Source: an optimization exercise on an open RTL-to-GDS flow (aim: small area). Production flows keep margins and buffers that such runs may drop.
RTL that was checked went through simulation tests only; none was proved equivalent to the original.
Some runs may be left out. An edit can pass the tests and still lose a function that they never use.
The RTL of runs 2 to 7 was laid out without a check of its function.

### design/flow/config.mk
export PLATFORM = sky130hd
export DESIGN_NAME = RV32I_Processor
export DESIGN_NICKNAME = RV32I_Processor
export VERILOG_FILES = /design/flow/design.v
export SDC_FILE = /design/flow/constraint.sdc
export NUM_CORES = 8
export LEC_CHECK = 0
export CAP_MARGIN = 20
export CORE_MARGIN = 2
export CORE_UTILIZATION = 35
export PLACE_DENSITY = 0.4
export SLEW_MARGIN = 20
### design/flow/constraint.sdc
create_clock -name core_clock -period 240.0 [get_ports {clk}]
set_input_delay 48.0000 -clock core_clock [delete_from_list [all_inputs] [get_ports {clk}]]
set_output_delay 48.0000 -clock core_clock [all_outputs]
set_load 0.01 [all_outputs]
### design/flow/design.v
`timescale 1ns / 1ps
module ALU (
    input [31:0] operand_a,
    input [31:0] operand_b,
    input [5:0] alu_control,  
    output reg [31:0] alu_result,
    output reg carry_out,
    output reg overflow,
    output reg negative,
    output zero
);
    assign zero = (alu_result == 0);
    always @(*) begin
        carry_out = 0;
        overflow = 0;
        negative = 0;
        case (alu_control)
            6'b000000: alu_result = operand_a + operand_b;              
            6'b000001: alu_result = operand_a - operand_b;              
            6'b000010: alu_result = operand_a * operand_b;              
            6'b000011: alu_result = (operand_b == 32'd0) ? 32'hFFFFFFFF : operand_a / operand_b;  
            6'b000100: alu_result = (operand_b == 32'd0) ? operand_a : operand_a % operand_b;  
            6'b000101: alu_result = -operand_a;                         
            6'b000110: alu_result = operand_a + 1;                      
            6'b000111: alu_result = operand_a - 1;                      
            6'b001001: alu_result = (operand_a < operand_b) ? operand_a : operand_b;  
            6'b001010: alu_result = (operand_a > operand_b) ? operand_a : operand_b;  
            6'b010000: alu_result = operand_a & operand_b;              
            6'b010001: alu_result = operand_a | operand_b;              
            6'b010010: alu_result = operand_a ^ operand_b;              
            6'b010011: alu_result = ~(operand_a & operand_b);           
            6'b010100: alu_result = ~(operand_a | operand_b);           
            6'b010101: alu_result = ~(operand_a ^ operand_b);           
            6'b010110: alu_result = ~operand_a;                         
            6'b010111: alu_result = operand_a & ~operand_b;             
            6'b011000: alu_result = |operand_a;                         
            6'b011001: alu_result = ^operand_a;                         
            6'b011010: alu_result = (operand_a != 0) ? 32'hFFFFFFFF : 0;  
            6'b100000: alu_result = operand_a << operand_b[4:0];        
            6'b100001: alu_result = operand_a >> operand_b[4:0];        
            6'b100010: alu_result = $signed(operand_a) >>> operand_b[4:0];  
            6'b100011: alu_result = {operand_a[30:0], operand_a[31]};   
            6'b100100: alu_result = {operand_a[0], operand_a[31:1]};    
            6'b100101: alu_result = operand_a << (32 - operand_b);      
            6'b100110: alu_result = operand_a >> (32 - operand_b);      
            6'b101000: alu_result = (operand_a == operand_b) ? 1 : 0;   
            6'b101001: alu_result = (operand_a < operand_b) ? 1 : 0;    
            6'b101010: alu_result = (operand_a > operand_b) ? 1 : 0;    
            6'b101011: alu_result = (operand_a <= operand_b) ? 1 : 0;   
            6'b101100: alu_result = (operand_a >= operand_b) ? 1 : 0;   
            6'b110000: alu_result = operand_a ^ operand_b;              
            6'b110001: alu_result = ~operand_a;                         
            6'b110010: alu_result = operand_a[operand_b[4:0]];          
            6'b110011: alu_result = {operand_a, operand_b};             
            6'b110100: alu_result = operand_a ^ (operand_a >> 1);       
            6'b111000: alu_result = operand_a * operand_a;              
            6'b111001: alu_result = operand_a / 2;                      
            6'b111010: alu_result = operand_a * operand_b / 1000;       
            6'b111100: alu_result = (operand_a & operand_b) ? 32'h1 : 0;  
            6'b111101: alu_result = operand_a | operand_b;              
            6'b111110: alu_result = ^(operand_a & operand_b);           
            default: alu_result = 32'b0;
        endcase
        if (alu_control == 6'b000000 || alu_control == 6'b000001) begin
            overflow = (~operand_a[31] & ~operand_b[31] & alu_result[31]) |
                       (operand_a[31] & operand_b[31] & ~alu_result[31]);
        end
        negative = alu_result[31];
    end
endmodule
`timescale 1ns / 1ps
module RegisterFile (
    input clk,
    input reset,
    input [4:0] rs1,            
    input [4:0] rs2,            
    input [4:0] rd,             
    input [31:0] write_data,    
    input reg_write,            
    output [31:0] read_data1,   
    output [31:0] read_data2    
);
    reg [31:0] registers [0:31];
    integer i;
    always @(posedge clk or posedge reset) begin
        if (reset) begin
            for (i = 0; i < 32; i = i + 1) begin
                registers[i] <= 32'b0;
            end
        end else if (reg_write && rd != 5'b0) begin
            registers[rd] <= write_data;
        end
    end
    assign read_data1 = registers[rs1];   
    assign read_data2 = registers[rs2];   
endmodule
`timescale 1ns / 1ps
module ControlUnit (
    input [6:0] opcode,           
    input [2:0] funct3,           
    input [6:0] funct7,           
    output reg reg_write,         
    output reg mem_read,          
    output reg mem_write,         
    output reg mem_to_reg,        
    output reg branch_taken,      
    output reg imm_select,        
    output reg jump               
);
    always @(*) begin
        reg_write = 0;
        mem_read = 0;
        mem_write = 0;
        mem_to_reg = 0;
        branch_taken = 0;
        imm_select = 0;
        jump = 0;
        case (opcode)
            7'b0110011: begin  
                reg_write = 1;          
                imm_select = 0;         
                mem_read = 0;
                mem_write = 0;
                mem_to_reg = 0;
                branch_taken = 0;
                jump = 0;
            end
            7'b0010011: begin  
                reg_write = 1;
                imm_select = 1;         
                mem_read = 0;
                mem_write = 0;
                mem_to_reg = 0;
                branch_taken = 0;
                jump = 0;
            end
            7'b0000011: begin  
                reg_write = 1;          
                mem_read = 1;           
                mem_write = 0;
                mem_to_reg = 1;         
                imm_select = 1;         
                branch_taken = 0;
                jump = 0;
            end
            7'b0100011: begin  
                reg_write = 0;          
                mem_read = 0;
                mem_write = 1;          
                mem_to_reg = 0;
                imm_select = 1;         
                branch_taken = 0;
                jump = 0;
            end
            7'b1100011: begin  
                reg_write = 0;          
                mem_read = 0;
                mem_write = 0;
                mem_to_reg = 0;
                imm_select = 1;         
                branch_taken = 1;       
                jump = 0;
            end
            7'b1101111: begin  
                reg_write = 1;          
                mem_read = 0;
                mem_write = 0;
                mem_to_reg = 0;
                imm_select = 1;         
                branch_taken = 0;
                jump = 1;               
            end
            7'b1100111: begin  
                reg_write = 1;          
                mem_read = 0;
                mem_write = 0;
                mem_to_reg = 0;
                imm_select = 1;         
                branch_taken = 0;
                jump = 1;               
            end
            default: begin
                reg_write = 0;
                mem_read = 0;
                mem_write = 0;
                mem_to_reg = 0;
                imm_select = 0;
                branch_taken = 0;
                jump = 0;
            end
        endcase
    end
endmodule
`timescale 1ns / 1ps
module InstructionFetch (
    input clk,
    input reset,
    input [31:0] branch_target,
    input branch_taken,
    input jump_taken,
    input [31:0] jump_target,
    input interrupt_taken,
    input [31:0] interrupt_vector,
    input stall,
    input [255:0] instruction_memory_input,
    output reg [31:0] pc,
    output reg [31:0] instruction,
    output reg exception
);
    reg [31:0] cache [0:15];
    reg cache_valid [0:15];
    integer i;
    always @(*) begin
        if (pc[31:8] == 24'd0 && cache_valid[pc[7:4]]) begin
            instruction = cache[pc[7:4]];
        end else begin
            instruction = instruction_memory_input[pc[4:2] * 32 +: 32];
        end
    end
    always @(posedge clk or posedge reset) begin
        if (reset) begin
            pc <= 32'b0;
        end else if (stall) begin
            pc <= pc;   
        end else if (interrupt_taken) begin
            pc <= interrupt_vector;
        end else if (branch_taken) begin
            pc <= branch_target;
        end else if (jump_taken) begin
            pc <= jump_target;
        end else begin
            pc <= pc + 4;
        end
    end
    always @(posedge clk or posedge reset) begin
        if (reset) begin
            for (i = 0; i < 16; i = i + 1) begin
                cache_valid[i] <= 1'b0;
            end
        end else if (!stall) begin
            if (pc[31:8] == 24'd0) begin
                cache[pc[7:4]] <= instruction_memory_input[pc[4:2] * 32 +: 32];
                cache_valid[pc[7:4]] <= 1'b1;
            end
        end
    end
    always @(*) begin
        if (pc > 255 || instruction == 32'hFFFFFFFF) begin
            exception = 1'b1;
        end else begin
            exception = 1'b0;
        end
    end
endmodule
`timescale 1ns / 1ps
module RV32I_Processor (
    input clk,
    input reset,
    input [31:0] branch_target,
    input [31:0] jump_target,
    input interrupt_taken,
    input [31:0] interrupt_vector,
    input stall,
    input [255:0] instruction_memory_input,   
    output [31:0] pc,
    output [31:0] alu_result,
    output wire [31:0] instruction,
    output reg_write,
    output [31:0] read_data1,
    output [31:0] read_data2,
    output zero,
    input [5:0] alu_control,
    output exception
);
    wire [31:0] branch_target_wire, jump_target_wire, interrupt_vector_wire;
    wire stall_wire, interrupt_taken_wire;
    wire [31:0] write_data;
    wire branch_taken, jump_taken, imm_select, mem_read, mem_write, mem_to_reg;
    wire [4:0] rs1, rs2, rd;
    assign rs1 = instruction[19:15];
    assign rs2 = instruction[24:20];
    assign rd = instruction[11:7];
    InstructionFetch IF (
        .clk(clk),
        .reset(reset),
        .branch_target(branch_target),   
        .branch_taken(branch_taken),        
        .jump_taken(jump_taken),            
        .jump_target(jump_target),       
        .interrupt_taken(interrupt_taken),   
        .interrupt_vector(interrupt_vector),  
        .stall(stall),   
        .instruction_memory_input(instruction_memory_input),
        .pc(pc),
        .instruction(instruction),       
        .exception(exception)
    );
    RegisterFile RF (
        .clk(clk),
        .reset(reset),
        .rs1(rs1),
        .rs2(rs2),
        .rd(rd),
        .write_data(write_data),
        .reg_write(reg_write),
        .read_data1(read_data1),
        .read_data2(read_data2)
    );
    ControlUnit CU (
        .opcode(instruction[6:0]),
        .funct3(instruction[14:12]),
        .funct7(instruction[31:25]),
        .reg_write(reg_write),
        .mem_read(mem_read),
        .mem_write(mem_write),
        .mem_to_reg(mem_to_reg),
        .branch_taken(branch_taken),
        .imm_select(imm_select),
        .jump(jump_taken)  
    );
    ALU ALU (
        .operand_a(read_data1),
        .operand_b(imm_select ? {{20{instruction[31]}}, instruction[31:20]} : read_data2),
        .alu_control(alu_control),
        .alu_result(alu_result),
        .carry_out(),
        .overflow(),
        .negative(),
        .zero(zero)
    );
    assign write_data = mem_to_reg ? alu_result : alu_result;  
    assign branch_target_wire = pc + {{19{instruction[31]}}, instruction[31], instruction[7], instruction[30:25], instruction[11:8], 1'b0};  
    assign jump_target_wire = pc + {{11{instruction[31]}}, instruction[31], instruction[19:12], instruction[20], instruction[30:21], 1'b0};  
endmodule
### design/flow/run.sh
#!/bin/bash
# synth_recipe.tcl (not shown) runs the flow's synth.tcl, then flattens the netlist and writes it again
# the make line also repeats each setting of config.mk as NAME=value (left out here)
make -C /OpenROAD-flow-scripts/flow DESIGN_CONFIG=/design/flow/config.mk WORK_HOME=/design/flow/orfs CLKGATE_MAP_FILE= SYNTH_SCRIPT=/design/flow/synth_recipe.tcl finish
Run 1, the metal 3 layer:
(1 px per um)
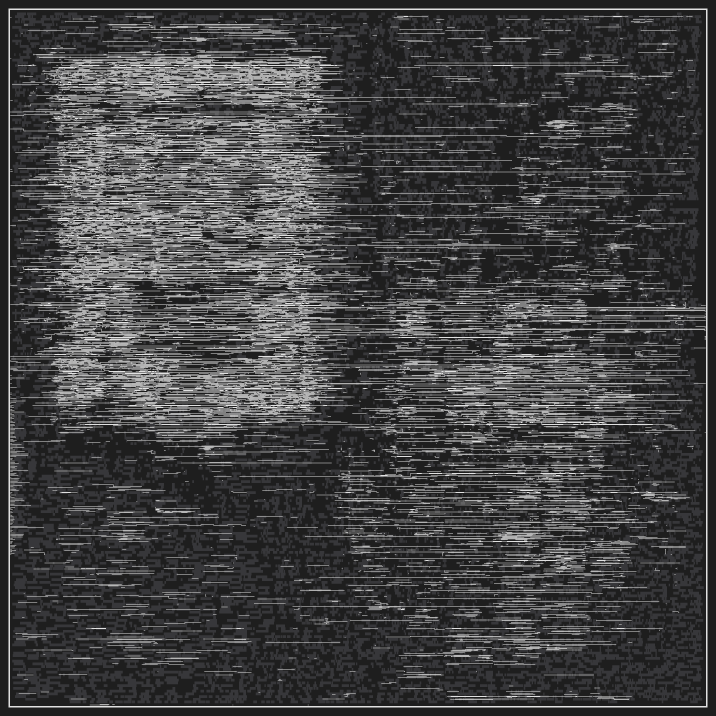
2875 nets have wire on it. The layer holds 12% of the routed length. The longest straight run is 312 um. The layer carries 138 mm of wire. The wires run mostly horizontal.
Post-Route WL: 1160000 um
vias: 182978
met3 Track Usage GR: 0.178

Run 1, clock nets:
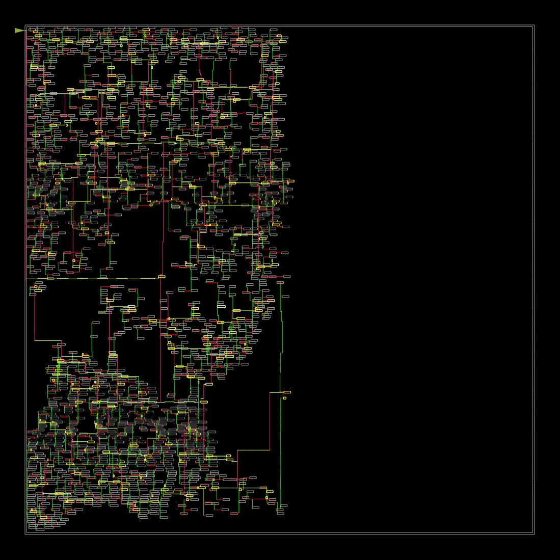
# clk buffers: 226
CTS Sinks: 1584

Run 1, metal 1:
(1 px per um) Supply wires on this layer in gray.
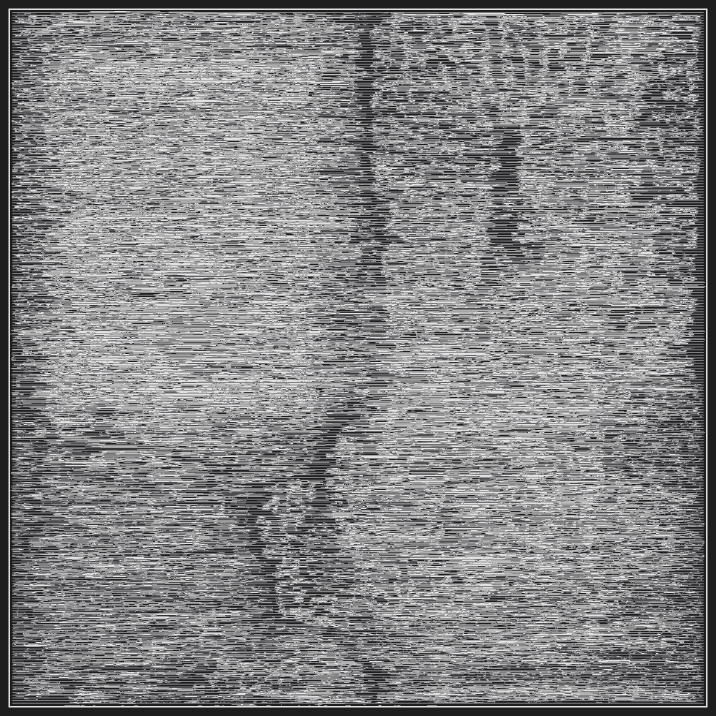
The longest straight run is 175 um. The layer holds 38% of the routed length. 21775 nets have wire on it. The wires run mostly horizontal.
grt met1 use: 0.563

Run 1, zoomed window:
Region (149, 149) to (199, 199) um. Cells in gray, sequential cells in the stronger gray; small squares are vias.
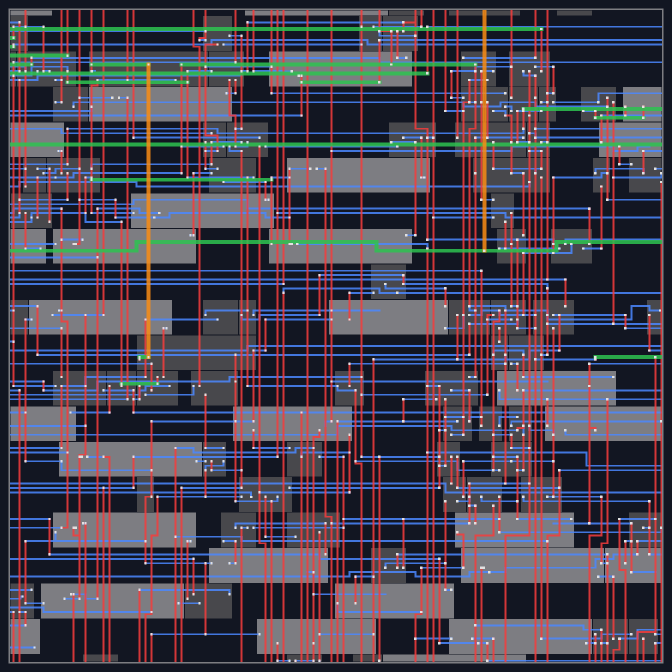
Key: blue = metal 1; orange = metal 4; red = metal 2; green = metal 3
87 logic cells have their middle in the window. Most frequent: edfxtp_1 (12), a21o_1 (10), dfrtp_1 (9). Netlist names of flops here include IF.cache (12), IF.cache_valid (9). Sequential cells in the window: 21.

==> results.json, run 1 <==
{
  "status": "finished clean",
  "multi_input_area_share": 0.612,
  "drv_slew": 0,
  "skew_ns": 0.0939,
  "hold_violations": 0,
  "cts-root-buf": "clkbuf_16",
  "seq_area_frac": 0.221,
  "die_h_um": 696,
  "cts_hold_buf": 0,
  "crit_path_end_kind": "primary output",
  "reg2regPathDepth": 684,
  "clk_pin_slew_ns": 0.06,
  "fmax_ghz": 0.00436,
  "synth_cell_type_count": 163,
  "multi_input_area_sq_mm": 0.117,
  "grt.total_usage": 0.462,
  "cp_top_family": "compound AO/OA/AOI/OAI gates",
  "synth_seq_area_share": 0.252,
  "setup-tns-final_ns": 0,
  "cp.buffers_inverters": 43,
  "pin_count": 525,
  "seq_cells": 1584,
  "inverters": 1492,
  "antenna_found_initial": 181,
  "fp-row-count": 254,
  "ys.flop_type": "dfrtp_1",
  "buffers": 1442,
  "synth-edff-count": 512,
  "period_needed_ns": 229.43,
  "wire_per_inst_um": 42.0,
  "grt_first_pass_wirelength_um": 1530000,
  "start_util": 0.351,
  "holdCritStartpoint": "RF.registers[0][1]",
  "place_inst": 27070,
  "syn_inst": 20468,
  "drive_gt1_frac": 0.105,
  "core_sq_mm": 0.478,
  "cts_made_buffers": 170,
  "regToRegStartpoint": "IF.pc[4]",
  "cp.required_ns": 192.00,
  "drc": 0,
  "buf_share": 0.0642,
  "cts_resized": 0,
  "vias_per_cell": 6.64,
  "synthArstFlopShare": 0.677,
  "worst_path_max_delay_cell": "a2111oi_1",
  "cpPeakStageDelay_ns": 0.72,
  "syn-num-nets": 22606,
  "fin_area_sq_mm": 0.191,
  "rsz0062_at_grt": "no",
  "path_max_fanout": 43,
  "htreeDepth": 4,
  "fin_nets": 22987,
  "critPathCapture": "zero",
  "drtPass1Iterations": 12,
  "cp.arrival_ns": 181.43,
  "dpl_cell_area_sq_mm": 0.185,
  "cts_tree": "built",
  "ys_ff_latch": 1584,
  "yosysWarnings": 7,
  "place.gp.congestion": 1.07,
  "fillers": 48986,
  "path_depth": 674,
  "stdcell_count": 27576,
  "dieArea_sq_mm": 0.484,
  "io_buffers": 524,
  "min_path_cells": 0,
  "postCtsSetupRepairBufs": 0,
  "avgSynthCellArea_sq_um": 8.19,
  "synth_area_sq_mm": 0.168,
  "clock_latency_ns": 0.90,
  "drtIter0Drc": 27748
}
## run 1: per-stage QoR
stage                      util  hold slack (ns)  setup WS, ns
final                     0.401            0.382         10.57
after global placement    0.387            0.365         11.10
after floorplan               -            0.419         26.91
after detailed placement  0.387            0.368          9.65
after global routing      0.400            0.396        0.0960
after CTS                 0.399            0.382          9.08
## run 1: state kept, by name, summed over array words and instances (netlist names)
signal and cells:
RF.registers 1024, IF.cache 512, IF.pc 32, IF.cache_valid 16
## run 1: cells in the final DEF (no fill, tap or decap), types with 466 or more instances in the layout
| cell type | synthesis | routed |
|---|---|---|
| a21oi_1 | 1122 | 1086 |
| a22oi_1 | 466 | 466 |
| buf_4 | 94 | 906 |
| clkdlybuf4s50_1 | 0 | 520 |
| dfrtp_1 | 1072 | 1066 |
| edfxtp_1 | 512 | 512 |
| fa_1 | 778 | 778 |
| ha_1 | 998 | 998 |
| inv_1 | 1449 | 1434 |
| nand2_1 | 3767 | 3736 |
| nor2_1 | 1389 | 1336 |
| o21ai_0 | 1101 | 1065 |
| xnor2_1 | 662 | 650 |
## run 1: cells by family after synthesis
family,count (synthesis),synth area share
simple gates,7302,0.195
compound gates,5510,0.225
buf+inv,2728,0.0670
fa+ha+maj,1792,0.168
flops,1584,0.252
xor+xnor,918,0.0482
mux,632,0.0452
other cells,2,0.0000448
## run 1: cell usage after synthesis, drive strengths merged, types with 78 or more instances
library cell  count  area (sq um)
a211oi          117           916
a21o            400          3010
a21oi          1128          5680
a221oi          207          1810
a222oi          133          1330
a22o            193          1700
a22oi           468          3520
a31oi           121           776
a32oi            85           771
and2            148           926
and3            102           639
buf             445          2640
clkbuf          789          2970
dfrtp          1072         26800
edfxtp          512         15400
fa              778         15600
ha              998         12500
inv            1467          5510
mux2            321          3630
mux2i           245          2470
nand2          3769         14200
nand2b          177          1110
nand3           423          2130
nand4           249          1570
nor2           1395          5260
nor2b            93           584
nor3            353          1800
nor4            139           961
o211ai          121           913
o21a            146          1100
o21ai          1237          6210
o21bai          121           916
o221ai           78           689
o22ai           163          1030
o31ai           123           975
or2              98           613
or3              93           582
xnor2           667          5880
xor2            251          2210
## run 1: per-layer routing
metal  track usage  wire length [um]
met5        0.0300              1700
met4         0.339            107000
met3         0.178            138000
met2         0.657            469000
met1         0.563            442000
Run 1, routing congestion map:
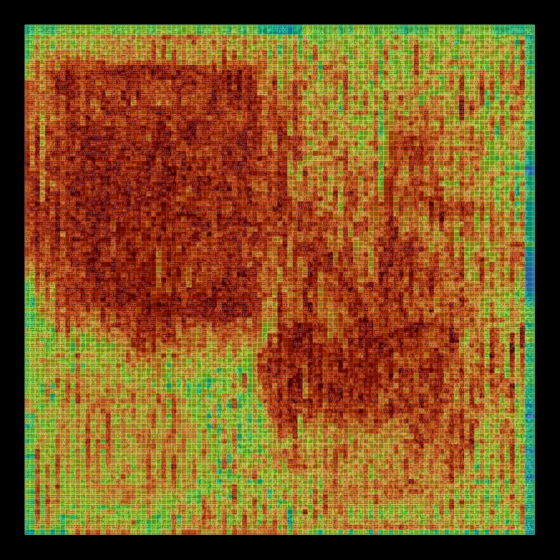

==> run 2: too many edits to list; what changed since run 1 <==
design/flow/design.v: 334 -> 1653 lines; modules unchanged: 0
  ALU: edited, 69 -> 111 lines
  rca32: new, 18 lines
  cdiv125: new, 31 lines
  mdarr: new, 1323 lines
  RegisterFile: edited, 25 -> 29 lines
  ControlUnit: edited, 96 -> 19 lines
  InstructionFetch: edited, 60 -> 61 lines
  RV32I_Processor: edited, 79 -> 61 lines
==> module ALU as of run 2 <==
module ALU (
    input  [31:0] a,
    input  [31:0] b,
    input  [5:0]  op,
    output reg [31:0] alu_result,
    output        zero
);
    wire is_mul  = (op == 6'b000010);
    wire is_div  = (op == 6'b000011);
    wire is_mod  = (op == 6'b000100);
    wire is_sqr  = (op == 6'b111000);
    wire divmode = is_div | is_mod;
    wire [31:0] m = is_sqr ? a : b;            
    wire [32:0] big;                           
    assign big[0] = 1'b0;
    genvar gi;
    generate
        for (gi = 1; gi < 32; gi = gi + 1) begin : g_big
            assign big[gi] = big[gi-1] | b[32-gi];
        end
    endgenerate
    wire [31:0] e = {32{divmode}} & ~big[31:0];
    wire [31:0] f = {32{~divmode}} & m;
    wire [31:0] arr_y = divmode ? ~b : a;
    wire [31:0] arr_r0 = {32{divmode}} & a;
    wire [31:0] arr_r, arr_q;
    mdarr u_arr (
        .r_init(arr_r0), .y(arr_y), .cin(divmode), .e(e), .f(f),
        .r_out(arr_r), .sel(arr_q)
    );
    wire [22:0] scaled;
    cdiv125 u_cdiv (.y(arr_r[31:3]), .q(scaled));
    wire op_add = (op == 6'b000000);
    wire op_neg = (op == 6'b000101);
    wire op_inc = (op == 6'b000110);
    wire op_dec = (op == 6'b000111);
    wire [31:0] add_x = op_neg ? 32'd0 : a;
    wire [31:0] add_y = op_add ? b : op_inc ? 32'd0 : op_dec ? 32'hFFFFFFFF : op_neg ? ~a : ~b;
    wire        add_c = ~(op_add | op_dec);
    wire [31:0] sum;
    wire        cout;
    rca32 u_add (.x(add_x), .y(add_y), .ci(add_c), .s(sum), .co(cout));
    wire lt = ~cout;                           
    wire eq = ~|(a ^ b);
    wire sh_l   = (op == 6'b100000) | (op == 6'b100101);
    wire sh_rev = (op == 6'b100101) | (op == 6'b100110);
    wire sh_one = (op == 6'b111001);
    wire sh_sra = (op == 6'b100010);
    wire [4:0] nb = ~b[4:0] + 5'd1;            
    wire [4:0] amt = sh_rev ? nb : sh_one ? 5'd1 : b[4:0];
    wire rev_ok = ~|b[31:6] & (b[5] ? ~|b[4:0] : |b[4:0]);
    reg  [31:0] a_rev, sh_out_rev;
    integer k;
    always @(*) for (k = 0; k < 32; k = k + 1) a_rev[k] = a[31-k];
    wire [31:0] sh_in = sh_l ? a_rev : a;
    wire [31:0] sh_out = $signed({sh_sra & a[31], sh_in}) >>> amt;
    always @(*) for (k = 0; k < 32; k = k + 1) sh_out_rev[k] = sh_out[31-k];
    wire [31:0] ab_and = a & (op[5] ? b : 32'hFFFFFFFF);
    wire red_or  = |ab_and;
    wire red_xor = ^ab_and;
    always @(*) begin
        case (op)
            6'b000000: alu_result = sum;
            6'b000001: alu_result = sum;
            6'b000010: alu_result = arr_r;
            6'b000011: alu_result = arr_q;
            6'b000100: alu_result = arr_r;
            6'b000101: alu_result = sum;
            6'b000110: alu_result = sum;
            6'b000111: alu_result = sum;
            6'b001001: alu_result = lt ? a : b;
            6'b001010: alu_result = lt ? b : a;
            6'b010000: alu_result = a & b;
            6'b010001: alu_result = a | b;
            6'b010010: alu_result = a ^ b;
            6'b010011: alu_result = ~(a & b);
            6'b010100: alu_result = ~(a | b);
            6'b010101: alu_result = ~(a ^ b);
            6'b010110: alu_result = ~a;
            6'b010111: alu_result = a & ~b;
            6'b011000: alu_result = {31'd0, red_or};
            6'b011001: alu_result = {31'd0, red_xor};
            6'b011010: alu_result = {32{red_or}};
            6'b100000: alu_result = sh_out_rev;
            6'b100001: alu_result = sh_out;
            6'b100010: alu_result = sh_out;
            6'b100011: alu_result = {a[30:0], a[31]};
            6'b100100: alu_result = {a[0], a[31:1]};
            6'b100101: alu_result = rev_ok ? sh_out_rev : 32'd0;
            6'b100110: alu_result = rev_ok ? sh_out : 32'd0;
            6'b101000: alu_result = {31'd0, eq};
            6'b101001: alu_result = {31'd0, lt};
            6'b101010: alu_result = {31'd0, ~lt & ~eq};
            6'b101011: alu_result = {31'd0, lt | eq};
            6'b101100: alu_result = {31'd0, ~lt};
            6'b110000: alu_result = a ^ b;
            6'b110001: alu_result = ~a;
            6'b110010: alu_result = {31'd0, sh_out[0]};
            6'b110011: alu_result = b;
            6'b110100: alu_result = a ^ {1'b0, a[31:1]};
            6'b111000: alu_result = arr_r;
            6'b111001: alu_result = sh_out;
            6'b111010: alu_result = {9'd0, scaled};
            6'b111100: alu_result = {31'd0, red_or};
            6'b111101: alu_result = a | b;
            6'b111110: alu_result = {31'd0, red_xor};
            default:   alu_result = 32'd0;
        endcase
    end
    assign zero = ~|alu_result;
endmodule
==> module RegisterFile as of run 2 <==
module RegisterFile (
    input         clk,
    input         reset,
    input  [4:0]  rs1,
    input  [4:0]  rs2,
    input  [4:0]  rd,
    input  [31:0] write_data,
    input         reg_write,
    output [31:0] read_data1,
    output [31:0] read_data2
);
    reg  [31:0] regs [0:31];
    reg  [31:1] valid;
    wire [31:1] we;
    genvar i;
    generate
        for (i = 1; i < 32; i = i + 1) begin : g_reg
            assign we[i] = reg_write && (rd == i);
            always @(posedge clk)
                if (we[i]) regs[i] <= write_data;
            always @(posedge clk or posedge reset)
                if (reset) valid[i] <= 1'b0;
                else if (we[i]) valid[i] <= 1'b1;
        end
    endgenerate
    wire [31:0] vld = {valid, 1'b0};
    assign read_data1 = vld[rs1] ? regs[rs1] : 32'd0;
    assign read_data2 = vld[rs2] ? regs[rs2] : 32'd0;
endmodule
==> module InstructionFetch as of run 2 <==
module InstructionFetch (
    input              clk,
    input              reset,
    input      [31:0]  branch_target,
    input              branch_taken,
    input              jump_taken,
    input      [31:0]  jump_target,
    input              interrupt_taken,
    input      [31:0]  interrupt_vector,
    input              stall,
    input      [255:0] instruction_memory_input,
    output reg [31:0]  pc,
    output     [31:0]  instruction,
    output             exception
);
    reg [31:0] cache [0:15];
    reg [15:0] cache_valid;
    wire       in_range = ~|pc[31:8];
    wire [3:0] line     = pc[7:4];
    reg [31:0] win;
    integer k;
    always @(*) begin
        win = 32'd0;
        for (k = 0; k < 8; k = k + 1)
            win = win | ({32{pc[4:2] == k}} & instruction_memory_input[k*32 +: 32]);
    end
    reg [31:0] hit_word;
    reg        hit;
    integer j;
    always @(*) begin
        hit_word = 32'd0;
        hit = 1'b0;
        for (j = 0; j < 16; j = j + 1) begin
            hit_word = hit_word | ({32{in_range && line == j && cache_valid[j]}} & cache[j]);
            hit = hit | (in_range && line == j && cache_valid[j]);
        end
    end
    assign instruction = hit_word | ({32{~hit}} & win);
    wire [29:0] pc_inc = pc[31:2] + 30'd1;
    always @(posedge clk or posedge reset) begin
        if (reset)
            pc <= 32'b0;
        else if (!stall) begin
            if (interrupt_taken)   pc <= interrupt_vector;
            else if (branch_taken) pc <= branch_target;
            else if (jump_taken)   pc <= jump_target;
            else                   pc <= {pc_inc, pc[1:0]};
        end
    end
    genvar g;
    generate
        for (g = 0; g < 16; g = g + 1) begin : g_line
            always @(posedge clk)
                if (!stall && in_range && line == g) cache[g] <= win;
            always @(posedge clk or posedge reset)
                if (reset) cache_valid[g] <= 1'b0;
                else if (!stall && in_range && line == g) cache_valid[g] <= 1'b1;
        end
    endgenerate
    assign exception = ~in_range | (&instruction);
endmodule
==> module cdiv125 as of run 2 <==
module cdiv125 (
    input  [28:0] y,
    output [22:0] q
);
    wire [6:0]  r [0:29];
    wire [28:0] qq;
    assign r[29] = 7'd0;
    genvar k;
    generate
        for (k = 28; k >= 0; k = k - 1) begin : g_row
            wire [7:0] v = {r[k+1], y[k]};
            wire [6:0] c;
            wire [6:0] s;
            assign qq[k] = v[7] | (&v[6:2] & (v[1] | v[0]));
            assign s[0] = ~v[0];
            assign s[1] = ~(v[1] ^ v[0]);
            assign c[2] = v[1] | v[0];
            assign s[2] = v[2] ^ c[2];
            assign c[3] = v[2] & c[2];
            assign s[3] = v[3] ^ c[3];
            assign c[4] = v[3] & c[3];
            assign s[4] = v[4] ^ c[4];
            assign c[5] = v[4] & c[4];
            assign s[5] = v[5] ^ c[5];
            assign c[6] = v[5] & c[5];
            assign s[6] = v[6] ^ c[6];
            assign r[k] = qq[k] ? s : v[6:0];
        end
    endgenerate
    assign q = qq[22:0];
endmodule
==> module ControlUnit as of run 2 <==
module ControlUnit (
    input  [6:0] opcode,
    output       reg_write,      
    output       imm_select,     
    output       branch_taken,   
    output       jump            
);
    wire op_r    = (opcode == 7'b0110011);
    wire op_i    = (opcode == 7'b0010011);
    wire op_load = (opcode == 7'b0000011);
    wire op_st   = (opcode == 7'b0100011);
    wire op_br   = (opcode == 7'b1100011);
    wire op_jal  = (opcode == 7'b1101111);
    wire op_jalr = (opcode == 7'b1100111);
    assign reg_write    = op_r | op_i | op_load | op_jal | op_jalr;
    assign imm_select   = op_i | op_load | op_st | op_br | op_jal | op_jalr;
    assign branch_taken = op_br;
    assign jump         = op_jal | op_jalr;
endmodule
==> module RV32I_Processor as of run 2 <==
module RV32I_Processor (
    input clk,
    input reset,
    input [31:0] branch_target,
    input [31:0] jump_target,
    input interrupt_taken,
    input [31:0] interrupt_vector,
    input stall,
    input [255:0] instruction_memory_input,
    output [31:0] pc,
    output [31:0] alu_result,
    output wire [31:0] instruction,
    output reg_write,
    output [31:0] read_data1,
    output [31:0] read_data2,
    output zero,
    input [5:0] alu_control,
    output exception
);
    wire branch_taken, jump_taken, imm_select;
    InstructionFetch IF (
        .clk(clk),
        .reset(reset),
        .branch_target(branch_target),
        .branch_taken(branch_taken),
        .jump_taken(jump_taken),
        .jump_target(jump_target),
        .interrupt_taken(interrupt_taken),
        .interrupt_vector(interrupt_vector),
        .stall(stall),
        .instruction_memory_input(instruction_memory_input),
        .pc(pc),
        .instruction(instruction),
        .exception(exception)
    );
    RegisterFile RF (
        .clk(clk),
        .reset(reset),
        .rs1(instruction[19:15]),
        .rs2(instruction[24:20]),
        .rd(instruction[11:7]),
        .write_data(alu_result),
        .reg_write(reg_write),
        .read_data1(read_data1),
        .read_data2(read_data2)
    );
    ControlUnit CU (
        .opcode(instruction[6:0]),
        .reg_write(reg_write),
        .imm_select(imm_select),
        .branch_taken(branch_taken),
        .jump(jump_taken)
    );
    ALU ALU (
        .a(read_data1),
        .b(imm_select ? {{20{instruction[31]}}, instruction[31:20]} : read_data2),
        .op(alu_control),
        .alu_result(alu_result),
        .zero(zero)
    );
endmodule
==> module rca32 as of run 2 <==
module rca32 (
    input  [31:0] x,
    input  [31:0] y,
    input         ci,
    output [31:0] s,
    output        co
);
    wire [32:0] c;
    assign c[0] = ci;
    genvar k;
    generate
        for (k = 0; k < 32; k = k + 1) begin : g_fa
            assign s[k]   = x[k] ^ y[k] ^ c[k];
            assign c[k+1] = (x[k] & y[k]) | (x[k] & c[k]) | (y[k] & c[k]);
        end
    endgenerate
    assign co = c[32];
endmodule
--- a/design/flow/config.mk
+++ b/design/flow/config.mk
@@ -6,4 +6,5 @@
 export NUM_CORES = 8
 export LEC_CHECK = 0
+export ABC_AREA = 1
 export CAP_MARGIN = 20
 export CORE_MARGIN = 2
Run 2, routing congestion map:
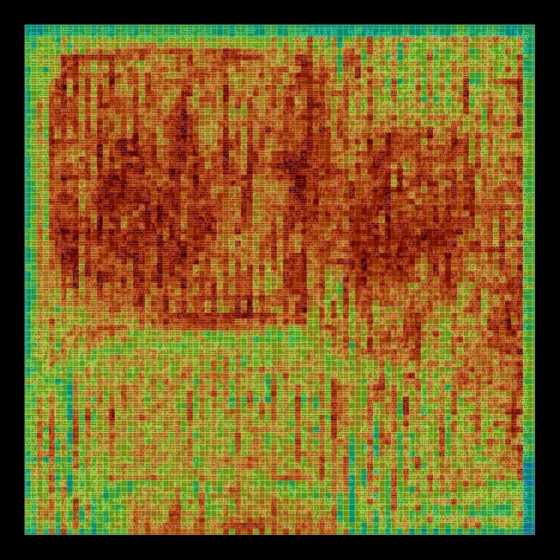
grt met1 use: 0.467
total track usage: 0.371
met3 Track Usage GR: 0.0782
met2 Use GR: 0.587

Run 2, clock nets:
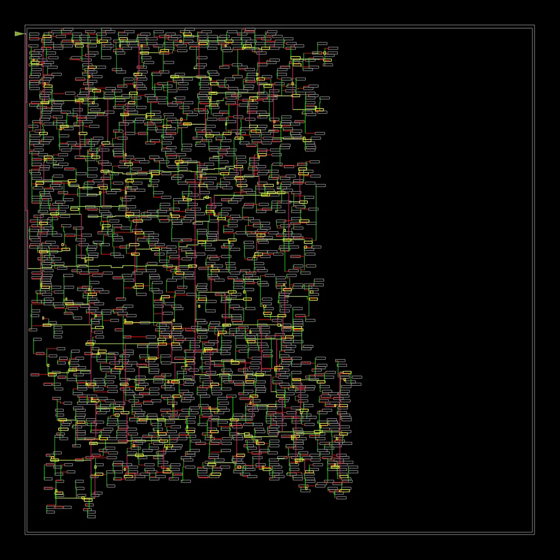
Final Skew: 0.0659 ns
CTS Sinks: 1583
CTS buffer count: 172
# clk buffers: 209
Skew-Pair Late Insertion Delay: 0.86 ns

==> run 2 against run 1 <==
Against the previous run:
- synthesized cell count down 34%
- clock-buffer cell count down 17
- clock skew down 0.028 ns
- now fails the layout checks on capacitance limit, slew limit
- routed wire length down 43%
- maximum frequency up 1.7%
==> results.json, run 2 <==
{
  "status": "finished with violations",
  "failed_checks": "capacitance limit, slew limit",
  "die_h_um": 586,
  "vias_per_cell": 5.93,
  "fillers": 33768,
  "grt_max_degree": 202,
  "final_cell_mix": "nand2_1 (3151), edfxtp_1 (1504), nand3_1 (1217)",
  "regToRegStartpoint": "IF.pc[29]",
  "synth_fa_ha_area_frac": 0.130,
  "path_class": "primary input to primary output",
  "hold_violations": 0,
  "place.gp.congestion": 1.02,
  "setup_viol": 0,
  "place_inst": 18433,
  "grt_overflow": 0,
  "dieArea_sq_mm": 0.343,
  "start_util": 0.352,
  "grt_pass1_vias": 108060,
  "cp_top_family": "compound AO/OA/AOI/OAI gates",
  "period_needed_ns": 225.57,
  "io_buffers": 524,
  "syn_inst": 13496,
  "antenna_left": 0,
  "fp-row-count": 213,
  "dpl_cell_area_sq_mm": 0.131,
  "min_to": "RF.valid[30]",
  "synth_cell_type_count": 93,
  "r2r_slack_ns": 108.47,
  "ys.flop_type": "edfxtp_1",
  "clk_pin_slew_ns": 0.06,
  "path_depth": 887,
  "antenna_found_initial": 48,
  "reg2reg_to": "RF.regs[13][0]",
  "holdCritStartpoint": "RF.valid[30]",
  "wire_per_inst_um": 34.8,
  "critPathCapture": "zero",
  "drv_slew": 6,
  "synthArstFlopShare": 0.0499,
  "ys_ff_latch": 1583,
  "reg2regPathDepth": 842,
  "startpoint_type": "primary input",
  "crit_path_end_kind": "primary output",
  "synth_area_sq_mm": 0.118,
  "cp.required_ns": 192.00,
  "areaGrowthSynthToFinish_pct": 16.5,
  "clock_path_buffers": 4,
  "synth_top_area_frac": 0.381,
  "drive_gt1_frac": 0.138,
  "stdcell_count": 18841,
  "synth.most_common_cell": "nand2_1",
  "worst_path_max_delay_cell": "nor4_2",
  "fin_nets": 15580,
  "hp-class": "flip-flop to flip-flop",
  "cpPeakStageDelay_ns": 0.52,
  "synth_seq_area_share": 0.398,
  "slew_headroom": -1.14,
  "cts_tree": "built",
  "path_max_fanout": 38,
  "synthSimpleGateAreaFrac": 0.249,
  "tightest_slew_ns": 3.19,
  "drtPass1Iterations": 8,
  "synth_area_leaders": "edfxtp_1 (38%), nand2_1 (10%), ha_1 (7.8%), nand3_1 (5.2%), fa_1 (5.1%)",
  "synth-edff-count": 1504,
  "drc": 0,
  "min_path_cells": 2,
  "yosys-top-cells-count": "nand2_1 (3176), edfxtp_1 (1504), nand3_1 (1226)",
  "largest_reg_flops": 992,
  "drtIter0Drc": 13073,
  "core_sq_mm": 0.337,
  "crit_start": "instruction_memory_input[147]",
  "fin_area_sq_mm": 0.138,
  "yosysWarnings": 38,
  "cts-root-buf": "clkbuf_16",
  "timing.final.crit_share": 0.940,
  "yosys.area.top_type": "edfxtp_1",
  "cp.buffers_inverters": 174,
  "synth_top_family_by_area": "simple AND/OR/NAND/NOR gates",
  "regMostFlops": "RF.regs",
  "avgSynthCellArea_sq_um": 8.78,
  "muxShareOfSynthArea": 0.000169,
  "fp.dieW_um": 586,
  "final_common_cell": "nand2_1",
  "cp.arrival_ns": 177.57,
  "cap_violations": 2,
  "fmax_ghz": 0.00443,
  "htreeDepth": 4,
  "synth-xor-area-share": 0.0273,
  "synth_compound_area_frac": 0.125,
  "cts_hold_buf": 0,
  "cp_common_cell": "inv_1",
  "pin_count": 525,
  "syn-num-nets": 14904,
  "dp_hpwl_um": 457000,
  "grt_first_pass_wirelength_um": 887000
}
Run 2, the metal 3 layer:
(1 px per um)
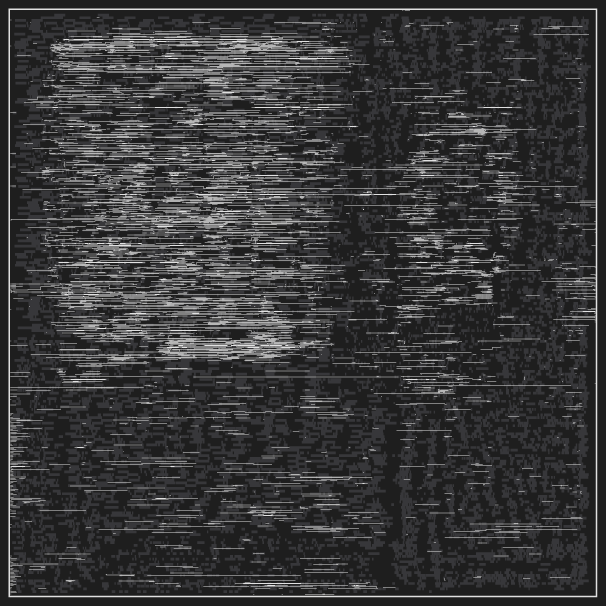
1471 nets have wire on it. The wires run mostly horizontal. The longest straight run is 275 um.
vias: 111774
Post-Route WL: 656000 um

Run 2, metal 1:
(1 px per um) Supply wires on this layer in gray.
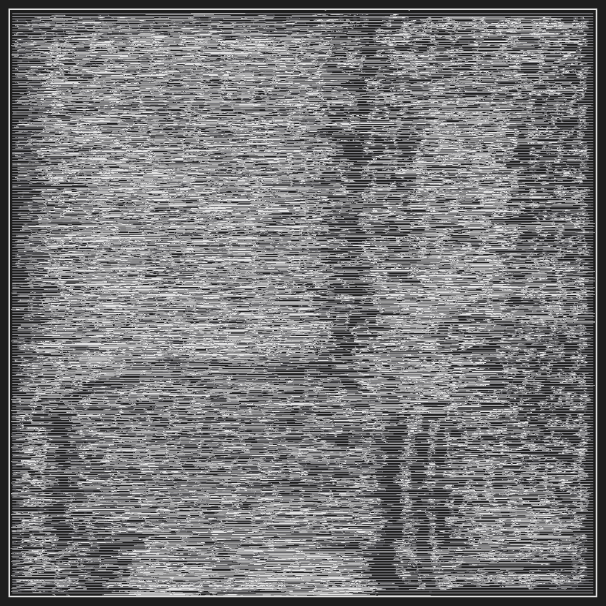
The layer carries 257 mm of wire. The layer holds 39% of the routed length. The longest straight run is 171 um. The wires run mostly horizontal. 14601 nets have wire on it.

==> run 2: cell types whose count changed after synthesis, sizes merged, moves of 391 or more <==
cell    change
fa        -474
edfxtp    +992
nand3     +936
clkbuf    -466
nor2      -391
a21oi     -831
dfrtp     -993
a22oi     -409
xnor2     -546
==> run 2: routing by layer <==
layer  share of wire  GRT usage  vias up
li1                -          -    48173
met1            0.39      0.467    55660
met2            0.45      0.587     6223
met3           0.089     0.0782     1700
met4           0.072      0.217       18
met5         0.00018          0        -
==> run 2: kinds of logic (layout without fill, tap and decap cells) <==
group	Yosys count	in the layout
compound gates	2318	2319
xor+xnor	327	327
fa+ha+maj	1046	1046
buf+inv	1891	2687
flops	1583	1583
mux	2	2
other cells	0	28
simple gates	6329	6334
==> run 2: stage by stage <==
| step | TNS, ns | hold WS [ns] | util | setup WS [ns] |
|---|---|---|---|---|
| floorplan | 0 | 0.428 | - | 10.01 |
| global placement | -3.83 | 0.464 | 0.389 | -1.70 |
| detailed placement | -15.80 | 0.466 | 0.389 | -4.31 |
| CTS | 0 | 0.481 | 0.405 | 0.0447 |
| global route | -0.535 | 0.501 | 0.410 | -0.301 |
| finish | 0 | 0.476 | 0.410 | 14.43 |
==> run 2: timing repair <==
item,CTS,global route
pin swaps,3,27
setup endpoints to repair,7,18
buffers inserted,10,59
cloned,6,5
gates resized for setup,19,198
==> run 2: cell type report <==
| type | count | area [sq um] | area share |
|---|---|---|---|
| Timing Repair inverter | 5 | 25.0 | 0.000181 |
| Antenna cell | 28 | 70.1 | 0.000508 |
| Inverter | 1282 | 4970 | 0.0361 |
| Clock buffer | 209 | 4500 | 0.0326 |
| Sequential cell | 1583 | 47100 | 0.342 |
| Clock inverter | 91 | 801 | 0.00581 |
| Tap cell | 4515 | 5650 | 0.0410 |
| Timing Repair Buffer | 1100 | 9790 | 0.0709 |
| Multi-Input combinational cell | 10028 | 65000 | 0.471 |
Run 2, zoomed window:
Region (121, 121) to (171, 171) um. Cells in gray, sequential cells in the stronger gray; small squares are vias.
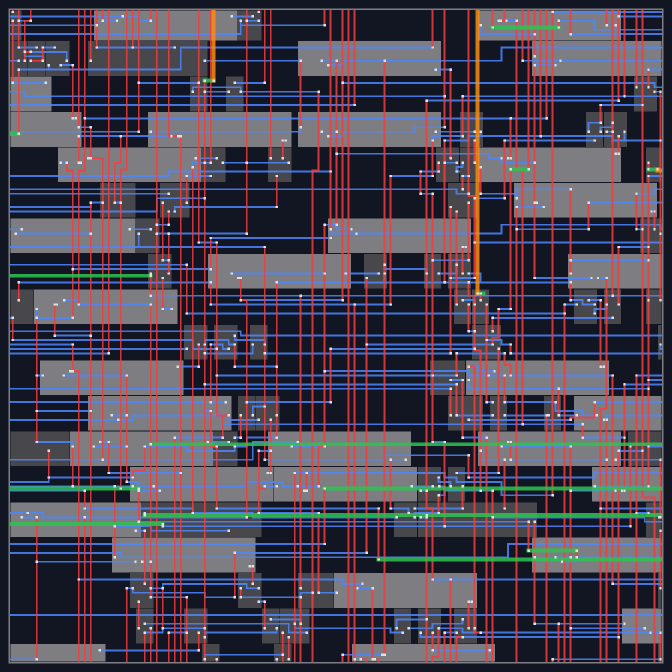

==> run 3, diff against run 2 <==
--- a/design/flow/config.mk
+++ b/design/flow/config.mk
@@ -8,3 +8,3 @@
 export ABC_AREA = 1
-export CAP_MARGIN = 20
+export CAP_MARGIN = 0
 export CORE_MARGIN = 2
@@ -12,2 +12,2 @@
 export PLACE_DENSITY = 0.4
-export SLEW_MARGIN = 20
+export SLEW_MARGIN = 0
Run 3, zoomed window:
Region (121, 121) to (171, 171) um. Cells in gray, sequential cells in the stronger gray; small squares are vias.
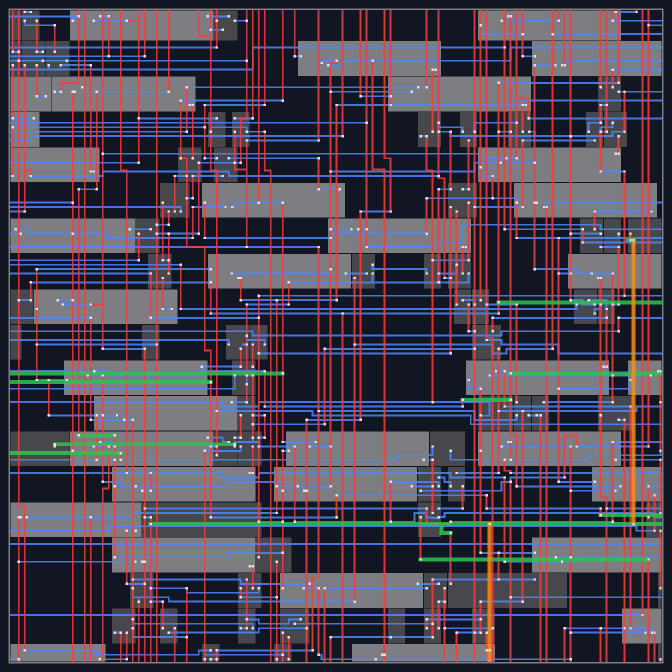
Key: orange = metal 4; red = metal 2; blue = metal 1; green = metal 3
Sequential cells in the window: 29. Most frequent: edfxtp_1 (29), nand3_1 (27), nand2_1 (13). 91 logic cells have their middle in the window. Netlist names of flops here include IF.cache (29).

Run 3, clock nets:
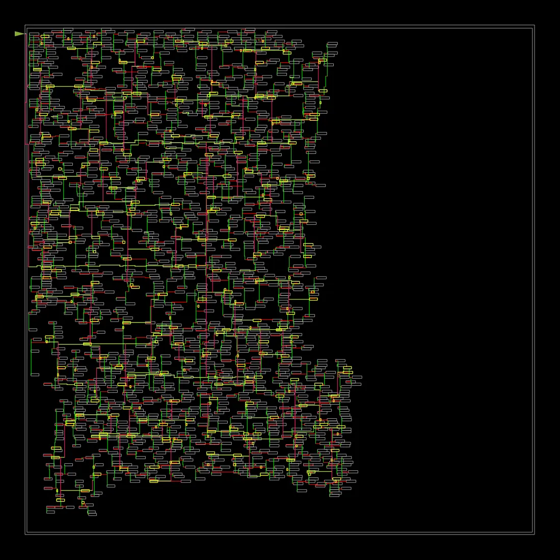
# clk buffers: 210
CTS buffer count: 174
Final Skew: 0.0770 ns
Seq Cell Count: 1583

Run 3, the metal 3 layer:
(1 px per um)
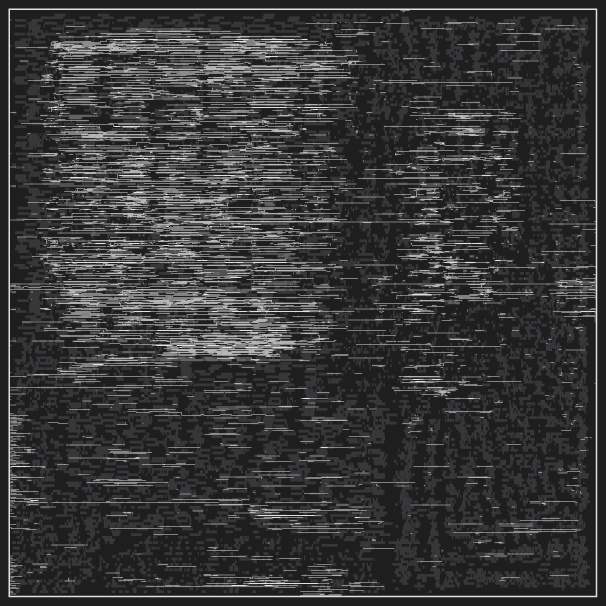
1493 nets have wire on it. The wires run mostly horizontal. The layer holds 9.2% of the routed length. The layer carries 60.1 mm of wire.
met3 Track Usage GR: 0.0788
vias: 111838
Post-Route WL: 656000 um

Run 3, routing congestion map:
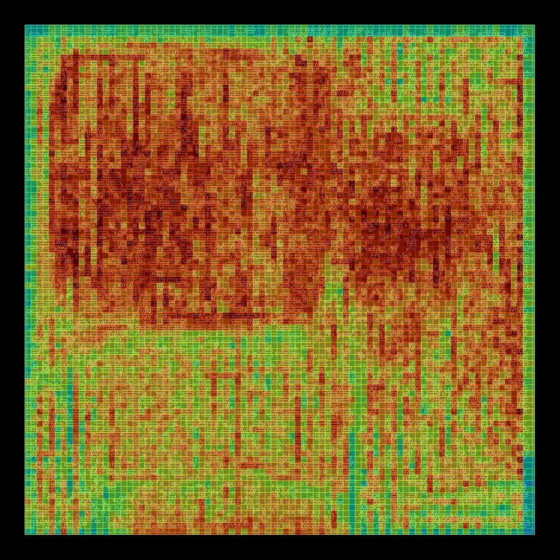
grt met1 use: 0.467
Routed WL per cell: 34.8 um

==> run 3 against run 2 <==
Against the previous run:
- sequential cell count is the same
- via count is essentially flat
- clock-buffer cell count grew 1
- worst setup slack lost 0.078 ns
- final area grew 0.14%
- clock skew grew 0.011 ns
- core utilization grew 0.058 points
- non-clock buffer count grew 6
- final cell count is essentially flat
- still fails the layout checks on capacitance limit, slew limit
- critical endpoint unchanged
==> results.json, run 3 <==
{
  "status": "finished with violations",
  "failed_checks": "capacitance limit, slew limit",
  "path_class": "primary input to primary output",
  "crit_start": "instruction_memory_input[147]",
  "ys.flop_type": "edfxtp_1",
  "syn_inst": 13496,
  "clk_pin_slew_ns": 0.05,
  "cp_top_family": "compound AO/OA/AOI/OAI gates",
  "htreeDepth": 4,
  "hold_violations": 0,
  "fp.dieW_um": 586,
  "antenna_found_initial": 52,
  "place_inst": 18433,
  "final_cell_mix": "nand2_1 (3147), edfxtp_1 (1504), nand3_1 (1216)",
  "path_depth": 890,
  "min_to": "RF.valid[30]",
  "cp.required_ns": 192.00,
  "die_h_um": 586,
  "fin_area_sq_mm": 0.138,
  "place.gp.congestion": 1.02,
  "grt_pass1_vias": 107909,
  "fp-row-count": 213,
  "path_max_fanout": 38,
  "vias_per_cell": 5.93,
  "cpPeakStageDelay_ns": 0.71,
  "tightest_slew_ns": 3.68,
  "dpl_cell_area_sq_mm": 0.131,
  "avgSynthCellArea_sq_um": 8.78,
  "r2r_slack_ns": 108.28,
  "dp_hpwl_um": 457000,
  "syn-num-nets": 14904,
  "reg2reg_to": "RF.regs[23][0]",
  "synth.most_common_cell": "nand2_1",
  "cts_tree": "built",
  "synth-edff-count": 1504,
  "grt_overflow": 0,
  "cp.arrival_ns": 177.64,
  "drc": 0,
  "synth_cell_type_count": 93,
  "fin_nets": 15588,
  "crit_path_end_kind": "primary output",
  "largest_reg_flops": 992,
  "period_needed_ns": 225.64,
  "cp.buffers_inverters": 172,
  "hold_ws_ns": 0.475,
  "yosys.area.top_type": "edfxtp_1",
  "drtIter0Drc": 13425,
  "grt_first_pass_wirelength_um": 886000,
  "cp_common_cell": "inv_1",
  "startpoint_type": "primary input",
  "start_util": 0.352,
  "synth_area_sq_mm": 0.118,
  "io_buffers": 524,
  "timing.final.crit_share": 0.940,
  "grt_max_degree": 202,
  "holdCritStartpoint": "RF.valid[30]",
  "worst_path_max_delay_cell": "nand2_1",
  "fin_util": 0.410,
  "drive_gt1_frac": 0.139,
  "clock_path_buffers": 4,
  "yosys-top-cells-count": "nand2_1 (3176), edfxtp_1 (1504), nand3_1 (1226)",
  "synth_seq_area_share": 0.398,
  "antenna_left": 0,
  "clock_latency_ns": 0.88,
  "fmax_ghz": 0.00443,
  "hp-class": "flip-flop to flip-flop",
  "critPathCapture": "zero",
  "core_sq_mm": 0.337,
  "drtPass1Iterations": 9,
  "setup_viol": 0,
  "min_path_cells": 2,
  "slew_headroom": -1.47,
  "stdcell_count": 18859,
  "yosysWarnings": 38,
  "pin_count": 525,
  "cap_violations": 2,
  "reg2regPathDepth": 835,
  "areaGrowthSynthToFinish_pct": 16.6,
  "regToRegStartpoint": "IF.pc[29]",
  "regMostFlops": "RF.regs",
  "dieArea_sq_mm": 0.343,
  "final_common_cell": "nand2_1",
  "synth_top_area_frac": 0.381,
  "grt.total_usage": 0.371,
  "cts_sinks": 1583,
  "ys_ff_latch": 1583,
  "cts-root-buf": "clkbuf_16",
  "drv_slew": 6,
  "synthArstFlopShare": 0.0499,
  "synth_area_leaders": "edfxtp_1 (38%), nand2_1 (10%), ha_1 (7.8%), nand3_1 (5.2%), fa_1 (5.1%)"
}
-- run 3: what timing repair did --
item	CTS	global route
cloned	6	5
resized for setup	21	198
endpoints found under the setup margin	7	18
setup buffers	8	67
pin swaps	3	24
hold buffers	0	0
-- run 3: kinds of logic (layout without fill, tap and decap cells) --
| kind of cell | after synthesis | count (layout) | synth area share |
|---|---|---|---|
| buf+inv | 1891 | 2702 | 0.0706 |
| other cells | 0 | 31 | 0 |
| compound gates | 2318 | 2319 | 0.125 |
| xor+xnor | 327 | 327 | 0.0273 |
| mux | 2 | 2 | 0.000169 |
| simple gates | 6329 | 6334 | 0.249 |
| flops | 1583 | 1583 | 0.398 |
| fa+ha+maj | 1046 | 1046 | 0.130 |
-- run 3: layout make-up --
type / count / area (sq um)
fillers: 33495 / 198000
well taps: 4515 / 5650
repair inverters: 5 / 25.0
diodes: 31 / 77.6
inverters: 1282 / 4970
clock buffers: 210 / 4540
multi-input cells: 10028 / 65000
flip-flops and latches: 1583 / 47100
clock inverters: 99 / 910
repair buffers: 1106 / 9830
-- run 3: metrics by stage --
stage / worst slack [ns] / setup TNS (ns)
6_report: 14.36 / 0
5_1_grt: -0.439 / -0.838
4_1_cts: 0.157 / 0
3_5_place_dp: -4.26 / -15.95
3_3_place_gp: -1.70 / -3.83
2_1_floorplan: 10.01 / 0
-- run 3: routing by layer --
metal / part of all wire / GRT usage
met1: 0.39 / 0.467
met4: 0.072 / 0.221
met5: 0.00021 / 0
met2: 0.45 / 0.584
met3: 0.092 / 0.0788
Run 3, metal 1:
(1 px per um) Supply wires on this layer in gray.
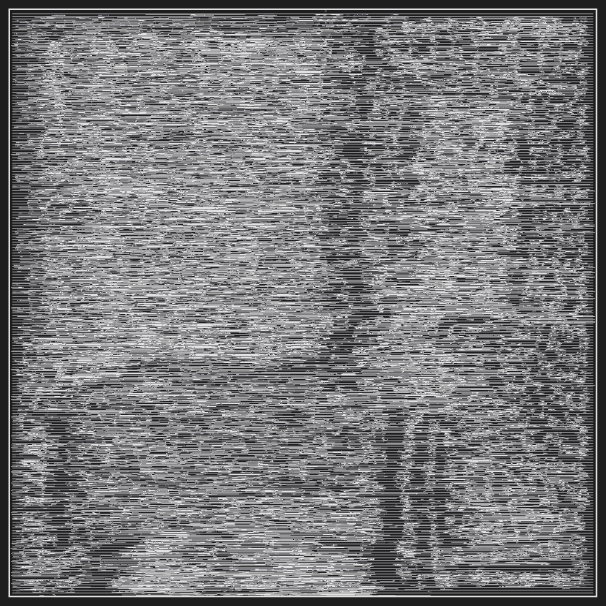

==> run 4, diff against run 3 <==
--- a/design/flow/config.mk
+++ b/design/flow/config.mk
@@ -8,6 +8,6 @@
 export ABC_AREA = 1
-export CAP_MARGIN = 0
+export CAP_MARGIN = 20
 export CORE_MARGIN = 2
-export CORE_UTILIZATION = 35
-export PLACE_DENSITY = 0.4
-export SLEW_MARGIN = 0
+export CORE_UTILIZATION = 55
+export PLACE_DENSITY = 0.65
+export SLEW_MARGIN = 20
Run 4, metal 1:
(1 px per um) Supply wires on this layer in gray.
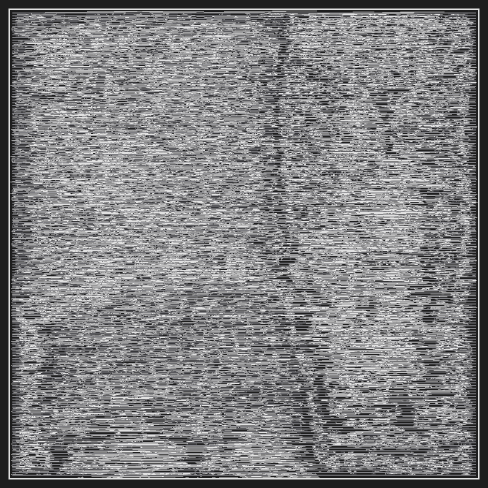
14503 nets have wire on it. The longest straight run is 95.9 um.
grt met1 use: 0.582
vias: 116946
Post-Route WL: 573000 um

Run 4, the metal 3 layer:
(1 px per um)
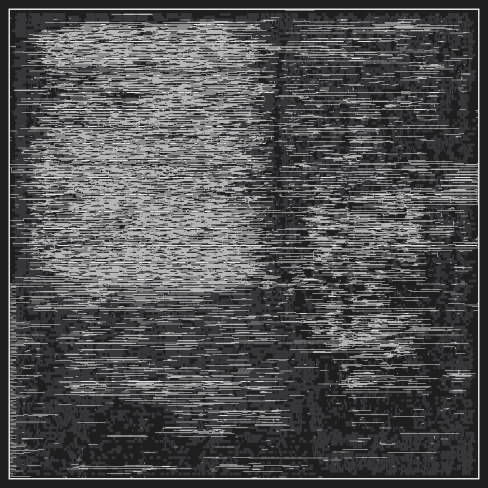
The layer carries 89.8 mm of wire. The longest straight run is 208 um.
met3 Track Usage GR: 0.227

==> run 4 against run 3 <==
Against the previous run:
- the run now finishes clean
- critical path depth is 5 higher
- worst setup slack got worse by 2.4 ns
- worst hold slack better by 0.015 ns
- non-clock buffer count decreased by 79
- register-to-register slack got worse by 2.3 ns
- sequential share of layout area increased by 0.85 points
- final area fell by 2.4%
==> results.json, run 4 <==
{
  "grt.total_usage": 0.510,
  "fp-row-count": 170,
  "cts_hold_buf": 0,
  "place.gp.congestion": 1.10,
  "status": "finished clean",
  "pre_cts_ws_ns": -5.24,
  "areaGrowthSynthToFinish_pct": 13.8,
  "holdCritStartpoint": "RF.valid[29]",
  "syn-num-nets": 14904,
  "synth-edff-count": 1504,
  "cp_common_cell": "nand2_1",
  "grt_overflow": 0,
  "die_h_um": 468,
  "cpPeakStageDelay_ns": 0.59,
  "dieArea_sq_mm": 0.219,
  "setup_viol": 0,
  "cp_top_family": "compound AO/OA/AOI/OAI gates",
  "synth_cell_type_count": 93,
  "core_sq_mm": 0.214,
  "multi_input_area_sq_mm": 0.0650,
  "reg2reg_to": "RF.regs[15][0]",
  "regMostFlops": "RF.regs",
  "clk_pin_slew_ns": 0.06,
  "path_class": "primary input to primary output",
  "ys.flop_type": "edfxtp_1",
  "path_depth": 895,
  "final.setup.worst_slack_ns": 11.98,
  "final_cell_mix": "nand2_1 (3137), edfxtp_1 (1504), nand3_1 (1214)",
  "clock_path_buffers": 3,
  "cp.required_ns": 192.00,
  "grt_pass1_vias": 110849,
  "yosysWarnings": 38,
  "dp_hpwl_um": 383000,
  "fp.dieW_um": 468,
  "r2r_slack_ns": 105.97,
  "cap_violations": 0,
  "synthArstFlopShare": 0.0499,
  "antenna_left": 0,
  "period_needed_ns": 228.02,
  "grt_max_degree": 124,
  "final_common_cell": "nand2_1",
  "synth_area_leaders": "edfxtp_1 (38%), nand2_1 (10%), ha_1 (7.8%), nand3_1 (5.2%), fa_1 (5.1%)",
  "drive_gt1_frac": 0.132,
  "drtPass1Iterations": 13,
  "pin_count": 525,
  "yosys.area.top_type": "edfxtp_1",
  "min_to": "RF.valid[29]",
  "setup-tns-final_ns": 0,
  "regArea_sq_mm": 0.0471,
  "crit_start": "instruction_memory_input[120]",
  "synth_seq_area_share": 0.398,
  "fillers": 18053,
  "htreeDepth": 4,
  "crit_path_end_kind": "primary output",
  "hp-class": "flip-flop to flip-flop",
  "cp.buffers_inverters": 167,
  "drv_slew": 0,
  "fmax_ghz": 0.00439,
  "startpoint_type": "primary input",
  "min_path_cells": 2,
  "syn_inst": 13496,
  "synth_top_area_frac": 0.381,
  "place_inst": 16654,
  "regToRegStartpoint": "IF.pc[16]",
  "cp.arrival_ns": 180.02,
  "vias_per_cell": 6.85,
  "cts_sinks": 1583,
  "critPathCapture": "zero",
  "synth_area_sq_mm": 0.118,
  "largest_reg_flops": 992,
  "slew_headroom": 0.130,
  "antenna_found_initial": 58,
  "drc": 0,
  "tightest_slew_ns": 1.30,
  "avgSynthCellArea_sq_um": 8.78,
  "cts_tree": "built",
  "stdcell_count": 17077,
  "yosys-top-cells-count": "nand2_1 (3176), edfxtp_1 (1504), nand3_1 (1226)",
  "fin_nets": 15476,
  "timing.final.crit_share": 0.950,
  "start_util": 0.552,
  "worst_path_max_delay_cell": "clkdlybuf4s50_1",
  "hold_violations": 0,
  "ys_ff_latch": 1583,
  "cts-root-buf": "clkbuf_16",
  "reg2regPathDepth": 850,
  "synth.most_common_cell": "nand2_1",
  "grt_first_pass_wirelength_um": 795000,
  "drtIter0Drc": 19431,
  "path_max_fanout": 38,
  "io_buffers": 524
}
Run 4, routing congestion map:
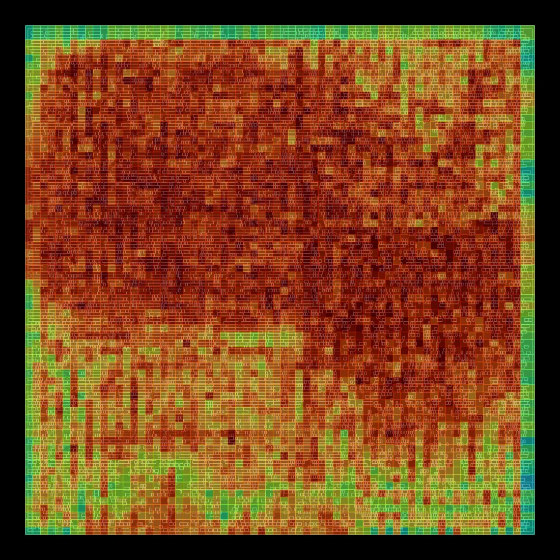
Routed WL per cell: 33.5 um
post-layout util: 0.629

Run 4, clock nets:
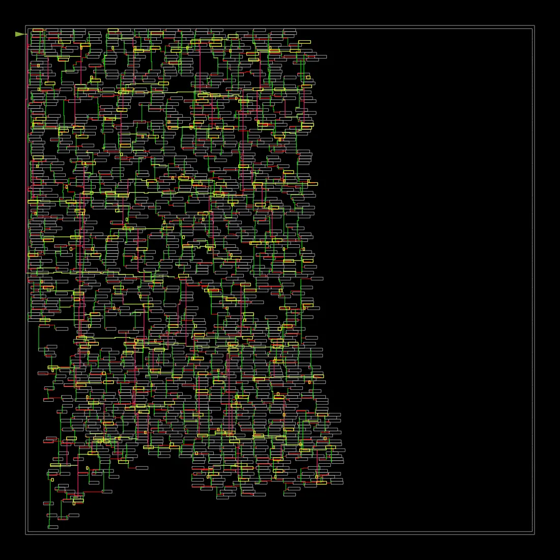
Final Skew: 0.0515 ns
CTS buffer count: 145
# clk buffers: 178
Skew-Pair Late Insertion Delay: 0.82 ns

[run 4: cell counts after synthesis]
Identical to the previous run, type by type.
[run 4: logic make-up (layout without fill, tap and decap cells)]
| family | Yosys count | in the layout | synth area share |
|---|---|---|---|
| and+or+nand+nor | 6329 | 6331 | 0.249 |
| AOI/OAI and AO/OA | 2318 | 2319 | 0.125 |
| buffers and inverters | 1891 | 2572 | 0.0706 |
| DFF | 1583 | 1583 | 0.398 |
| adders and majority gates | 1046 | 1046 | 0.130 |
| xor gates and xnor gates | 327 | 327 | 0.0273 |
| muxes | 2 | 2 | 0.000169 |
| other | 0 | 59 | 0 |
[run 4: metrics by stage]
| stage | hold WS, ns | util | area [sq um] |
|---|---|---|---|
| after detailed placement | 0.463 | 0.596 | 128000 |
| after global placement | 0.457 | 0.596 | 128000 |
| final | 0.490 | 0.629 | 135000 |
| after CTS | 0.490 | 0.620 | 133000 |
| after global routing | 0.515 | 0.628 | 135000 |
| after floorplan | 0.428 | - | 118000 |
[run 4: layer usage]
metal  GRT usage  share of wire
met1       0.582           0.32
met2       0.723           0.40
met3       0.227           0.16
met4       0.439           0.11
met5      0.0272         0.0016
[run 4: what timing repair did]
item                                   4_1_cts  5_1_grt
setup endpoints to repair                    8       19
endpoints found under the hold margin        0        0
buffers inserted                            20       77
gates resized for setup                     52      234
pin swaps                                   10       31
gates cloned                                 5        2
[run 4: layout make-up]
type / count / area share
diodes: 59 / 0.00110
flip-flops and latches: 1583 / 0.350
repair buffers: 1027 / 0.0687
clock buffers: 178 / 0.0286
well taps: 2838 / 0.0263
inverters: 1282 / 0.0373
clock inverters: 81 / 0.00590
repair inverters: 4 / 0.000149
multi-input cells: 10025 / 0.482
Run 4, zoomed window:
Region (92, 92) to (142, 142) um. Cells in gray, sequential cells in the stronger gray; small squares are vias.
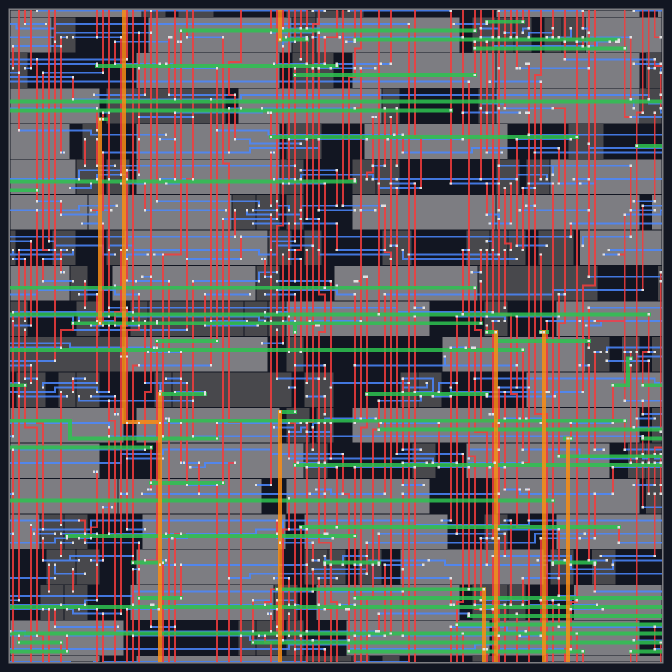

==> run 5, diff against run 4 <==
--- a/design/flow/design.v
+++ b/design/flow/design.v
@@ -4,11 +4,58 @@
     input  [5:0]  op,
-    output reg [31:0] alu_result,
+    output [31:0] alu_result,
     output        zero
 );
-    wire is_mul  = (op == 6'b000010);
-    wire is_div  = (op == 6'b000011);
-    wire is_mod  = (op == 6'b000100);
-    wire is_sqr  = (op == 6'b111000);
-    wire divmode = is_div | is_mod;
-    wire [31:0] m = is_sqr ? a : b;            
+    wire o_add  = (op == 6'b000000);
+    wire o_sub  = (op == 6'b000001);
+    wire o_mul  = (op == 6'b000010);
+    wire o_div  = (op == 6'b000011);
+    wire o_mod  = (op == 6'b000100);
+    wire o_neg  = (op == 6'b000101);
+    wire o_inc  = (op == 6'b000110);
+    wire o_dec  = (op == 6'b000111);
+    wire o_min  = (op == 6'b001001);
+    wire o_max  = (op == 6'b001010);
+    wire o_and  = (op == 6'b010000);
+    wire o_or   = (op == 6'b010001) | (op == 6'b111101);
+    wire o_xor  = (op == 6'b010010) | (op == 6'b110000);
+    wire o_nand = (op == 6'b010011);
+    wire o_nor  = (op == 6'b010100);
+    wire o_xnor = (op == 6'b010101);
+    wire o_nota = (op == 6'b010110) | (op == 6'b110001);
+    wire o_andn = (op == 6'b010111);
+    wire o_rdor = (op == 6'b011000);
+    wire o_par  = (op == 6'b011001);
+    wire o_ones = (op == 6'b011010);
+    wire o_sll  = (op == 6'b100000);
+    wire o_srl  = (op == 6'b100001);
+    wire o_sra  = (op == 6'b100010);
+    wire o_rol  = (op == 6'b100011);
+    wire o_ror  = (op == 6'b100100);
+    wire o_cls  = (op == 6'b100101);
+    wire o_crs  = (op == 6'b100110);
+    wire o_eq   = (op == 6'b101000);
+    wire o_lt   = (op == 6'b101001);
+    wire o_gt   = (op == 6'b101010);
+    wire o_le   = (op == 6'b101011);
+    wire o_ge   = (op == 6'b101100);
+    wire o_bsel = (op == 6'b110010);
+    wire o_pasb = (op == 6'b110011);
+    wire o_gray = (op == 6'b110100);
+    wire o_sqr  = (op == 6'b111000);
+    wire o_half = (op == 6'b111001);
+    wire o_scl  = (op == 6'b111010);
+    wire o_pand = (op == 6'b111100);
+    wire o_pxor = (op == 6'b111110);
+    wire divmode = o_div | o_mod | o_srl | o_sra | o_crs | o_bsel | o_half;
+    wire mulmode = o_mul | o_sqr | o_scl | o_sll | o_cls;
+    wire cmpmode = o_min | o_max | o_eq | o_lt | o_gt | o_le | o_ge;
+    wire addmode = o_add | o_sub | o_neg | o_inc | o_dec | cmpmode;
+    wire sh_mul = o_sll | o_cls;
+    wire sh_div = o_srl | o_sra | o_crs | o_bsel | o_half;
+    wire sh_neg = o_cls | o_crs;
+    wire [4:0] nb  = ~b[4:0] + 5'd1;           
+    wire [4:0] amt = sh_neg ? nb : o_half ? 5'd1 : b[4:0];
+    wire [31:0] oh = {32{sh_mul | sh_div}} & (32'd1 << amt);
+    wire [31:0] d  = ({32{~sh_div}} & b) | oh;  
+    wire [31:0] m  = o_sqr ? a : (sh_mul ? oh : b);  
     wire [32:0] big;                           
@@ -18,3 +65,3 @@
         for (gi = 1; gi < 32; gi = gi + 1) begin : g_big
-            assign big[gi] = big[gi-1] | b[32-gi];
+            assign big[gi] = big[gi-1] | d[32-gi];
         end
@@ -22,37 +69,48 @@
     wire [31:0] e = {32{divmode}} & ~big[31:0];
-    wire [31:0] f = {32{~divmode}} & m;
-    wire [31:0] arr_y = divmode ? ~b : a;
-    wire [31:0] arr_r0 = {32{divmode}} & a;
-    wire [31:0] arr_r, arr_q;
+    wire [31:0] f = ({32{mulmode}} & m) | {31'd0, addmode};
+    wire y_b   = o_add;
+    wire y_nb  = divmode | o_sub | cmpmode;
+    wire y_a   = mulmode;
+    wire y_na  = o_neg;
+    wire y_one = o_dec;
+    wire [31:0] arr_y = ({32{y_b}} & b) | ({32{y_nb}} & ~d) | ({32{y_a}} & a) |
+                        ({32{y_na}} & ~a) | {32{y_one}};
+    wire arr_c = divmode | o_sub | cmpmode | o_neg | o_inc;
+    wire [31:0] arr_r0 = {32{divmode | o_add | o_sub | o_inc | o_dec | cmpmode}} & a;
+    wire [31:0] arr_r, arr_q, sum;
+    wire        cout;
     mdarr u_arr (
-        .r_init(arr_r0), .y(arr_y), .cin(divmode), .e(e), .f(f),
-        .r_out(arr_r), .sel(arr_q)
+        .r_init(arr_r0), .y(arr_y), .cin(arr_c), .e(e), .f(f),
+        .r_out(arr_r), .sel(arr_q), .t0(sum), .c0out(cout)
     );
+    wire lt = ~cout;                           
+    wire eq = ~|sum;
     wire [22:0] scaled;
     cdiv125 u_cdiv (.y(arr_r[31:3]), .q(scaled));
-    wire op_add = (op == 6'b000000);
-    wire op_neg = (op == 6'b000101);
-    wire op_inc = (op == 6'b000110);
-    wire op_dec = (op == 6'b000111);
-    wire [31:0] add_x = op_neg ? 32'd0 : a;
-    wire [31:0] add_y = op_add ? b : op_inc ? 32'd0 : op_dec ? 32'hFFFFFFFF : op_neg ? ~a : ~b;
-    wire        add_c = ~(op_add | op_dec);
-    wire [31:0] sum;
-    wire        cout;
-    rca32 u_add (.x(add_x), .y(add_y), .ci(add_c), .s(sum), .co(cout));
-    wire lt = ~cout;                           
-    wire eq = ~|(a ^ b);
-    wire sh_l   = (op == 6'b100000) | (op == 6'b100101);
-    wire sh_rev = (op == 6'b100101) | (op == 6'b100110);
-    wire sh_one = (op == 6'b111001);
-    wire sh_sra = (op == 6'b100010);
-    wire [4:0] nb = ~b[4:0] + 5'd1;            
-    wire [4:0] amt = sh_rev ? nb : sh_one ? 5'd1 : b[4:0];
+    wire [3:0] tt = ({4{o_and}}  & 4'b1000) | ({4{o_or}}   & 4'b1110) |
+                    ({4{o_xor}}  & 4'b0110) | ({4{o_nand}} & 4'b0111) |
+                    ({4{o_nor}}  & 4'b0001) | ({4{o_xnor}} & 4'b1001) |
+                    ({4{o_nota}} & 4'b0011) | ({4{o_andn}} & 4'b0100) |
+                    ({4{o_pasb}} & 4'b1010) |
+                    ({4{o_min & lt}}  & 4'b1100) | ({4{o_min & ~lt}} & 4'b1010) |
+                    ({4{o_max & ~lt}} & 4'b1100) | ({4{o_max & lt}}  & 4'b1010);
+    wire [31:0] lg = (a & b & {32{tt[3]}}) | (a & ~b & {32{tt[2]}}) |
+                     (~a & b & {32{tt[1]}}) | (~a & ~b & {32{tt[0]}});
     wire rev_ok = ~|b[31:6] & (b[5] ? ~|b[4:0] : |b[4:0]);
-    reg  [31:0] a_rev, sh_out_rev;
-    integer k;
-    always @(*) for (k = 0; k < 32; k = k + 1) a_rev[k] = a[31-k];
-    wire [31:0] sh_in = sh_l ? a_rev : a;
-    wire [31:0] sh_out = $signed({sh_sra & a[31], sh_in}) >>> amt;
-    always @(*) for (k = 0; k < 32; k = k + 1) sh_out_rev[k] = sh_out[31-k];
+    wire [32:0] suf;                           
+    assign suf[32] = 1'b0;
+    generate
+        for (gi = 31; gi >= 0; gi = gi - 1) begin : g_suf
+            assign suf[gi] = suf[gi+1] | oh[gi];
+        end
+    endgenerate
+    wire [31:0] fill;
+    assign fill[0] = 1'b0;
+    generate
+        for (gi = 1; gi < 32; gi = gi + 1) begin : g_fill
+            assign fill[gi] = suf[32-gi];
+        end
+    endgenerate
+    wire en_q = o_srl | o_sra | o_half | (o_crs & rev_ok);
+    wire en_r = o_sll | (o_cls & rev_ok);
     wire [31:0] ab_and = a & (op[5] ? b : 32'hFFFFFFFF);
@@ -60,71 +118,18 @@
     wire red_xor = ^ab_and;
-    always @(*) begin
-        case (op)
-            6'b000000: alu_result = sum;
-            6'b000001: alu_result = sum;
-            6'b000010: alu_result = arr_r;
-            6'b000011: alu_result = arr_q;
-            6'b000100: alu_result = arr_r;
-            6'b000101: alu_result = sum;
-            6'b000110: alu_result = sum;
-            6'b000111: alu_result = sum;
-            6'b001001: alu_result = lt ? a : b;
-            6'b001010: alu_result = lt ? b : a;
-            6'b010000: alu_result = a & b;
-            6'b010001: alu_result = a | b;
-            6'b010010: alu_result = a ^ b;
-            6'b010011: alu_result = ~(a & b);
-            6'b010100: alu_result = ~(a | b);
-            6'b010101: alu_result = ~(a ^ b);
-            6'b010110: alu_result = ~a;
-            6'b010111: alu_result = a & ~b;
-            6'b011000: alu_result = {31'd0, red_or};
-            6'b011001: alu_result = {31'd0, red_xor};
-            6'b011010: alu_result = {32{red_or}};
-            6'b100000: alu_result = sh_out_rev;
-            6'b100001: alu_result = sh_out;
-            6'b100010: alu_result = sh_out;
-            6'b100011: alu_result = {a[30:0], a[31]};
-            6'b100100: alu_result = {a[0], a[31:1]};
-            6'b100101: alu_result = rev_ok ? sh_out_rev : 32'd0;
-            6'b100110: alu_result = rev_ok ? sh_out : 32'd0;
-            6'b101000: alu_result = {31'd0, eq};
-            6'b101001: alu_result = {31'd0, lt};
-            6'b101010: alu_result = {31'd0, ~lt & ~eq};
-            6'b101011: alu_result = {31'd0, lt | eq};
-            6'b101100: alu_result = {31'd0, ~lt};
-            6'b110000: alu_result = a ^ b;
-            6'b110001: alu_result = ~a;
-            6'b110010: alu_result = {31'd0, sh_out[0]};
-            6'b110011: alu_result = b;
-            6'b110100: alu_result = a ^ {1'b0, a[31:1]};
-            6'b111000: alu_result = arr_r;
-            6'b111001: alu_result = sh_out;
-            6'b111010: alu_result = {9'd0, scaled};
-            6'b111100: alu_result = {31'd0, red_or};
-            6'b111101: alu_result = a | b;
-            6'b111110: alu_result = {31'd0, red_xor};
-            default:   alu_result = 32'd0;
-        endcase
-    end
+    wire bit0 = ((o_rdor | o_pand) & red_or) | ((o_par | o_pxor) & red_xor) |
+                (o_eq & eq) | (o_lt & lt) | (o_gt & ~lt & ~eq) | (o_le & (lt | eq)) |
+                (o_ge & ~lt) | (o_bsel & arr_q[0]);
+    assign alu_result =
+        ({32{o_mul | o_mod | o_sqr | o_add | o_sub | o_neg | o_inc | o_dec | en_r}} & arr_r) |
+        ({32{o_div | en_q}} & arr_q) |
+        ({32{o_sra & a[31]}} & fill) |
+        ({32{o_scl}} & {9'd0, scaled}) |
+        lg |
+        ({32{o_rol}} & {a[30:0], a[31]}) |
+        ({32{o_ror}} & {a[0], a[31:1]}) |
+        ({32{o_gray}} & (a ^ {1'b0, a[31:1]})) |
+        ({32{o_ones & red_or}}) |
+        {31'd0, bit0};
     assign zero = ~|alu_result;
 endmodule
-module rca32 (
-    input  [31:0] x,
-    input  [31:0] y,
-    input         ci,
-    output [31:0] s,
-    output        co
-);
-    wire [32:0] c;
-    assign c[0] = ci;
-    genvar k;
-    generate
-        for (k = 0; k < 32; k = k + 1) begin : g_fa
-            assign s[k]   = x[k] ^ y[k] ^ c[k];
-            assign c[k+1] = (x[k] & y[k]) | (x[k] & c[k]) | (y[k] & c[k]);
-        end
-    endgenerate
-    assign co = c[32];
-endmodule
 module cdiv125 (
@@ -167,3 +172,5 @@
     output [31:0] r_out,     
-    output [31:0] sel        
+    output [31:0] sel,       
+    output [31:0] t0,        
+    output        c0out      
 );
@@ -1411,3 +1418,3 @@
     wire [32:0] c0;
-    wire [31:0] t0;
+    wire [31:0] t0_;
     assign c0[0] = cin;
@@ -1447,37 +1454,39 @@
     assign c0[32] = (g0[30] & p0[31]) | (g0[31]) | (p0[30] & p0[31] & c0[30]);
-    assign t0[0] = p0[0] ^ c0[0];
-    assign t0[1] = p0[1] ^ c0[1];
-    assign t0[2] = p0[2] ^ c0[2];
-    assign t0[3] = p0[3] ^ c0[3];
-    assign t0[4] = p0[4] ^ c0[4];
-    assign t0[5] = p0[5] ^ c0[5];
-    assign t0[6] = p0[6] ^ c0[6];
-    assign t0[7] = p0[7] ^ c0[7];
-    assign t0[8] = p0[8] ^ c0[8];
-    assign t0[9] = p0[9] ^ c0[9];
-    assign t0[10] = p0[10] ^ c0[10];
-    assign t0[11] = p0[11] ^ c0[11];
-    assign t0[12] = p0[12] ^ c0[12];
-    assign t0[13] = p0[13] ^ c0[13];
-    assign t0[14] = p0[14] ^ c0[14];
-    assign t0[15] = p0[15] ^ c0[15];
-    assign t0[16] = p0[16] ^ c0[16];
-    assign t0[17] = p0[17] ^ c0[17];
-    assign t0[18] = p0[18] ^ c0[18];
-    assign t0[19] = p0[19] ^ c0[19];
-    assign t0[20] = p0[20] ^ c0[20];
-    assign t0[21] = p0[21] ^ c0[21];
-    assign t0[22] = p0[22] ^ c0[22];
-    assign t0[23] = p0[23] ^ c0[23];
-    assign t0[24] = p0[24] ^ c0[24];
-    assign t0[25] = p0[25] ^ c0[25];
-    assign t0[26] = p0[26] ^ c0[26];
-    assign t0[27] = p0[27] ^ c0[27];
-    assign t0[28] = p0[28] ^ c0[28];
-    assign t0[29] = p0[29] ^ c0[29];
-    assign t0[30] = p0[30] ^ c0[30];
-    assign t0[31] = p0[31] ^ c0[31];
+    assign t0_[0] = p0[0] ^ c0[0];
+    assign t0_[1] = p0[1] ^ c0[1];
+    assign t0_[2] = p0[2] ^ c0[2];
+    assign t0_[3] = p0[3] ^ c0[3];
+    assign t0_[4] = p0[4] ^ c0[4];
+    assign t0_[5] = p0[5] ^ c0[5];
+    assign t0_[6] = p0[6] ^ c0[6];
+    assign t0_[7] = p0[7] ^ c0[7];
+    assign t0_[8] = p0[8] ^ c0[8];
+    assign t0_[9] = p0[9] ^ c0[9];
+    assign t0_[10] = p0[10] ^ c0[10];
+    assign t0_[11] = p0[11] ^ c0[11];
+    assign t0_[12] = p0[12] ^ c0[12];
+    assign t0_[13] = p0[13] ^ c0[13];
+    assign t0_[14] = p0[14] ^ c0[14];
+    assign t0_[15] = p0[15] ^ c0[15];
+    assign t0_[16] = p0[16] ^ c0[16];
+    assign t0_[17] = p0[17] ^ c0[17];
+    assign t0_[18] = p0[18] ^ c0[18];
+    assign t0_[19] = p0[19] ^ c0[19];
+    assign t0_[20] = p0[20] ^ c0[20];
+    assign t0_[21] = p0[21] ^ c0[21];
+    assign t0_[22] = p0[22] ^ c0[22];
+    assign t0_[23] = p0[23] ^ c0[23];
+    assign t0_[24] = p0[24] ^ c0[24];
+    assign t0_[25] = p0[25] ^ c0[25];
+    assign t0_[26] = p0[26] ^ c0[26];
+    assign t0_[27] = p0[27] ^ c0[27];
+    assign t0_[28] = p0[28] ^ c0[28];
+    assign t0_[29] = p0[29] ^ c0[29];
+    assign t0_[30] = p0[30] ^ c0[30];
+    assign t0_[31] = p0[31] ^ c0[31];
     assign sel[0] = (e[0] & c0[32]) | f[0];
-    wire [31:0] r0 = {sel[0] ? t0 : x0};
+    wire [31:0] r0 = {sel[0] ? t0_ : x0};
     assign r_out = r0;
+    assign t0 = t0_;
+    assign c0out = c0[32];
 endmodule
==> design/flow/flow/run.sh (new file) <==
#!/bin/bash
# Own layout flow: the standard flow (standard.sh, standard synthesis),
# except that the port buffers are sky130_fd_sc_hd__buf_1 instead of the
# default. The ORFS tools write their logs under orfs/logs/; the make output
# goes to standard.log.
set -euo pipefail
bash standard.sh "BUFFER_PORTS_ARGS=-buffer_cell sky130_fd_sc_hd__buf_1" finish > standard.log 2>&1
==> design/flow/standard.sh (new file) <==
#!/bin/bash
# synth_recipe.tcl (not shown) runs the flow's synth.tcl, then flattens the netlist and writes it again
# the make line also repeats each setting of config.mk as NAME=value (left out here)
make -C /OpenROAD-flow-scripts/flow DESIGN_CONFIG=/design/flow/config.mk WORK_HOME=/design/flow/orfs CLKGATE_MAP_FILE= SYNTH_SCRIPT=/design/flow/synth_recipe.tcl "${@:-finish}"
--- a/design/flow/config.mk
+++ b/design/flow/config.mk
@@ -8,6 +8,9 @@
 export ABC_AREA = 1
-export CAP_MARGIN = 20
+export CAP_MARGIN = 30
 export CORE_MARGIN = 2
-export CORE_UTILIZATION = 55
-export PLACE_DENSITY = 0.65
+export CORE_UTILIZATION = 45
+export CTS_BUF_LIST = sky130_fd_sc_hd__clkbuf_16
+export CTS_CLUSTER_DIAMETER = 80
+export CTS_CLUSTER_SIZE = 20
+export PLACE_DENSITY = 0.55
 export SLEW_MARGIN = 20
removed: design/flow/run.sh
Run 5, zoomed window:
Region (100, 100) to (150, 150) um. Cells in gray, sequential cells in the stronger gray; small squares are vias.
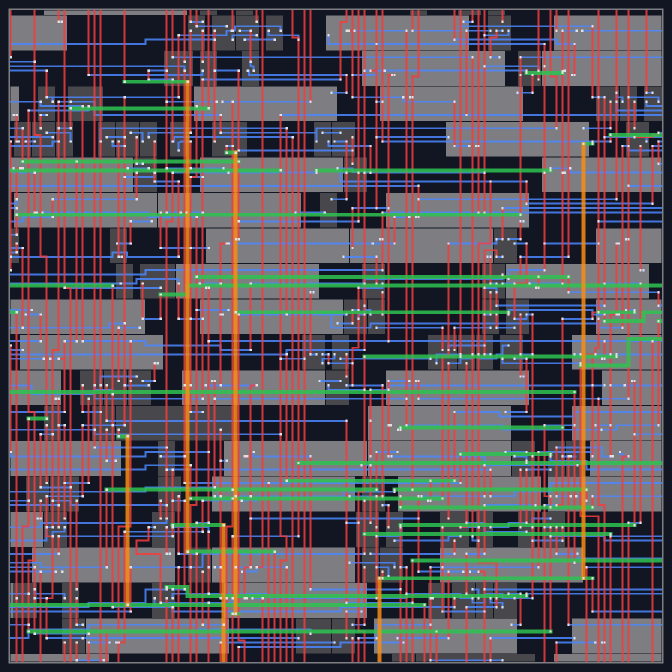
Key: blue = metal 1; green = metal 3; red = metal 2; orange = metal 4
Sequential cells in the window: 39. Most frequent: edfxtp_1 (39), nand3_1 (35), nand2_1 (18). 120 logic cells have their middle in the window. Netlist names of flops here include IF.cache (39).

Run 5, metal 1:
(1 px per um) Supply wires on this layer in gray.
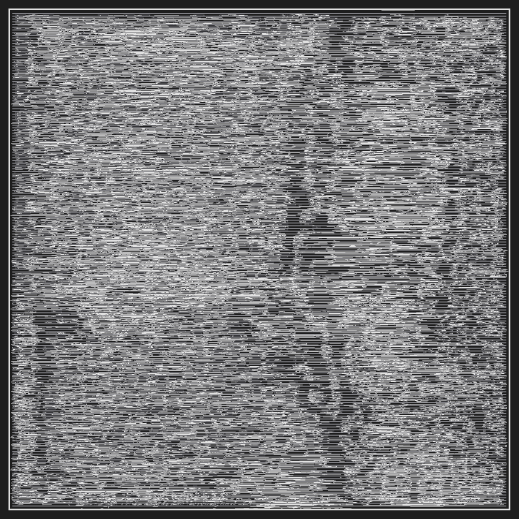
The layer holds 36% of the routed length. The layer carries 190 mm of wire. 13169 nets have wire on it. The wires run mostly horizontal. The longest straight run is 95.2 um.
Post-Route WL: 527000 um
vias: 102564
grt met1 use: 0.501

Run 5, clock nets:
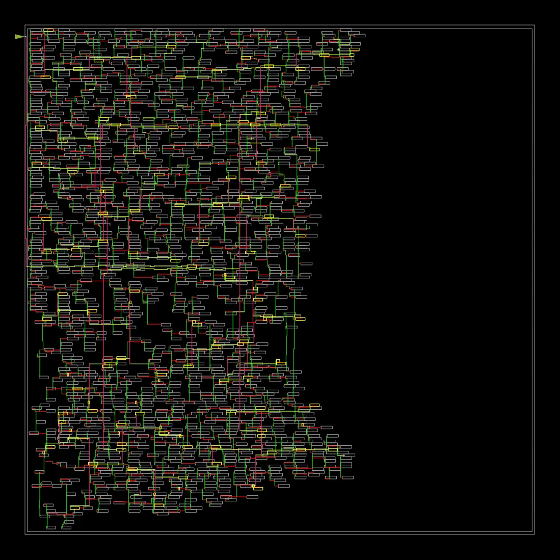
CTS buffer count: 92
# clk buffers: 94
Final Skew: 0.0564 ns

Run 5, the metal 3 layer:
(1 px per um)
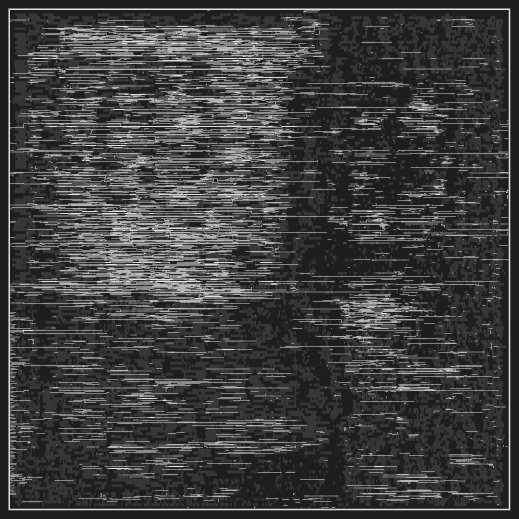
1648 nets have wire on it. The longest straight run is 227 um.
met3 Track Usage GR: 0.0986

==> run 5 against run 4 <==
Against the previous run:
- non-clock buffer count up 30
- worst hold slack improved by 0.0040 ns
- synthesized area down 7.0%
- critical path depth unchanged
- critical path type unchanged
- worst setup slack improved by 1.5 ns
- global-route usage is 10 points lower
- still clean
- first-iteration DRC count fell by 31%
- routed wire length is 7.9% lower
- final area shrank 9.2%
==> results.json, run 5 <==
{
  "hp-class": "flip-flop to flip-flop",
  "min_to": "IF.cache_valid[6]",
  "die_h_um": 499,
  "antenna_left": 0,
  "ys_ff_latch": 1583,
  "io_buffers": 524,
  "fp.dieW_um": 499,
  "largest_reg_flops": 992,
  "place.gp.congestion": 1.05,
  "dpl_cell_area_sq_mm": 0.118,
  "hold_ws_ns": 0.494,
  "synthArstFlopShare": 0.0499,
  "final_cell_mix": "nand2_1 (2486), edfxtp_1 (1504), inv_1 (1248)",
  "cp_common_cell": "inv_1",
  "dieArea_sq_mm": 0.249,
  "synth_seq_area_share": 0.428,
  "antenna_found_initial": 25,
  "final_common_cell": "nand2_1",
  "worst_path_max_delay_cell": "nor4_1",
  "drtPass1Iterations": 8,
  "regArea_sq_mm": 0.0471,
  "grt_pass1_vias": 98175,
  "crit_path_end_kind": "primary output",
  "status": "finished clean",
  "startpoint_type": "primary input",
  "dp_hpwl_um": 370000,
  "clock_path_buffers": 3,
  "multi_input_area_sq_mm": 0.0573,
  "grt_max_degree": 244,
  "synth-edff-count": 1504,
  "syn-num-nets": 13324,
  "cts-root-buf": "clkbuf_16",
  "core_sq_mm": 0.243,
  "path_class": "primary input to primary output",
  "ys.flop_type": "edfxtp_1",
  "avgSynthCellArea_sq_um": 9.14,
  "globalRouteMet2Util": 0.651,
  "setup_viol": 0,
  "areaGrowthSynthToFinish_pct": 11.1,
  "yosysWarnings": 37,
  "path_depth": 895,
  "drtIter0Drc": 13323,
  "cpPeakStageDelay_ns": 0.88,
  "fmax_ghz": 0.00442,
  "cp.arrival_ns": 178.47,
  "regToRegStartpoint": "IF.pc[28]",
  "critPathCapture": "alu_result[0]",
  "period_needed_ns": 226.47,
  "tightest_slew_ns": 1.24,
  "yosys-top-cells-count": "nand2_1 (2503), edfxtp_1 (1504), inv_1 (1243)",
  "grt.total_usage": 0.409,
  "clk_pin_slew_ns": 0.09,
  "vias_per_cell": 6.43,
  "cp.buffers_inverters": 177,
  "synth.most_common_cell": "nand2_1",
  "holdCritStartpoint": "IF.cache_valid[6]",
  "htreeDepth": 3,
  "fin_area_sq_mm": 0.122,
  "synth_area_sq_mm": 0.110,
  "syn_inst": 12044,
  "wire_per_inst_um": 33.1,
  "regMostFlops": "RF.regs",
  "start_util": 0.453,
  "busiest_layer": "met2",
  "cts_sinks": 1583,
  "pre_cts_ws_ns": -4.46,
  "reg2reg_to": "RF.regs[12][0]",
  "grt_first_pass_wirelength_um": 729000,
  "hold_violations": 0,
  "clock_latency_ns": 0.79,
  "min_path_cells": 2,
  "pin_count": 525,
  "r2r_slack_ns": 106.66,
  "synth_area_leaders": "edfxtp_1 (41%), nand2_1 (8.5%), ha_1 (7.3%), fa_1 (4.9%), nand3_1 (4.6%)",
  "drc": 0,
  "drive_gt1_frac": 0.125,
  "reg2regPathDepth": 841,
  "slew_headroom": 0.173
}
[run 5: stage by stage]
| step | std cells | util |
|---|---|---|
| finish | 15945 | 0.503 |
| global route | 15937 | 0.503 |
| CTS | 15876 | 0.497 |
| detailed placement | 15727 | 0.485 |
| global placement | 15712 | 0.484 |
| floorplan | 12044 | - |
[run 5: what timing repair did]
item | 4_1_cts | 5_1_grt
cloned | 5 | 7
endpoints found under the setup margin | 8 | 21
pin swaps | 6 | 26
gates resized for setup | 35 | 229
setup buffers | 16 | 46
[run 5: layer usage]
metal,part of all wire,routed length [um]
met5,0.00024,125
met4,0.077,40600
met3,0.11,58700
met2,0.45,237000
met1,0.36,190000
[run 5: cell type report]
class                   count  share of cell area
repair buffers           1057              0.0507
inverters                1343              0.0416
diodes                     10            0.000204
flip-flops and latches   1583               0.385
clock buffers              94              0.0192
multi-input cells        8617               0.468
well taps                3202              0.0327
clock inverters            34             0.00225
repair inverters            5            0.000204
[run 5: cells by family after synthesis]
family	after synthesis	synth area share
AO/OA/AOI/OAI	2317	0.137
XOR/XNOR	333	0.0292
adder cells (fa/ha/maj)	918	0.123
buffers and inverters	1851	0.0688
flip-flops	1583	0.428
AND/OR/NAND/NOR	5042	0.214
Run 5, routing congestion map:
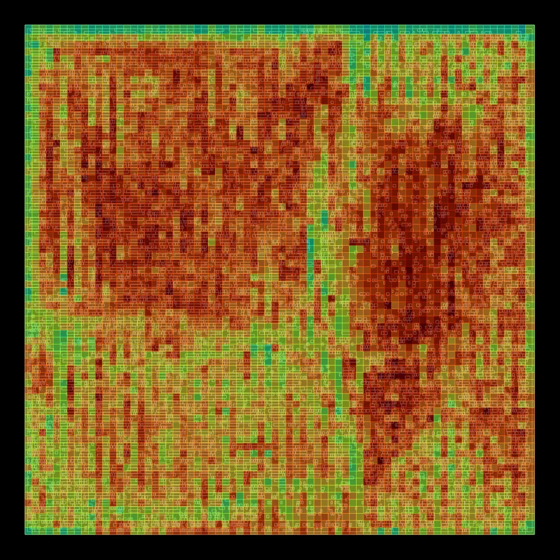

==> run 6, diff against run 5 <==
--- a/design/flow/config.mk
+++ b/design/flow/config.mk
@@ -7,3 +7,3 @@
 export LEC_CHECK = 0
-export ABC_AREA = 1
+export ABC_AREA = 0
 export CAP_MARGIN = 30
@@ -16 +16,2 @@
 export SLEW_MARGIN = 20
+export SYNTH_HIERARCHICAL = 1
Run 6, routing congestion map:
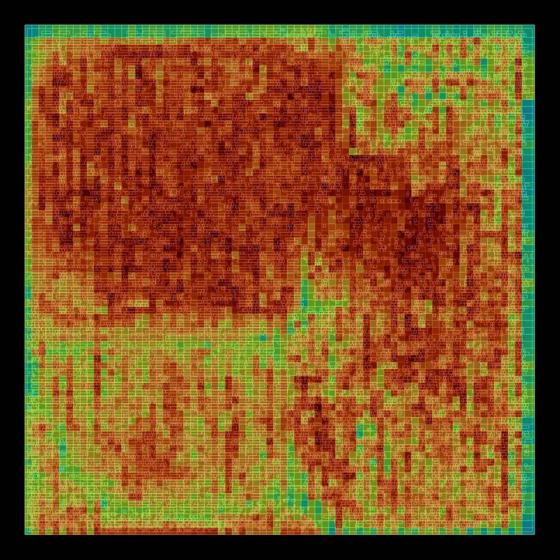
total track usage: 0.459
grt met1 use: 0.563
GR peak layer: met2
post-layout util: 0.499

Run 6, metal 1:
(1 px per um) Supply wires on this layer in gray.
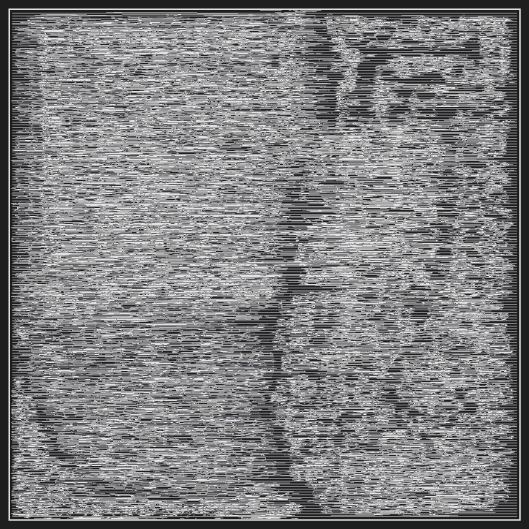
The layer holds 36% of the routed length. The layer carries 219 mm of wire. 12221 nets have wire on it. The longest straight run is 105 um.
Post-Route WL: 615000 um
vias: 110451

==> run 6 against run 5 <==
Against the previous run:
- still clean
- synthesized cell count decreased by 8.8%
- final cell count fell by 6.0%
- final area increased by 3.6%
- synthesized area up 4.3%
- global-route usage is 5.0 points higher
==> results.json, run 6 <==
{
  "place.gp.congestion": 1.06,
  "synth_cell_type_count": 165,
  "grt_pass1_vias": 102887,
  "die_h_um": 509,
  "fp.dieW_um": 509,
  "cts_hold_buf": 0,
  "fillers": 23155,
  "fmax_ghz": 0.00431,
  "synth_top_area_frac": 0.393,
  "clk_pin_slew_ns": 0.09,
  "start_util": 0.452,
  "cts_sinks": 1583,
  "regToRegStartpoint": "IF.pc[4]",
  "fp-row-count": 185,
  "areaGrowthSynthToFinish_pct": 10.3,
  "drtIter0Drc": 19565,
  "path_class": "primary input to primary output",
  "path_depth": 573,
  "dieArea_sq_mm": 0.259,
  "drive_gt1_frac": 0.122,
  "synth_area_sq_mm": 0.115,
  "crit_path_end_kind": "primary output",
  "worst_path_max_delay_cell": "a22oi_1",
  "startpoint_type": "primary input",
  "cts_tree": "built",
  "timing.final.crit_share": 0.967,
  "min_path_cells": 1,
  "holdCritStartpoint": "IF.cache_valid[15]",
  "drv_slew": 0,
  "synth-edff-count": 1504,
  "reg2reg_to": "RF.regs[25][0]",
  "cpPeakStageDelay_ns": 0.79,
  "dpl_cell_area_sq_mm": 0.123,
  "grt_overflow": 0,
  "ys.flop_type": "edfxtp_1",
  "regMostFlops": "RF.regs",
  "avgSynthCellArea_sq_um": 10.5,
  "crit_start": "instruction_memory_input[24]",
  "cap_violations": 0,
  "htreeDepth": 3,
  "status": "finished clean",
  "yosys.area.top_type": "edfxtp_1",
  "reg2regPathDepth": 574,
  "hold_ws_ns": 0.481,
  "synthArstFlopShare": 0.0499,
  "stdcell_count": 14986,
  "grt_max_degree": 65,
  "final.setup.worst_slack_ns": 7.97,
  "pre_cts_ws_ns": 0.587,
  "cp.arrival_ns": 184.03,
  "syn-num-nets": 12269,
  "vias_per_cell": 7.37,
  "antenna_left": 0,
  "cts-root-buf": "clkbuf_16",
  "path_max_fanout": 47,
  "ys_ff_latch": 1583,
  "synth_seq_area_share": 0.410,
  "setup_viol": 0,
  "cp_common_cell": "ha_1",
  "dp_hpwl_um": 418000,
  "hp-class": "flip-flop to flip-flop",
  "antenna_found_initial": 62,
  "drtPass1Iterations": 13,
  "core_sq_mm": 0.254,
  "cp.required_ns": 192.00,
  "final_common_cell": "edfxtp_1",
  "synth_area_leaders": "edfxtp_1 (39%), ha_1 (7.0%), a22oi_1 (5.9%), fa_1 (4.7%), nand2_1 (3.0%)",
  "slew_headroom": 0.133,
  "period_needed_ns": 232.03,
  "grt_first_pass_wirelength_um": 833000,
  "critPathCapture": "zero",
  "synth.most_common_cell": "edfxtp_1",
  "fin_nets": 12802,
  "syn_inst": 10989,
  "largest_reg_flops": 992,
  "hold_violations": 0,
  "wire_per_inst_um": 41.0,
  "pin_count": 525,
  "clock_latency_ns": 0.82,
  "r2r_slack_ns": 102.48,
  "yosysWarnings": 75,
  "min_to": "IF.cache_valid[15]",
  "drc": 0,
  "fin_area_sq_mm": 0.127,
  "cp.buffers_inverters": 80,
  "place_inst": 14729,
  "cp_top_family": "compound AO/OA/AOI/OAI gates",
  "final_cell_mix": "edfxtp_1 (1504), nand2_1 (920), a22oi_1 (905)",
  "tightest_slew_ns": 1.30,
  "io_buffers": 524,
  "clock_path_buffers": 3,
  "yosys-top-cells-count": "edfxtp_1 (1504), nand2_1 (922), a22oi_1 (905)"
}
Run 6, clock nets:
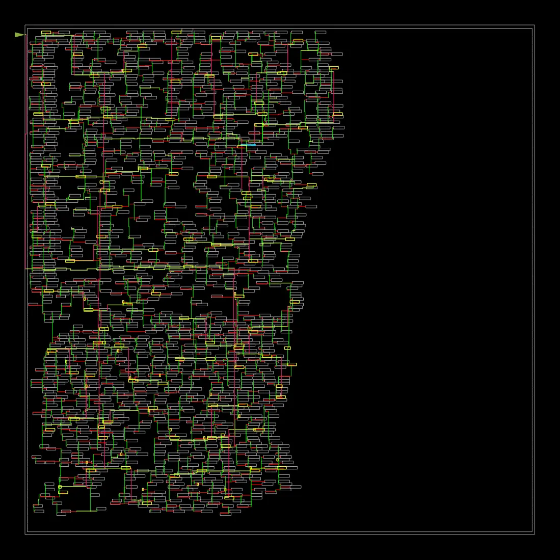
CTS buffer count: 90
Final Skew: 0.0657 ns

Run 6, zoomed window:
Region (102, 102) to (152, 152) um. Cells in gray, sequential cells in the stronger gray; small squares are vias.
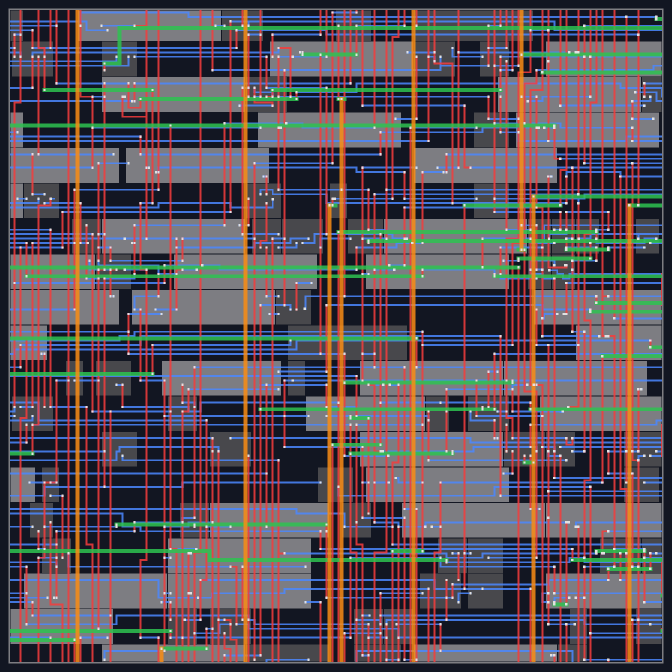
Key: green = metal 3; orange = metal 4; red = metal 2; blue = metal 1
96 logic cells have their middle in the window. Sequential cells in the window: 36. Netlist names of flops here include IF.cache (33), IF.cache_valid (3). Most frequent: edfxtp_1 (33), buf_4 (10).

==> run 6: cell types whose count changed in the layout (fill, tap and decap cells not counted), sizes merged, moves of 161 or more <==
cell,previous run,this run
nand2,2712,928
a22oi,26,907
inv,1331,450
nand3,1079,237
o21ai,793,480
a21oi,275,536
o22ai,282,62
mux2i,0,219
a221oi,252,80
nor3,78,239
==> run 6: Yosys stat by module (local to each module, per instance) <==
module / cells inside / cell area [sq um] / flip-flops and latches
ALU: 1232 / 7620 / 0
RegisterFile: 3259 / 45600 / 1023
cdiv125: 868 / 6620 / 0
mdarr: 3881 / 30300 / 0
RV32I_Processor: 38 / 552 / 0
InstructionFetch: 1697 / 24100 / 560
ControlUnit: 14 / 90.1 / 0
==> run 6: repair_timing <==
action | CTS | global route
pin swaps | 0 | 11
setup buffers | 0 | 38
cloned | 0 | 6
endpoints found under the setup margin | 1 | 9
gates resized for setup | 1 | 74
==> run 6: metrics by stage <==
step                      TNS [ns]
after CTS                        0
after floorplan                  0
final                            0
after global routing       -0.0528
after global placement           0
after detailed placement         0
==> run 6: routing by layer <==
metal  part of all wire  global-route usage  up-vias
met1               0.36               0.563    54357
met2               0.42               0.666     9604
li1                   -                   -    43760
met3               0.13               0.162     2688
met4              0.091               0.332       42
met5             0.0017              0.0190        -
==> run 6: logic make-up after synthesis <==
logic type      Yosys count  synth area share
fa+ha+maj               918             0.118
compound gates         3569             0.228
buf+inv                1088            0.0431
xor+xnor                345            0.0264
simple gates           3110             0.136
flops                  1583             0.410
mux                     376            0.0385
==> run 6: layout make-up <==
cell class | count | area (sq um) | share of cell area
Timing Repair Buffer | 1088 | 6640 | 0.0524
Multi-Input combinational cell | 8320 | 64400 | 0.508
Timing Repair inverter | 4 | 20.0 | 0.000158
Tap cell | 3366 | 4210 | 0.0332
Inverter | 435 | 1680 | 0.0132
Sequential cell | 1583 | 47100 | 0.372
Clock buffer | 92 | 2300 | 0.0182
Antenna cell | 65 | 163 | 0.00128
Clock inverter | 33 | 196 | 0.00155
Run 6, the metal 3 layer:
(1 px per um)
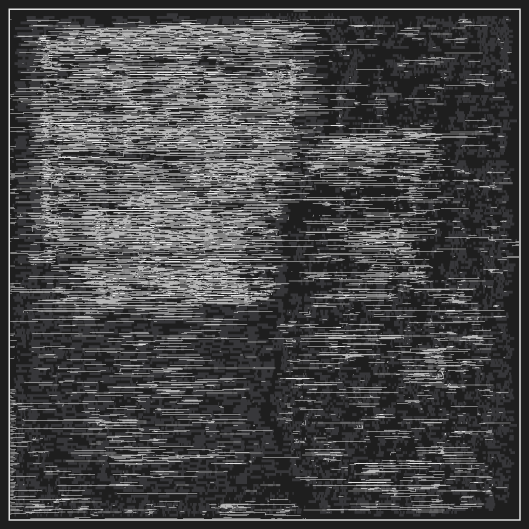

## Run 7: large edit since run 6, in outline
design/flow/design.v: 1662 -> 1662 lines; modules unchanged: 6
  mdarr: edited, 1327 -> 1327 lines
--- a/design/flow/config.mk
+++ b/design/flow/config.mk
@@ -6,5 +6,5 @@
 export NUM_CORES = 8
 export LEC_CHECK = 0
-export ABC_AREA = 0
+export ABC_AREA = 1
 export CAP_MARGIN = 30
 export CORE_MARGIN = 2
@@ -15,3 +15,2 @@
 export PLACE_DENSITY = 0.55
 export SLEW_MARGIN = 20
-export SYNTH_HIERARCHICAL = 1
Run 7, the metal 3 layer:
(1 px per um)
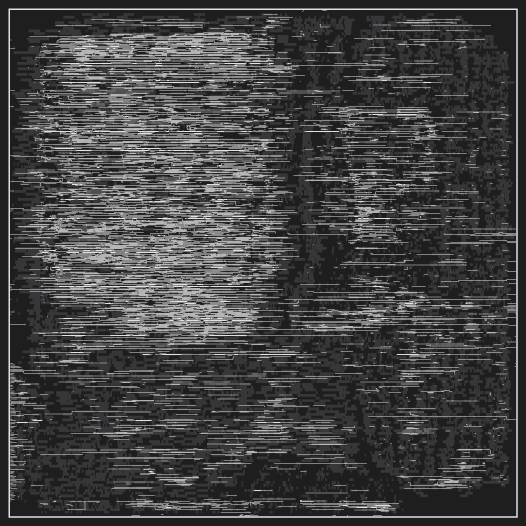
The layer holds 13% of the routed length. The layer carries 72.4 mm of wire. 1590 nets have wire on it. The wires run mostly horizontal.
vias: 106216
met3 Track Usage GR: 0.135
Post-Route WL: 565000 um

Run 7, zoomed window:
Region (102, 102) to (152, 152) um. Cells in gray, sequential cells in the stronger gray; small squares are vias.
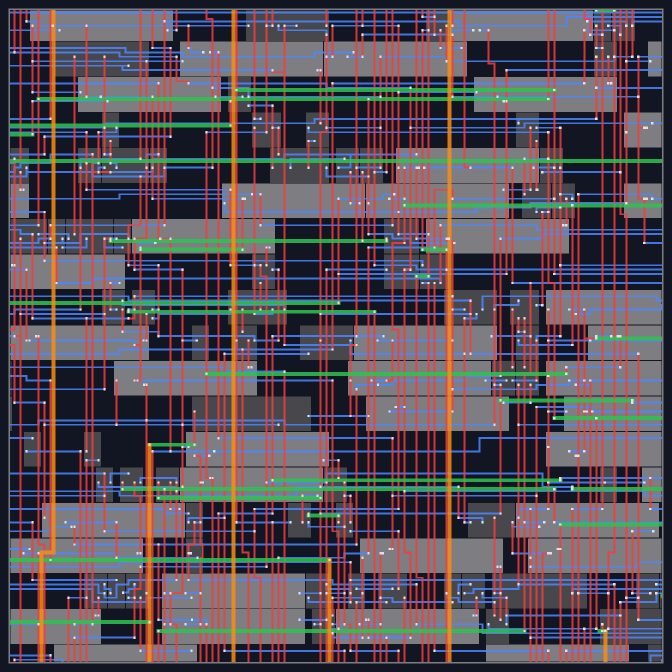
Key: green = metal 3; orange = metal 4; red = metal 2; blue = metal 1
Sequential cells in the window: 35. Netlist names of flops here include IF.cache (35). 102 logic cells have their middle in the window. Most frequent: edfxtp_1 (35), nand3_1 (29), nand2_1 (11).

==> run 7 against run 6 <==
Against the previous run:
- critical endpoint unchanged
- clock-buffer cell count rose by 2
- routed wire length fell by 8.0%
- core utilization fell by 0.38 points
- worst hold slack got worse by 0.0026 ns
- sequential cell count did not move
- the layout now fails its checks (capacitance limit, slew limit)
==> results.json, run 7 <==
{
  "status": "finished with violations",
  "failed_checks": "capacitance limit, slew limit",
  "fin_nets": 14401,
  "grt_first_pass_wirelength_um": 772000,
  "cp.buffers_inverters": 172,
  "cpPeakStageDelay_ns": 0.73,
  "setup_viol": 0,
  "slew_headroom": -0.971,
  "syn_inst": 12455,
  "path_max_fanout": 47,
  "start_util": 0.452,
  "period_needed_ns": 225.53,
  "hold_violations": 0,
  "cap_violations": 1,
  "cts_tree": "built",
  "holdCritStartpoint": "RF.valid[4]",
  "min_to": "RF.valid[4]",
  "startpoint_type": "primary input",
  "fp-row-count": 184,
  "vias_per_cell": 6.46,
  "die_h_um": 506,
  "path_class": "primary input to primary output",
  "drv_slew": 3,
  "synth_seq_area_share": 0.415,
  "antenna_found_initial": 46,
  "synth_cell_type_count": 101,
  "synth_area_sq_mm": 0.114,
  "synth_top_area_frac": 0.398,
  "path_depth": 890,
  "cp_top_family": "compound AO/OA/AOI/OAI gates",
  "drtIter0Drc": 15379,
  "crit_path_end_kind": "primary output",
  "regToRegStartpoint": "IF.pc[28]",
  "syn-num-nets": 13820,
  "critPathCapture": "zero",
  "final_common_cell": "nand2_1",
  "ys.flop_type": "edfxtp_1",
  "r2r_slack_ns": 108.49,
  "grt.total_usage": 0.427,
  "grt_pass1_vias": 99802,
  "io_buffers": 524,
  "clock_path_buffers": 3,
  "drive_gt1_frac": 0.121,
  "cts_sinks": 1583,
  "dp_hpwl_um": 382000,
  "stdcell_count": 16453,
  "yosysWarnings": 37,
  "cts_hold_buf": 0,
  "synth.most_common_cell": "nand2_1",
  "fp.dieW_um": 506,
  "tightest_slew_ns": 2.88,
  "wire_per_inst_um": 34.4,
  "dieArea_sq_mm": 0.256,
  "grt_max_degree": 267,
  "antenna_left": 0,
  "yosys.area.top_type": "edfxtp_1",
  "grt_overflow": 0,
  "final_cell_mix": "nand2_1 (2644), edfxtp_1 (1504), inv_1 (1428)",
  "min_path_cells": 1,
  "reg2regPathDepth": 866,
  "cts-root-buf": "clkbuf_16",
  "yosys-top-cells-count": "nand2_1 (2656), edfxtp_1 (1504), inv_1 (1435)",
  "place.gp.congestion": 1.06,
  "cp.arrival_ns": 177.53,
  "cp.required_ns": 192.00
}
Run 7, metal 1:
(1 px per um) Supply wires on this layer in gray.
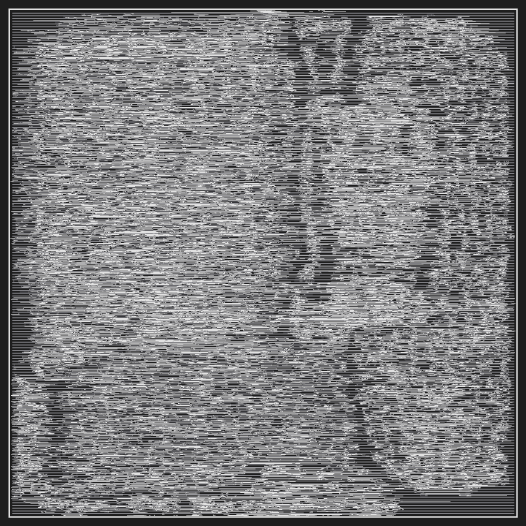
The wires run mostly horizontal. The layer carries 202 mm of wire. The longest straight run is 144 um. The layer holds 36% of the routed length.
grt met1 use: 0.525

Run 7, clock nets:
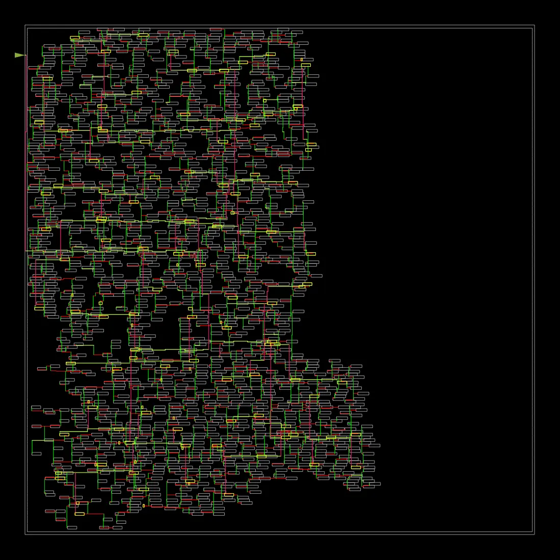
Final Skew: 0.0541 ns
Skew-Pair Late Insertion Delay: 0.80 ns
CTS buffer count: 92

==> run 7: cell count changes after synthesis, moves of 129 or more <==
cell / previous run / this run
buf_2: 170 / 39
nand3_1: 234 / 946
inv_1: 411 / 1435
a221oi_1: 71 / 200
a22oi_1: 905 / 32
a21oi_1: 517 / 300
nor3_1: 231 / 56
nand2_2: 4 / 185
mux2i_1: 213 / 0
o21ai_0: 435 / 652
a21o_1: 235 / 40
nand2_1: 922 / 2656
xnor2_1: 196 / 27
==> run 7: routing by layer <==
metal,global-route usage,part of all wire,vias up
met5,0.00463,0.00097,-
met4,0.294,0.087,26
met3,0.135,0.13,2212
met2,0.637,0.43,7850
met1,0.525,0.36,51662
li1,-,-,44466
==> run 7: cell type report <==
class,instances,area (sq um)
inverter,1574,6080
timing repair buffer,985,5680
clock inverter,29,209
tap,3348,4190
multi-input combinational,8790,58600
fill,23895,127000
antenna,40,100
sequential,1583,47100
clock buffer,94,2350
timing repair inverter,10,50.0
==> run 7: cells by family after synthesis <==
group,Yosys count,share of synthesized area
and+or+nand+nor,5434,0.229
AOI/OAI and AO/OA,2099,0.122
buffers and inverters,2084,0.0779
DFF,1583,0.415
adders and majority gates,1003,0.134
xor gates and xnor gates,252,0.0222
==> run 7: timing repair <==
action	4_1_cts	5_1_grt
setup endpoints to repair	0	13
setup buffers	0	42
gates resized for setup	0	72
==> run 7: through the flow <==
stage | util | setup slack [ns] | TNS (ns) | area [sq um] | hold slack [ns]
CTS | 0.492 | 3.52 | 0 | 123000 | 0.485
global placement | 0.481 | 6.84 | 0 | 121000 | 0.458
finish | 0.495 | 14.47 | 0 | 124000 | 0.478
global route | 0.495 | -0.212 | -0.304 | 124000 | 0.506
detailed placement | 0.481 | 4.09 | 0 | 121000 | 0.456
floorplan | - | 19.99 | 0 | 114000 | 0.438

## static timing again, ports no longer ideal
The results above use ideal ports. As a check the final layouts listed here were re-extracted and re-timed, cells and wires unchanged. Step 1, drivers: a clkbuf_16 drives clk and a buf_2 each remaining input, both assumed. Step 2 times the ports against the registers' clock, not the clock port: input delays grow and output delays shrink by t, the midpoint of the rising clock arrivals with the driver on. a / b / c = ideal / step 1 / step 2; a / b = the first two.
run	t, ns	setup slack, ns	worst hold slack (ns)	latest minus earliest clock arrival (ns)	worst data-port slew with drivers (ns)
run 1	0.962	10.571 / 10.549 / 10.549	0.382 / 0.382 / 0.382	0.094 / 0.094	0.14
run 2	0.923	14.433 / 14.406 / 14.406	0.476 / 0.476 / 0.476	0.066 / 0.066	0.27
run 3	0.930	14.355 / 14.313 / 14.313	0.475 / 0.475 / 0.475	0.077 / 0.077	0.27
run 4	0.885	11.981 / 11.955 / 11.955	0.490 / 0.490 / 0.490	0.052 / 0.051	0.11
run 5	0.849	13.527 / 13.506 / 13.506	0.494 / 0.494 / 0.494	0.057 / 0.057	0.13
run 6	0.873	7.968 / 7.937 / 7.937	0.481 / 0.481 / 0.481	0.066 / 0.066	0.13
run 7	0.863	14.472 / 14.443 / 14.443	0.478 / 0.478 / 0.478	0.054 / 0.055	0.26
The setup slack of run 3, which loses most, moves by -0.042 ns with the drivers and by -0.042 ns with both steps.
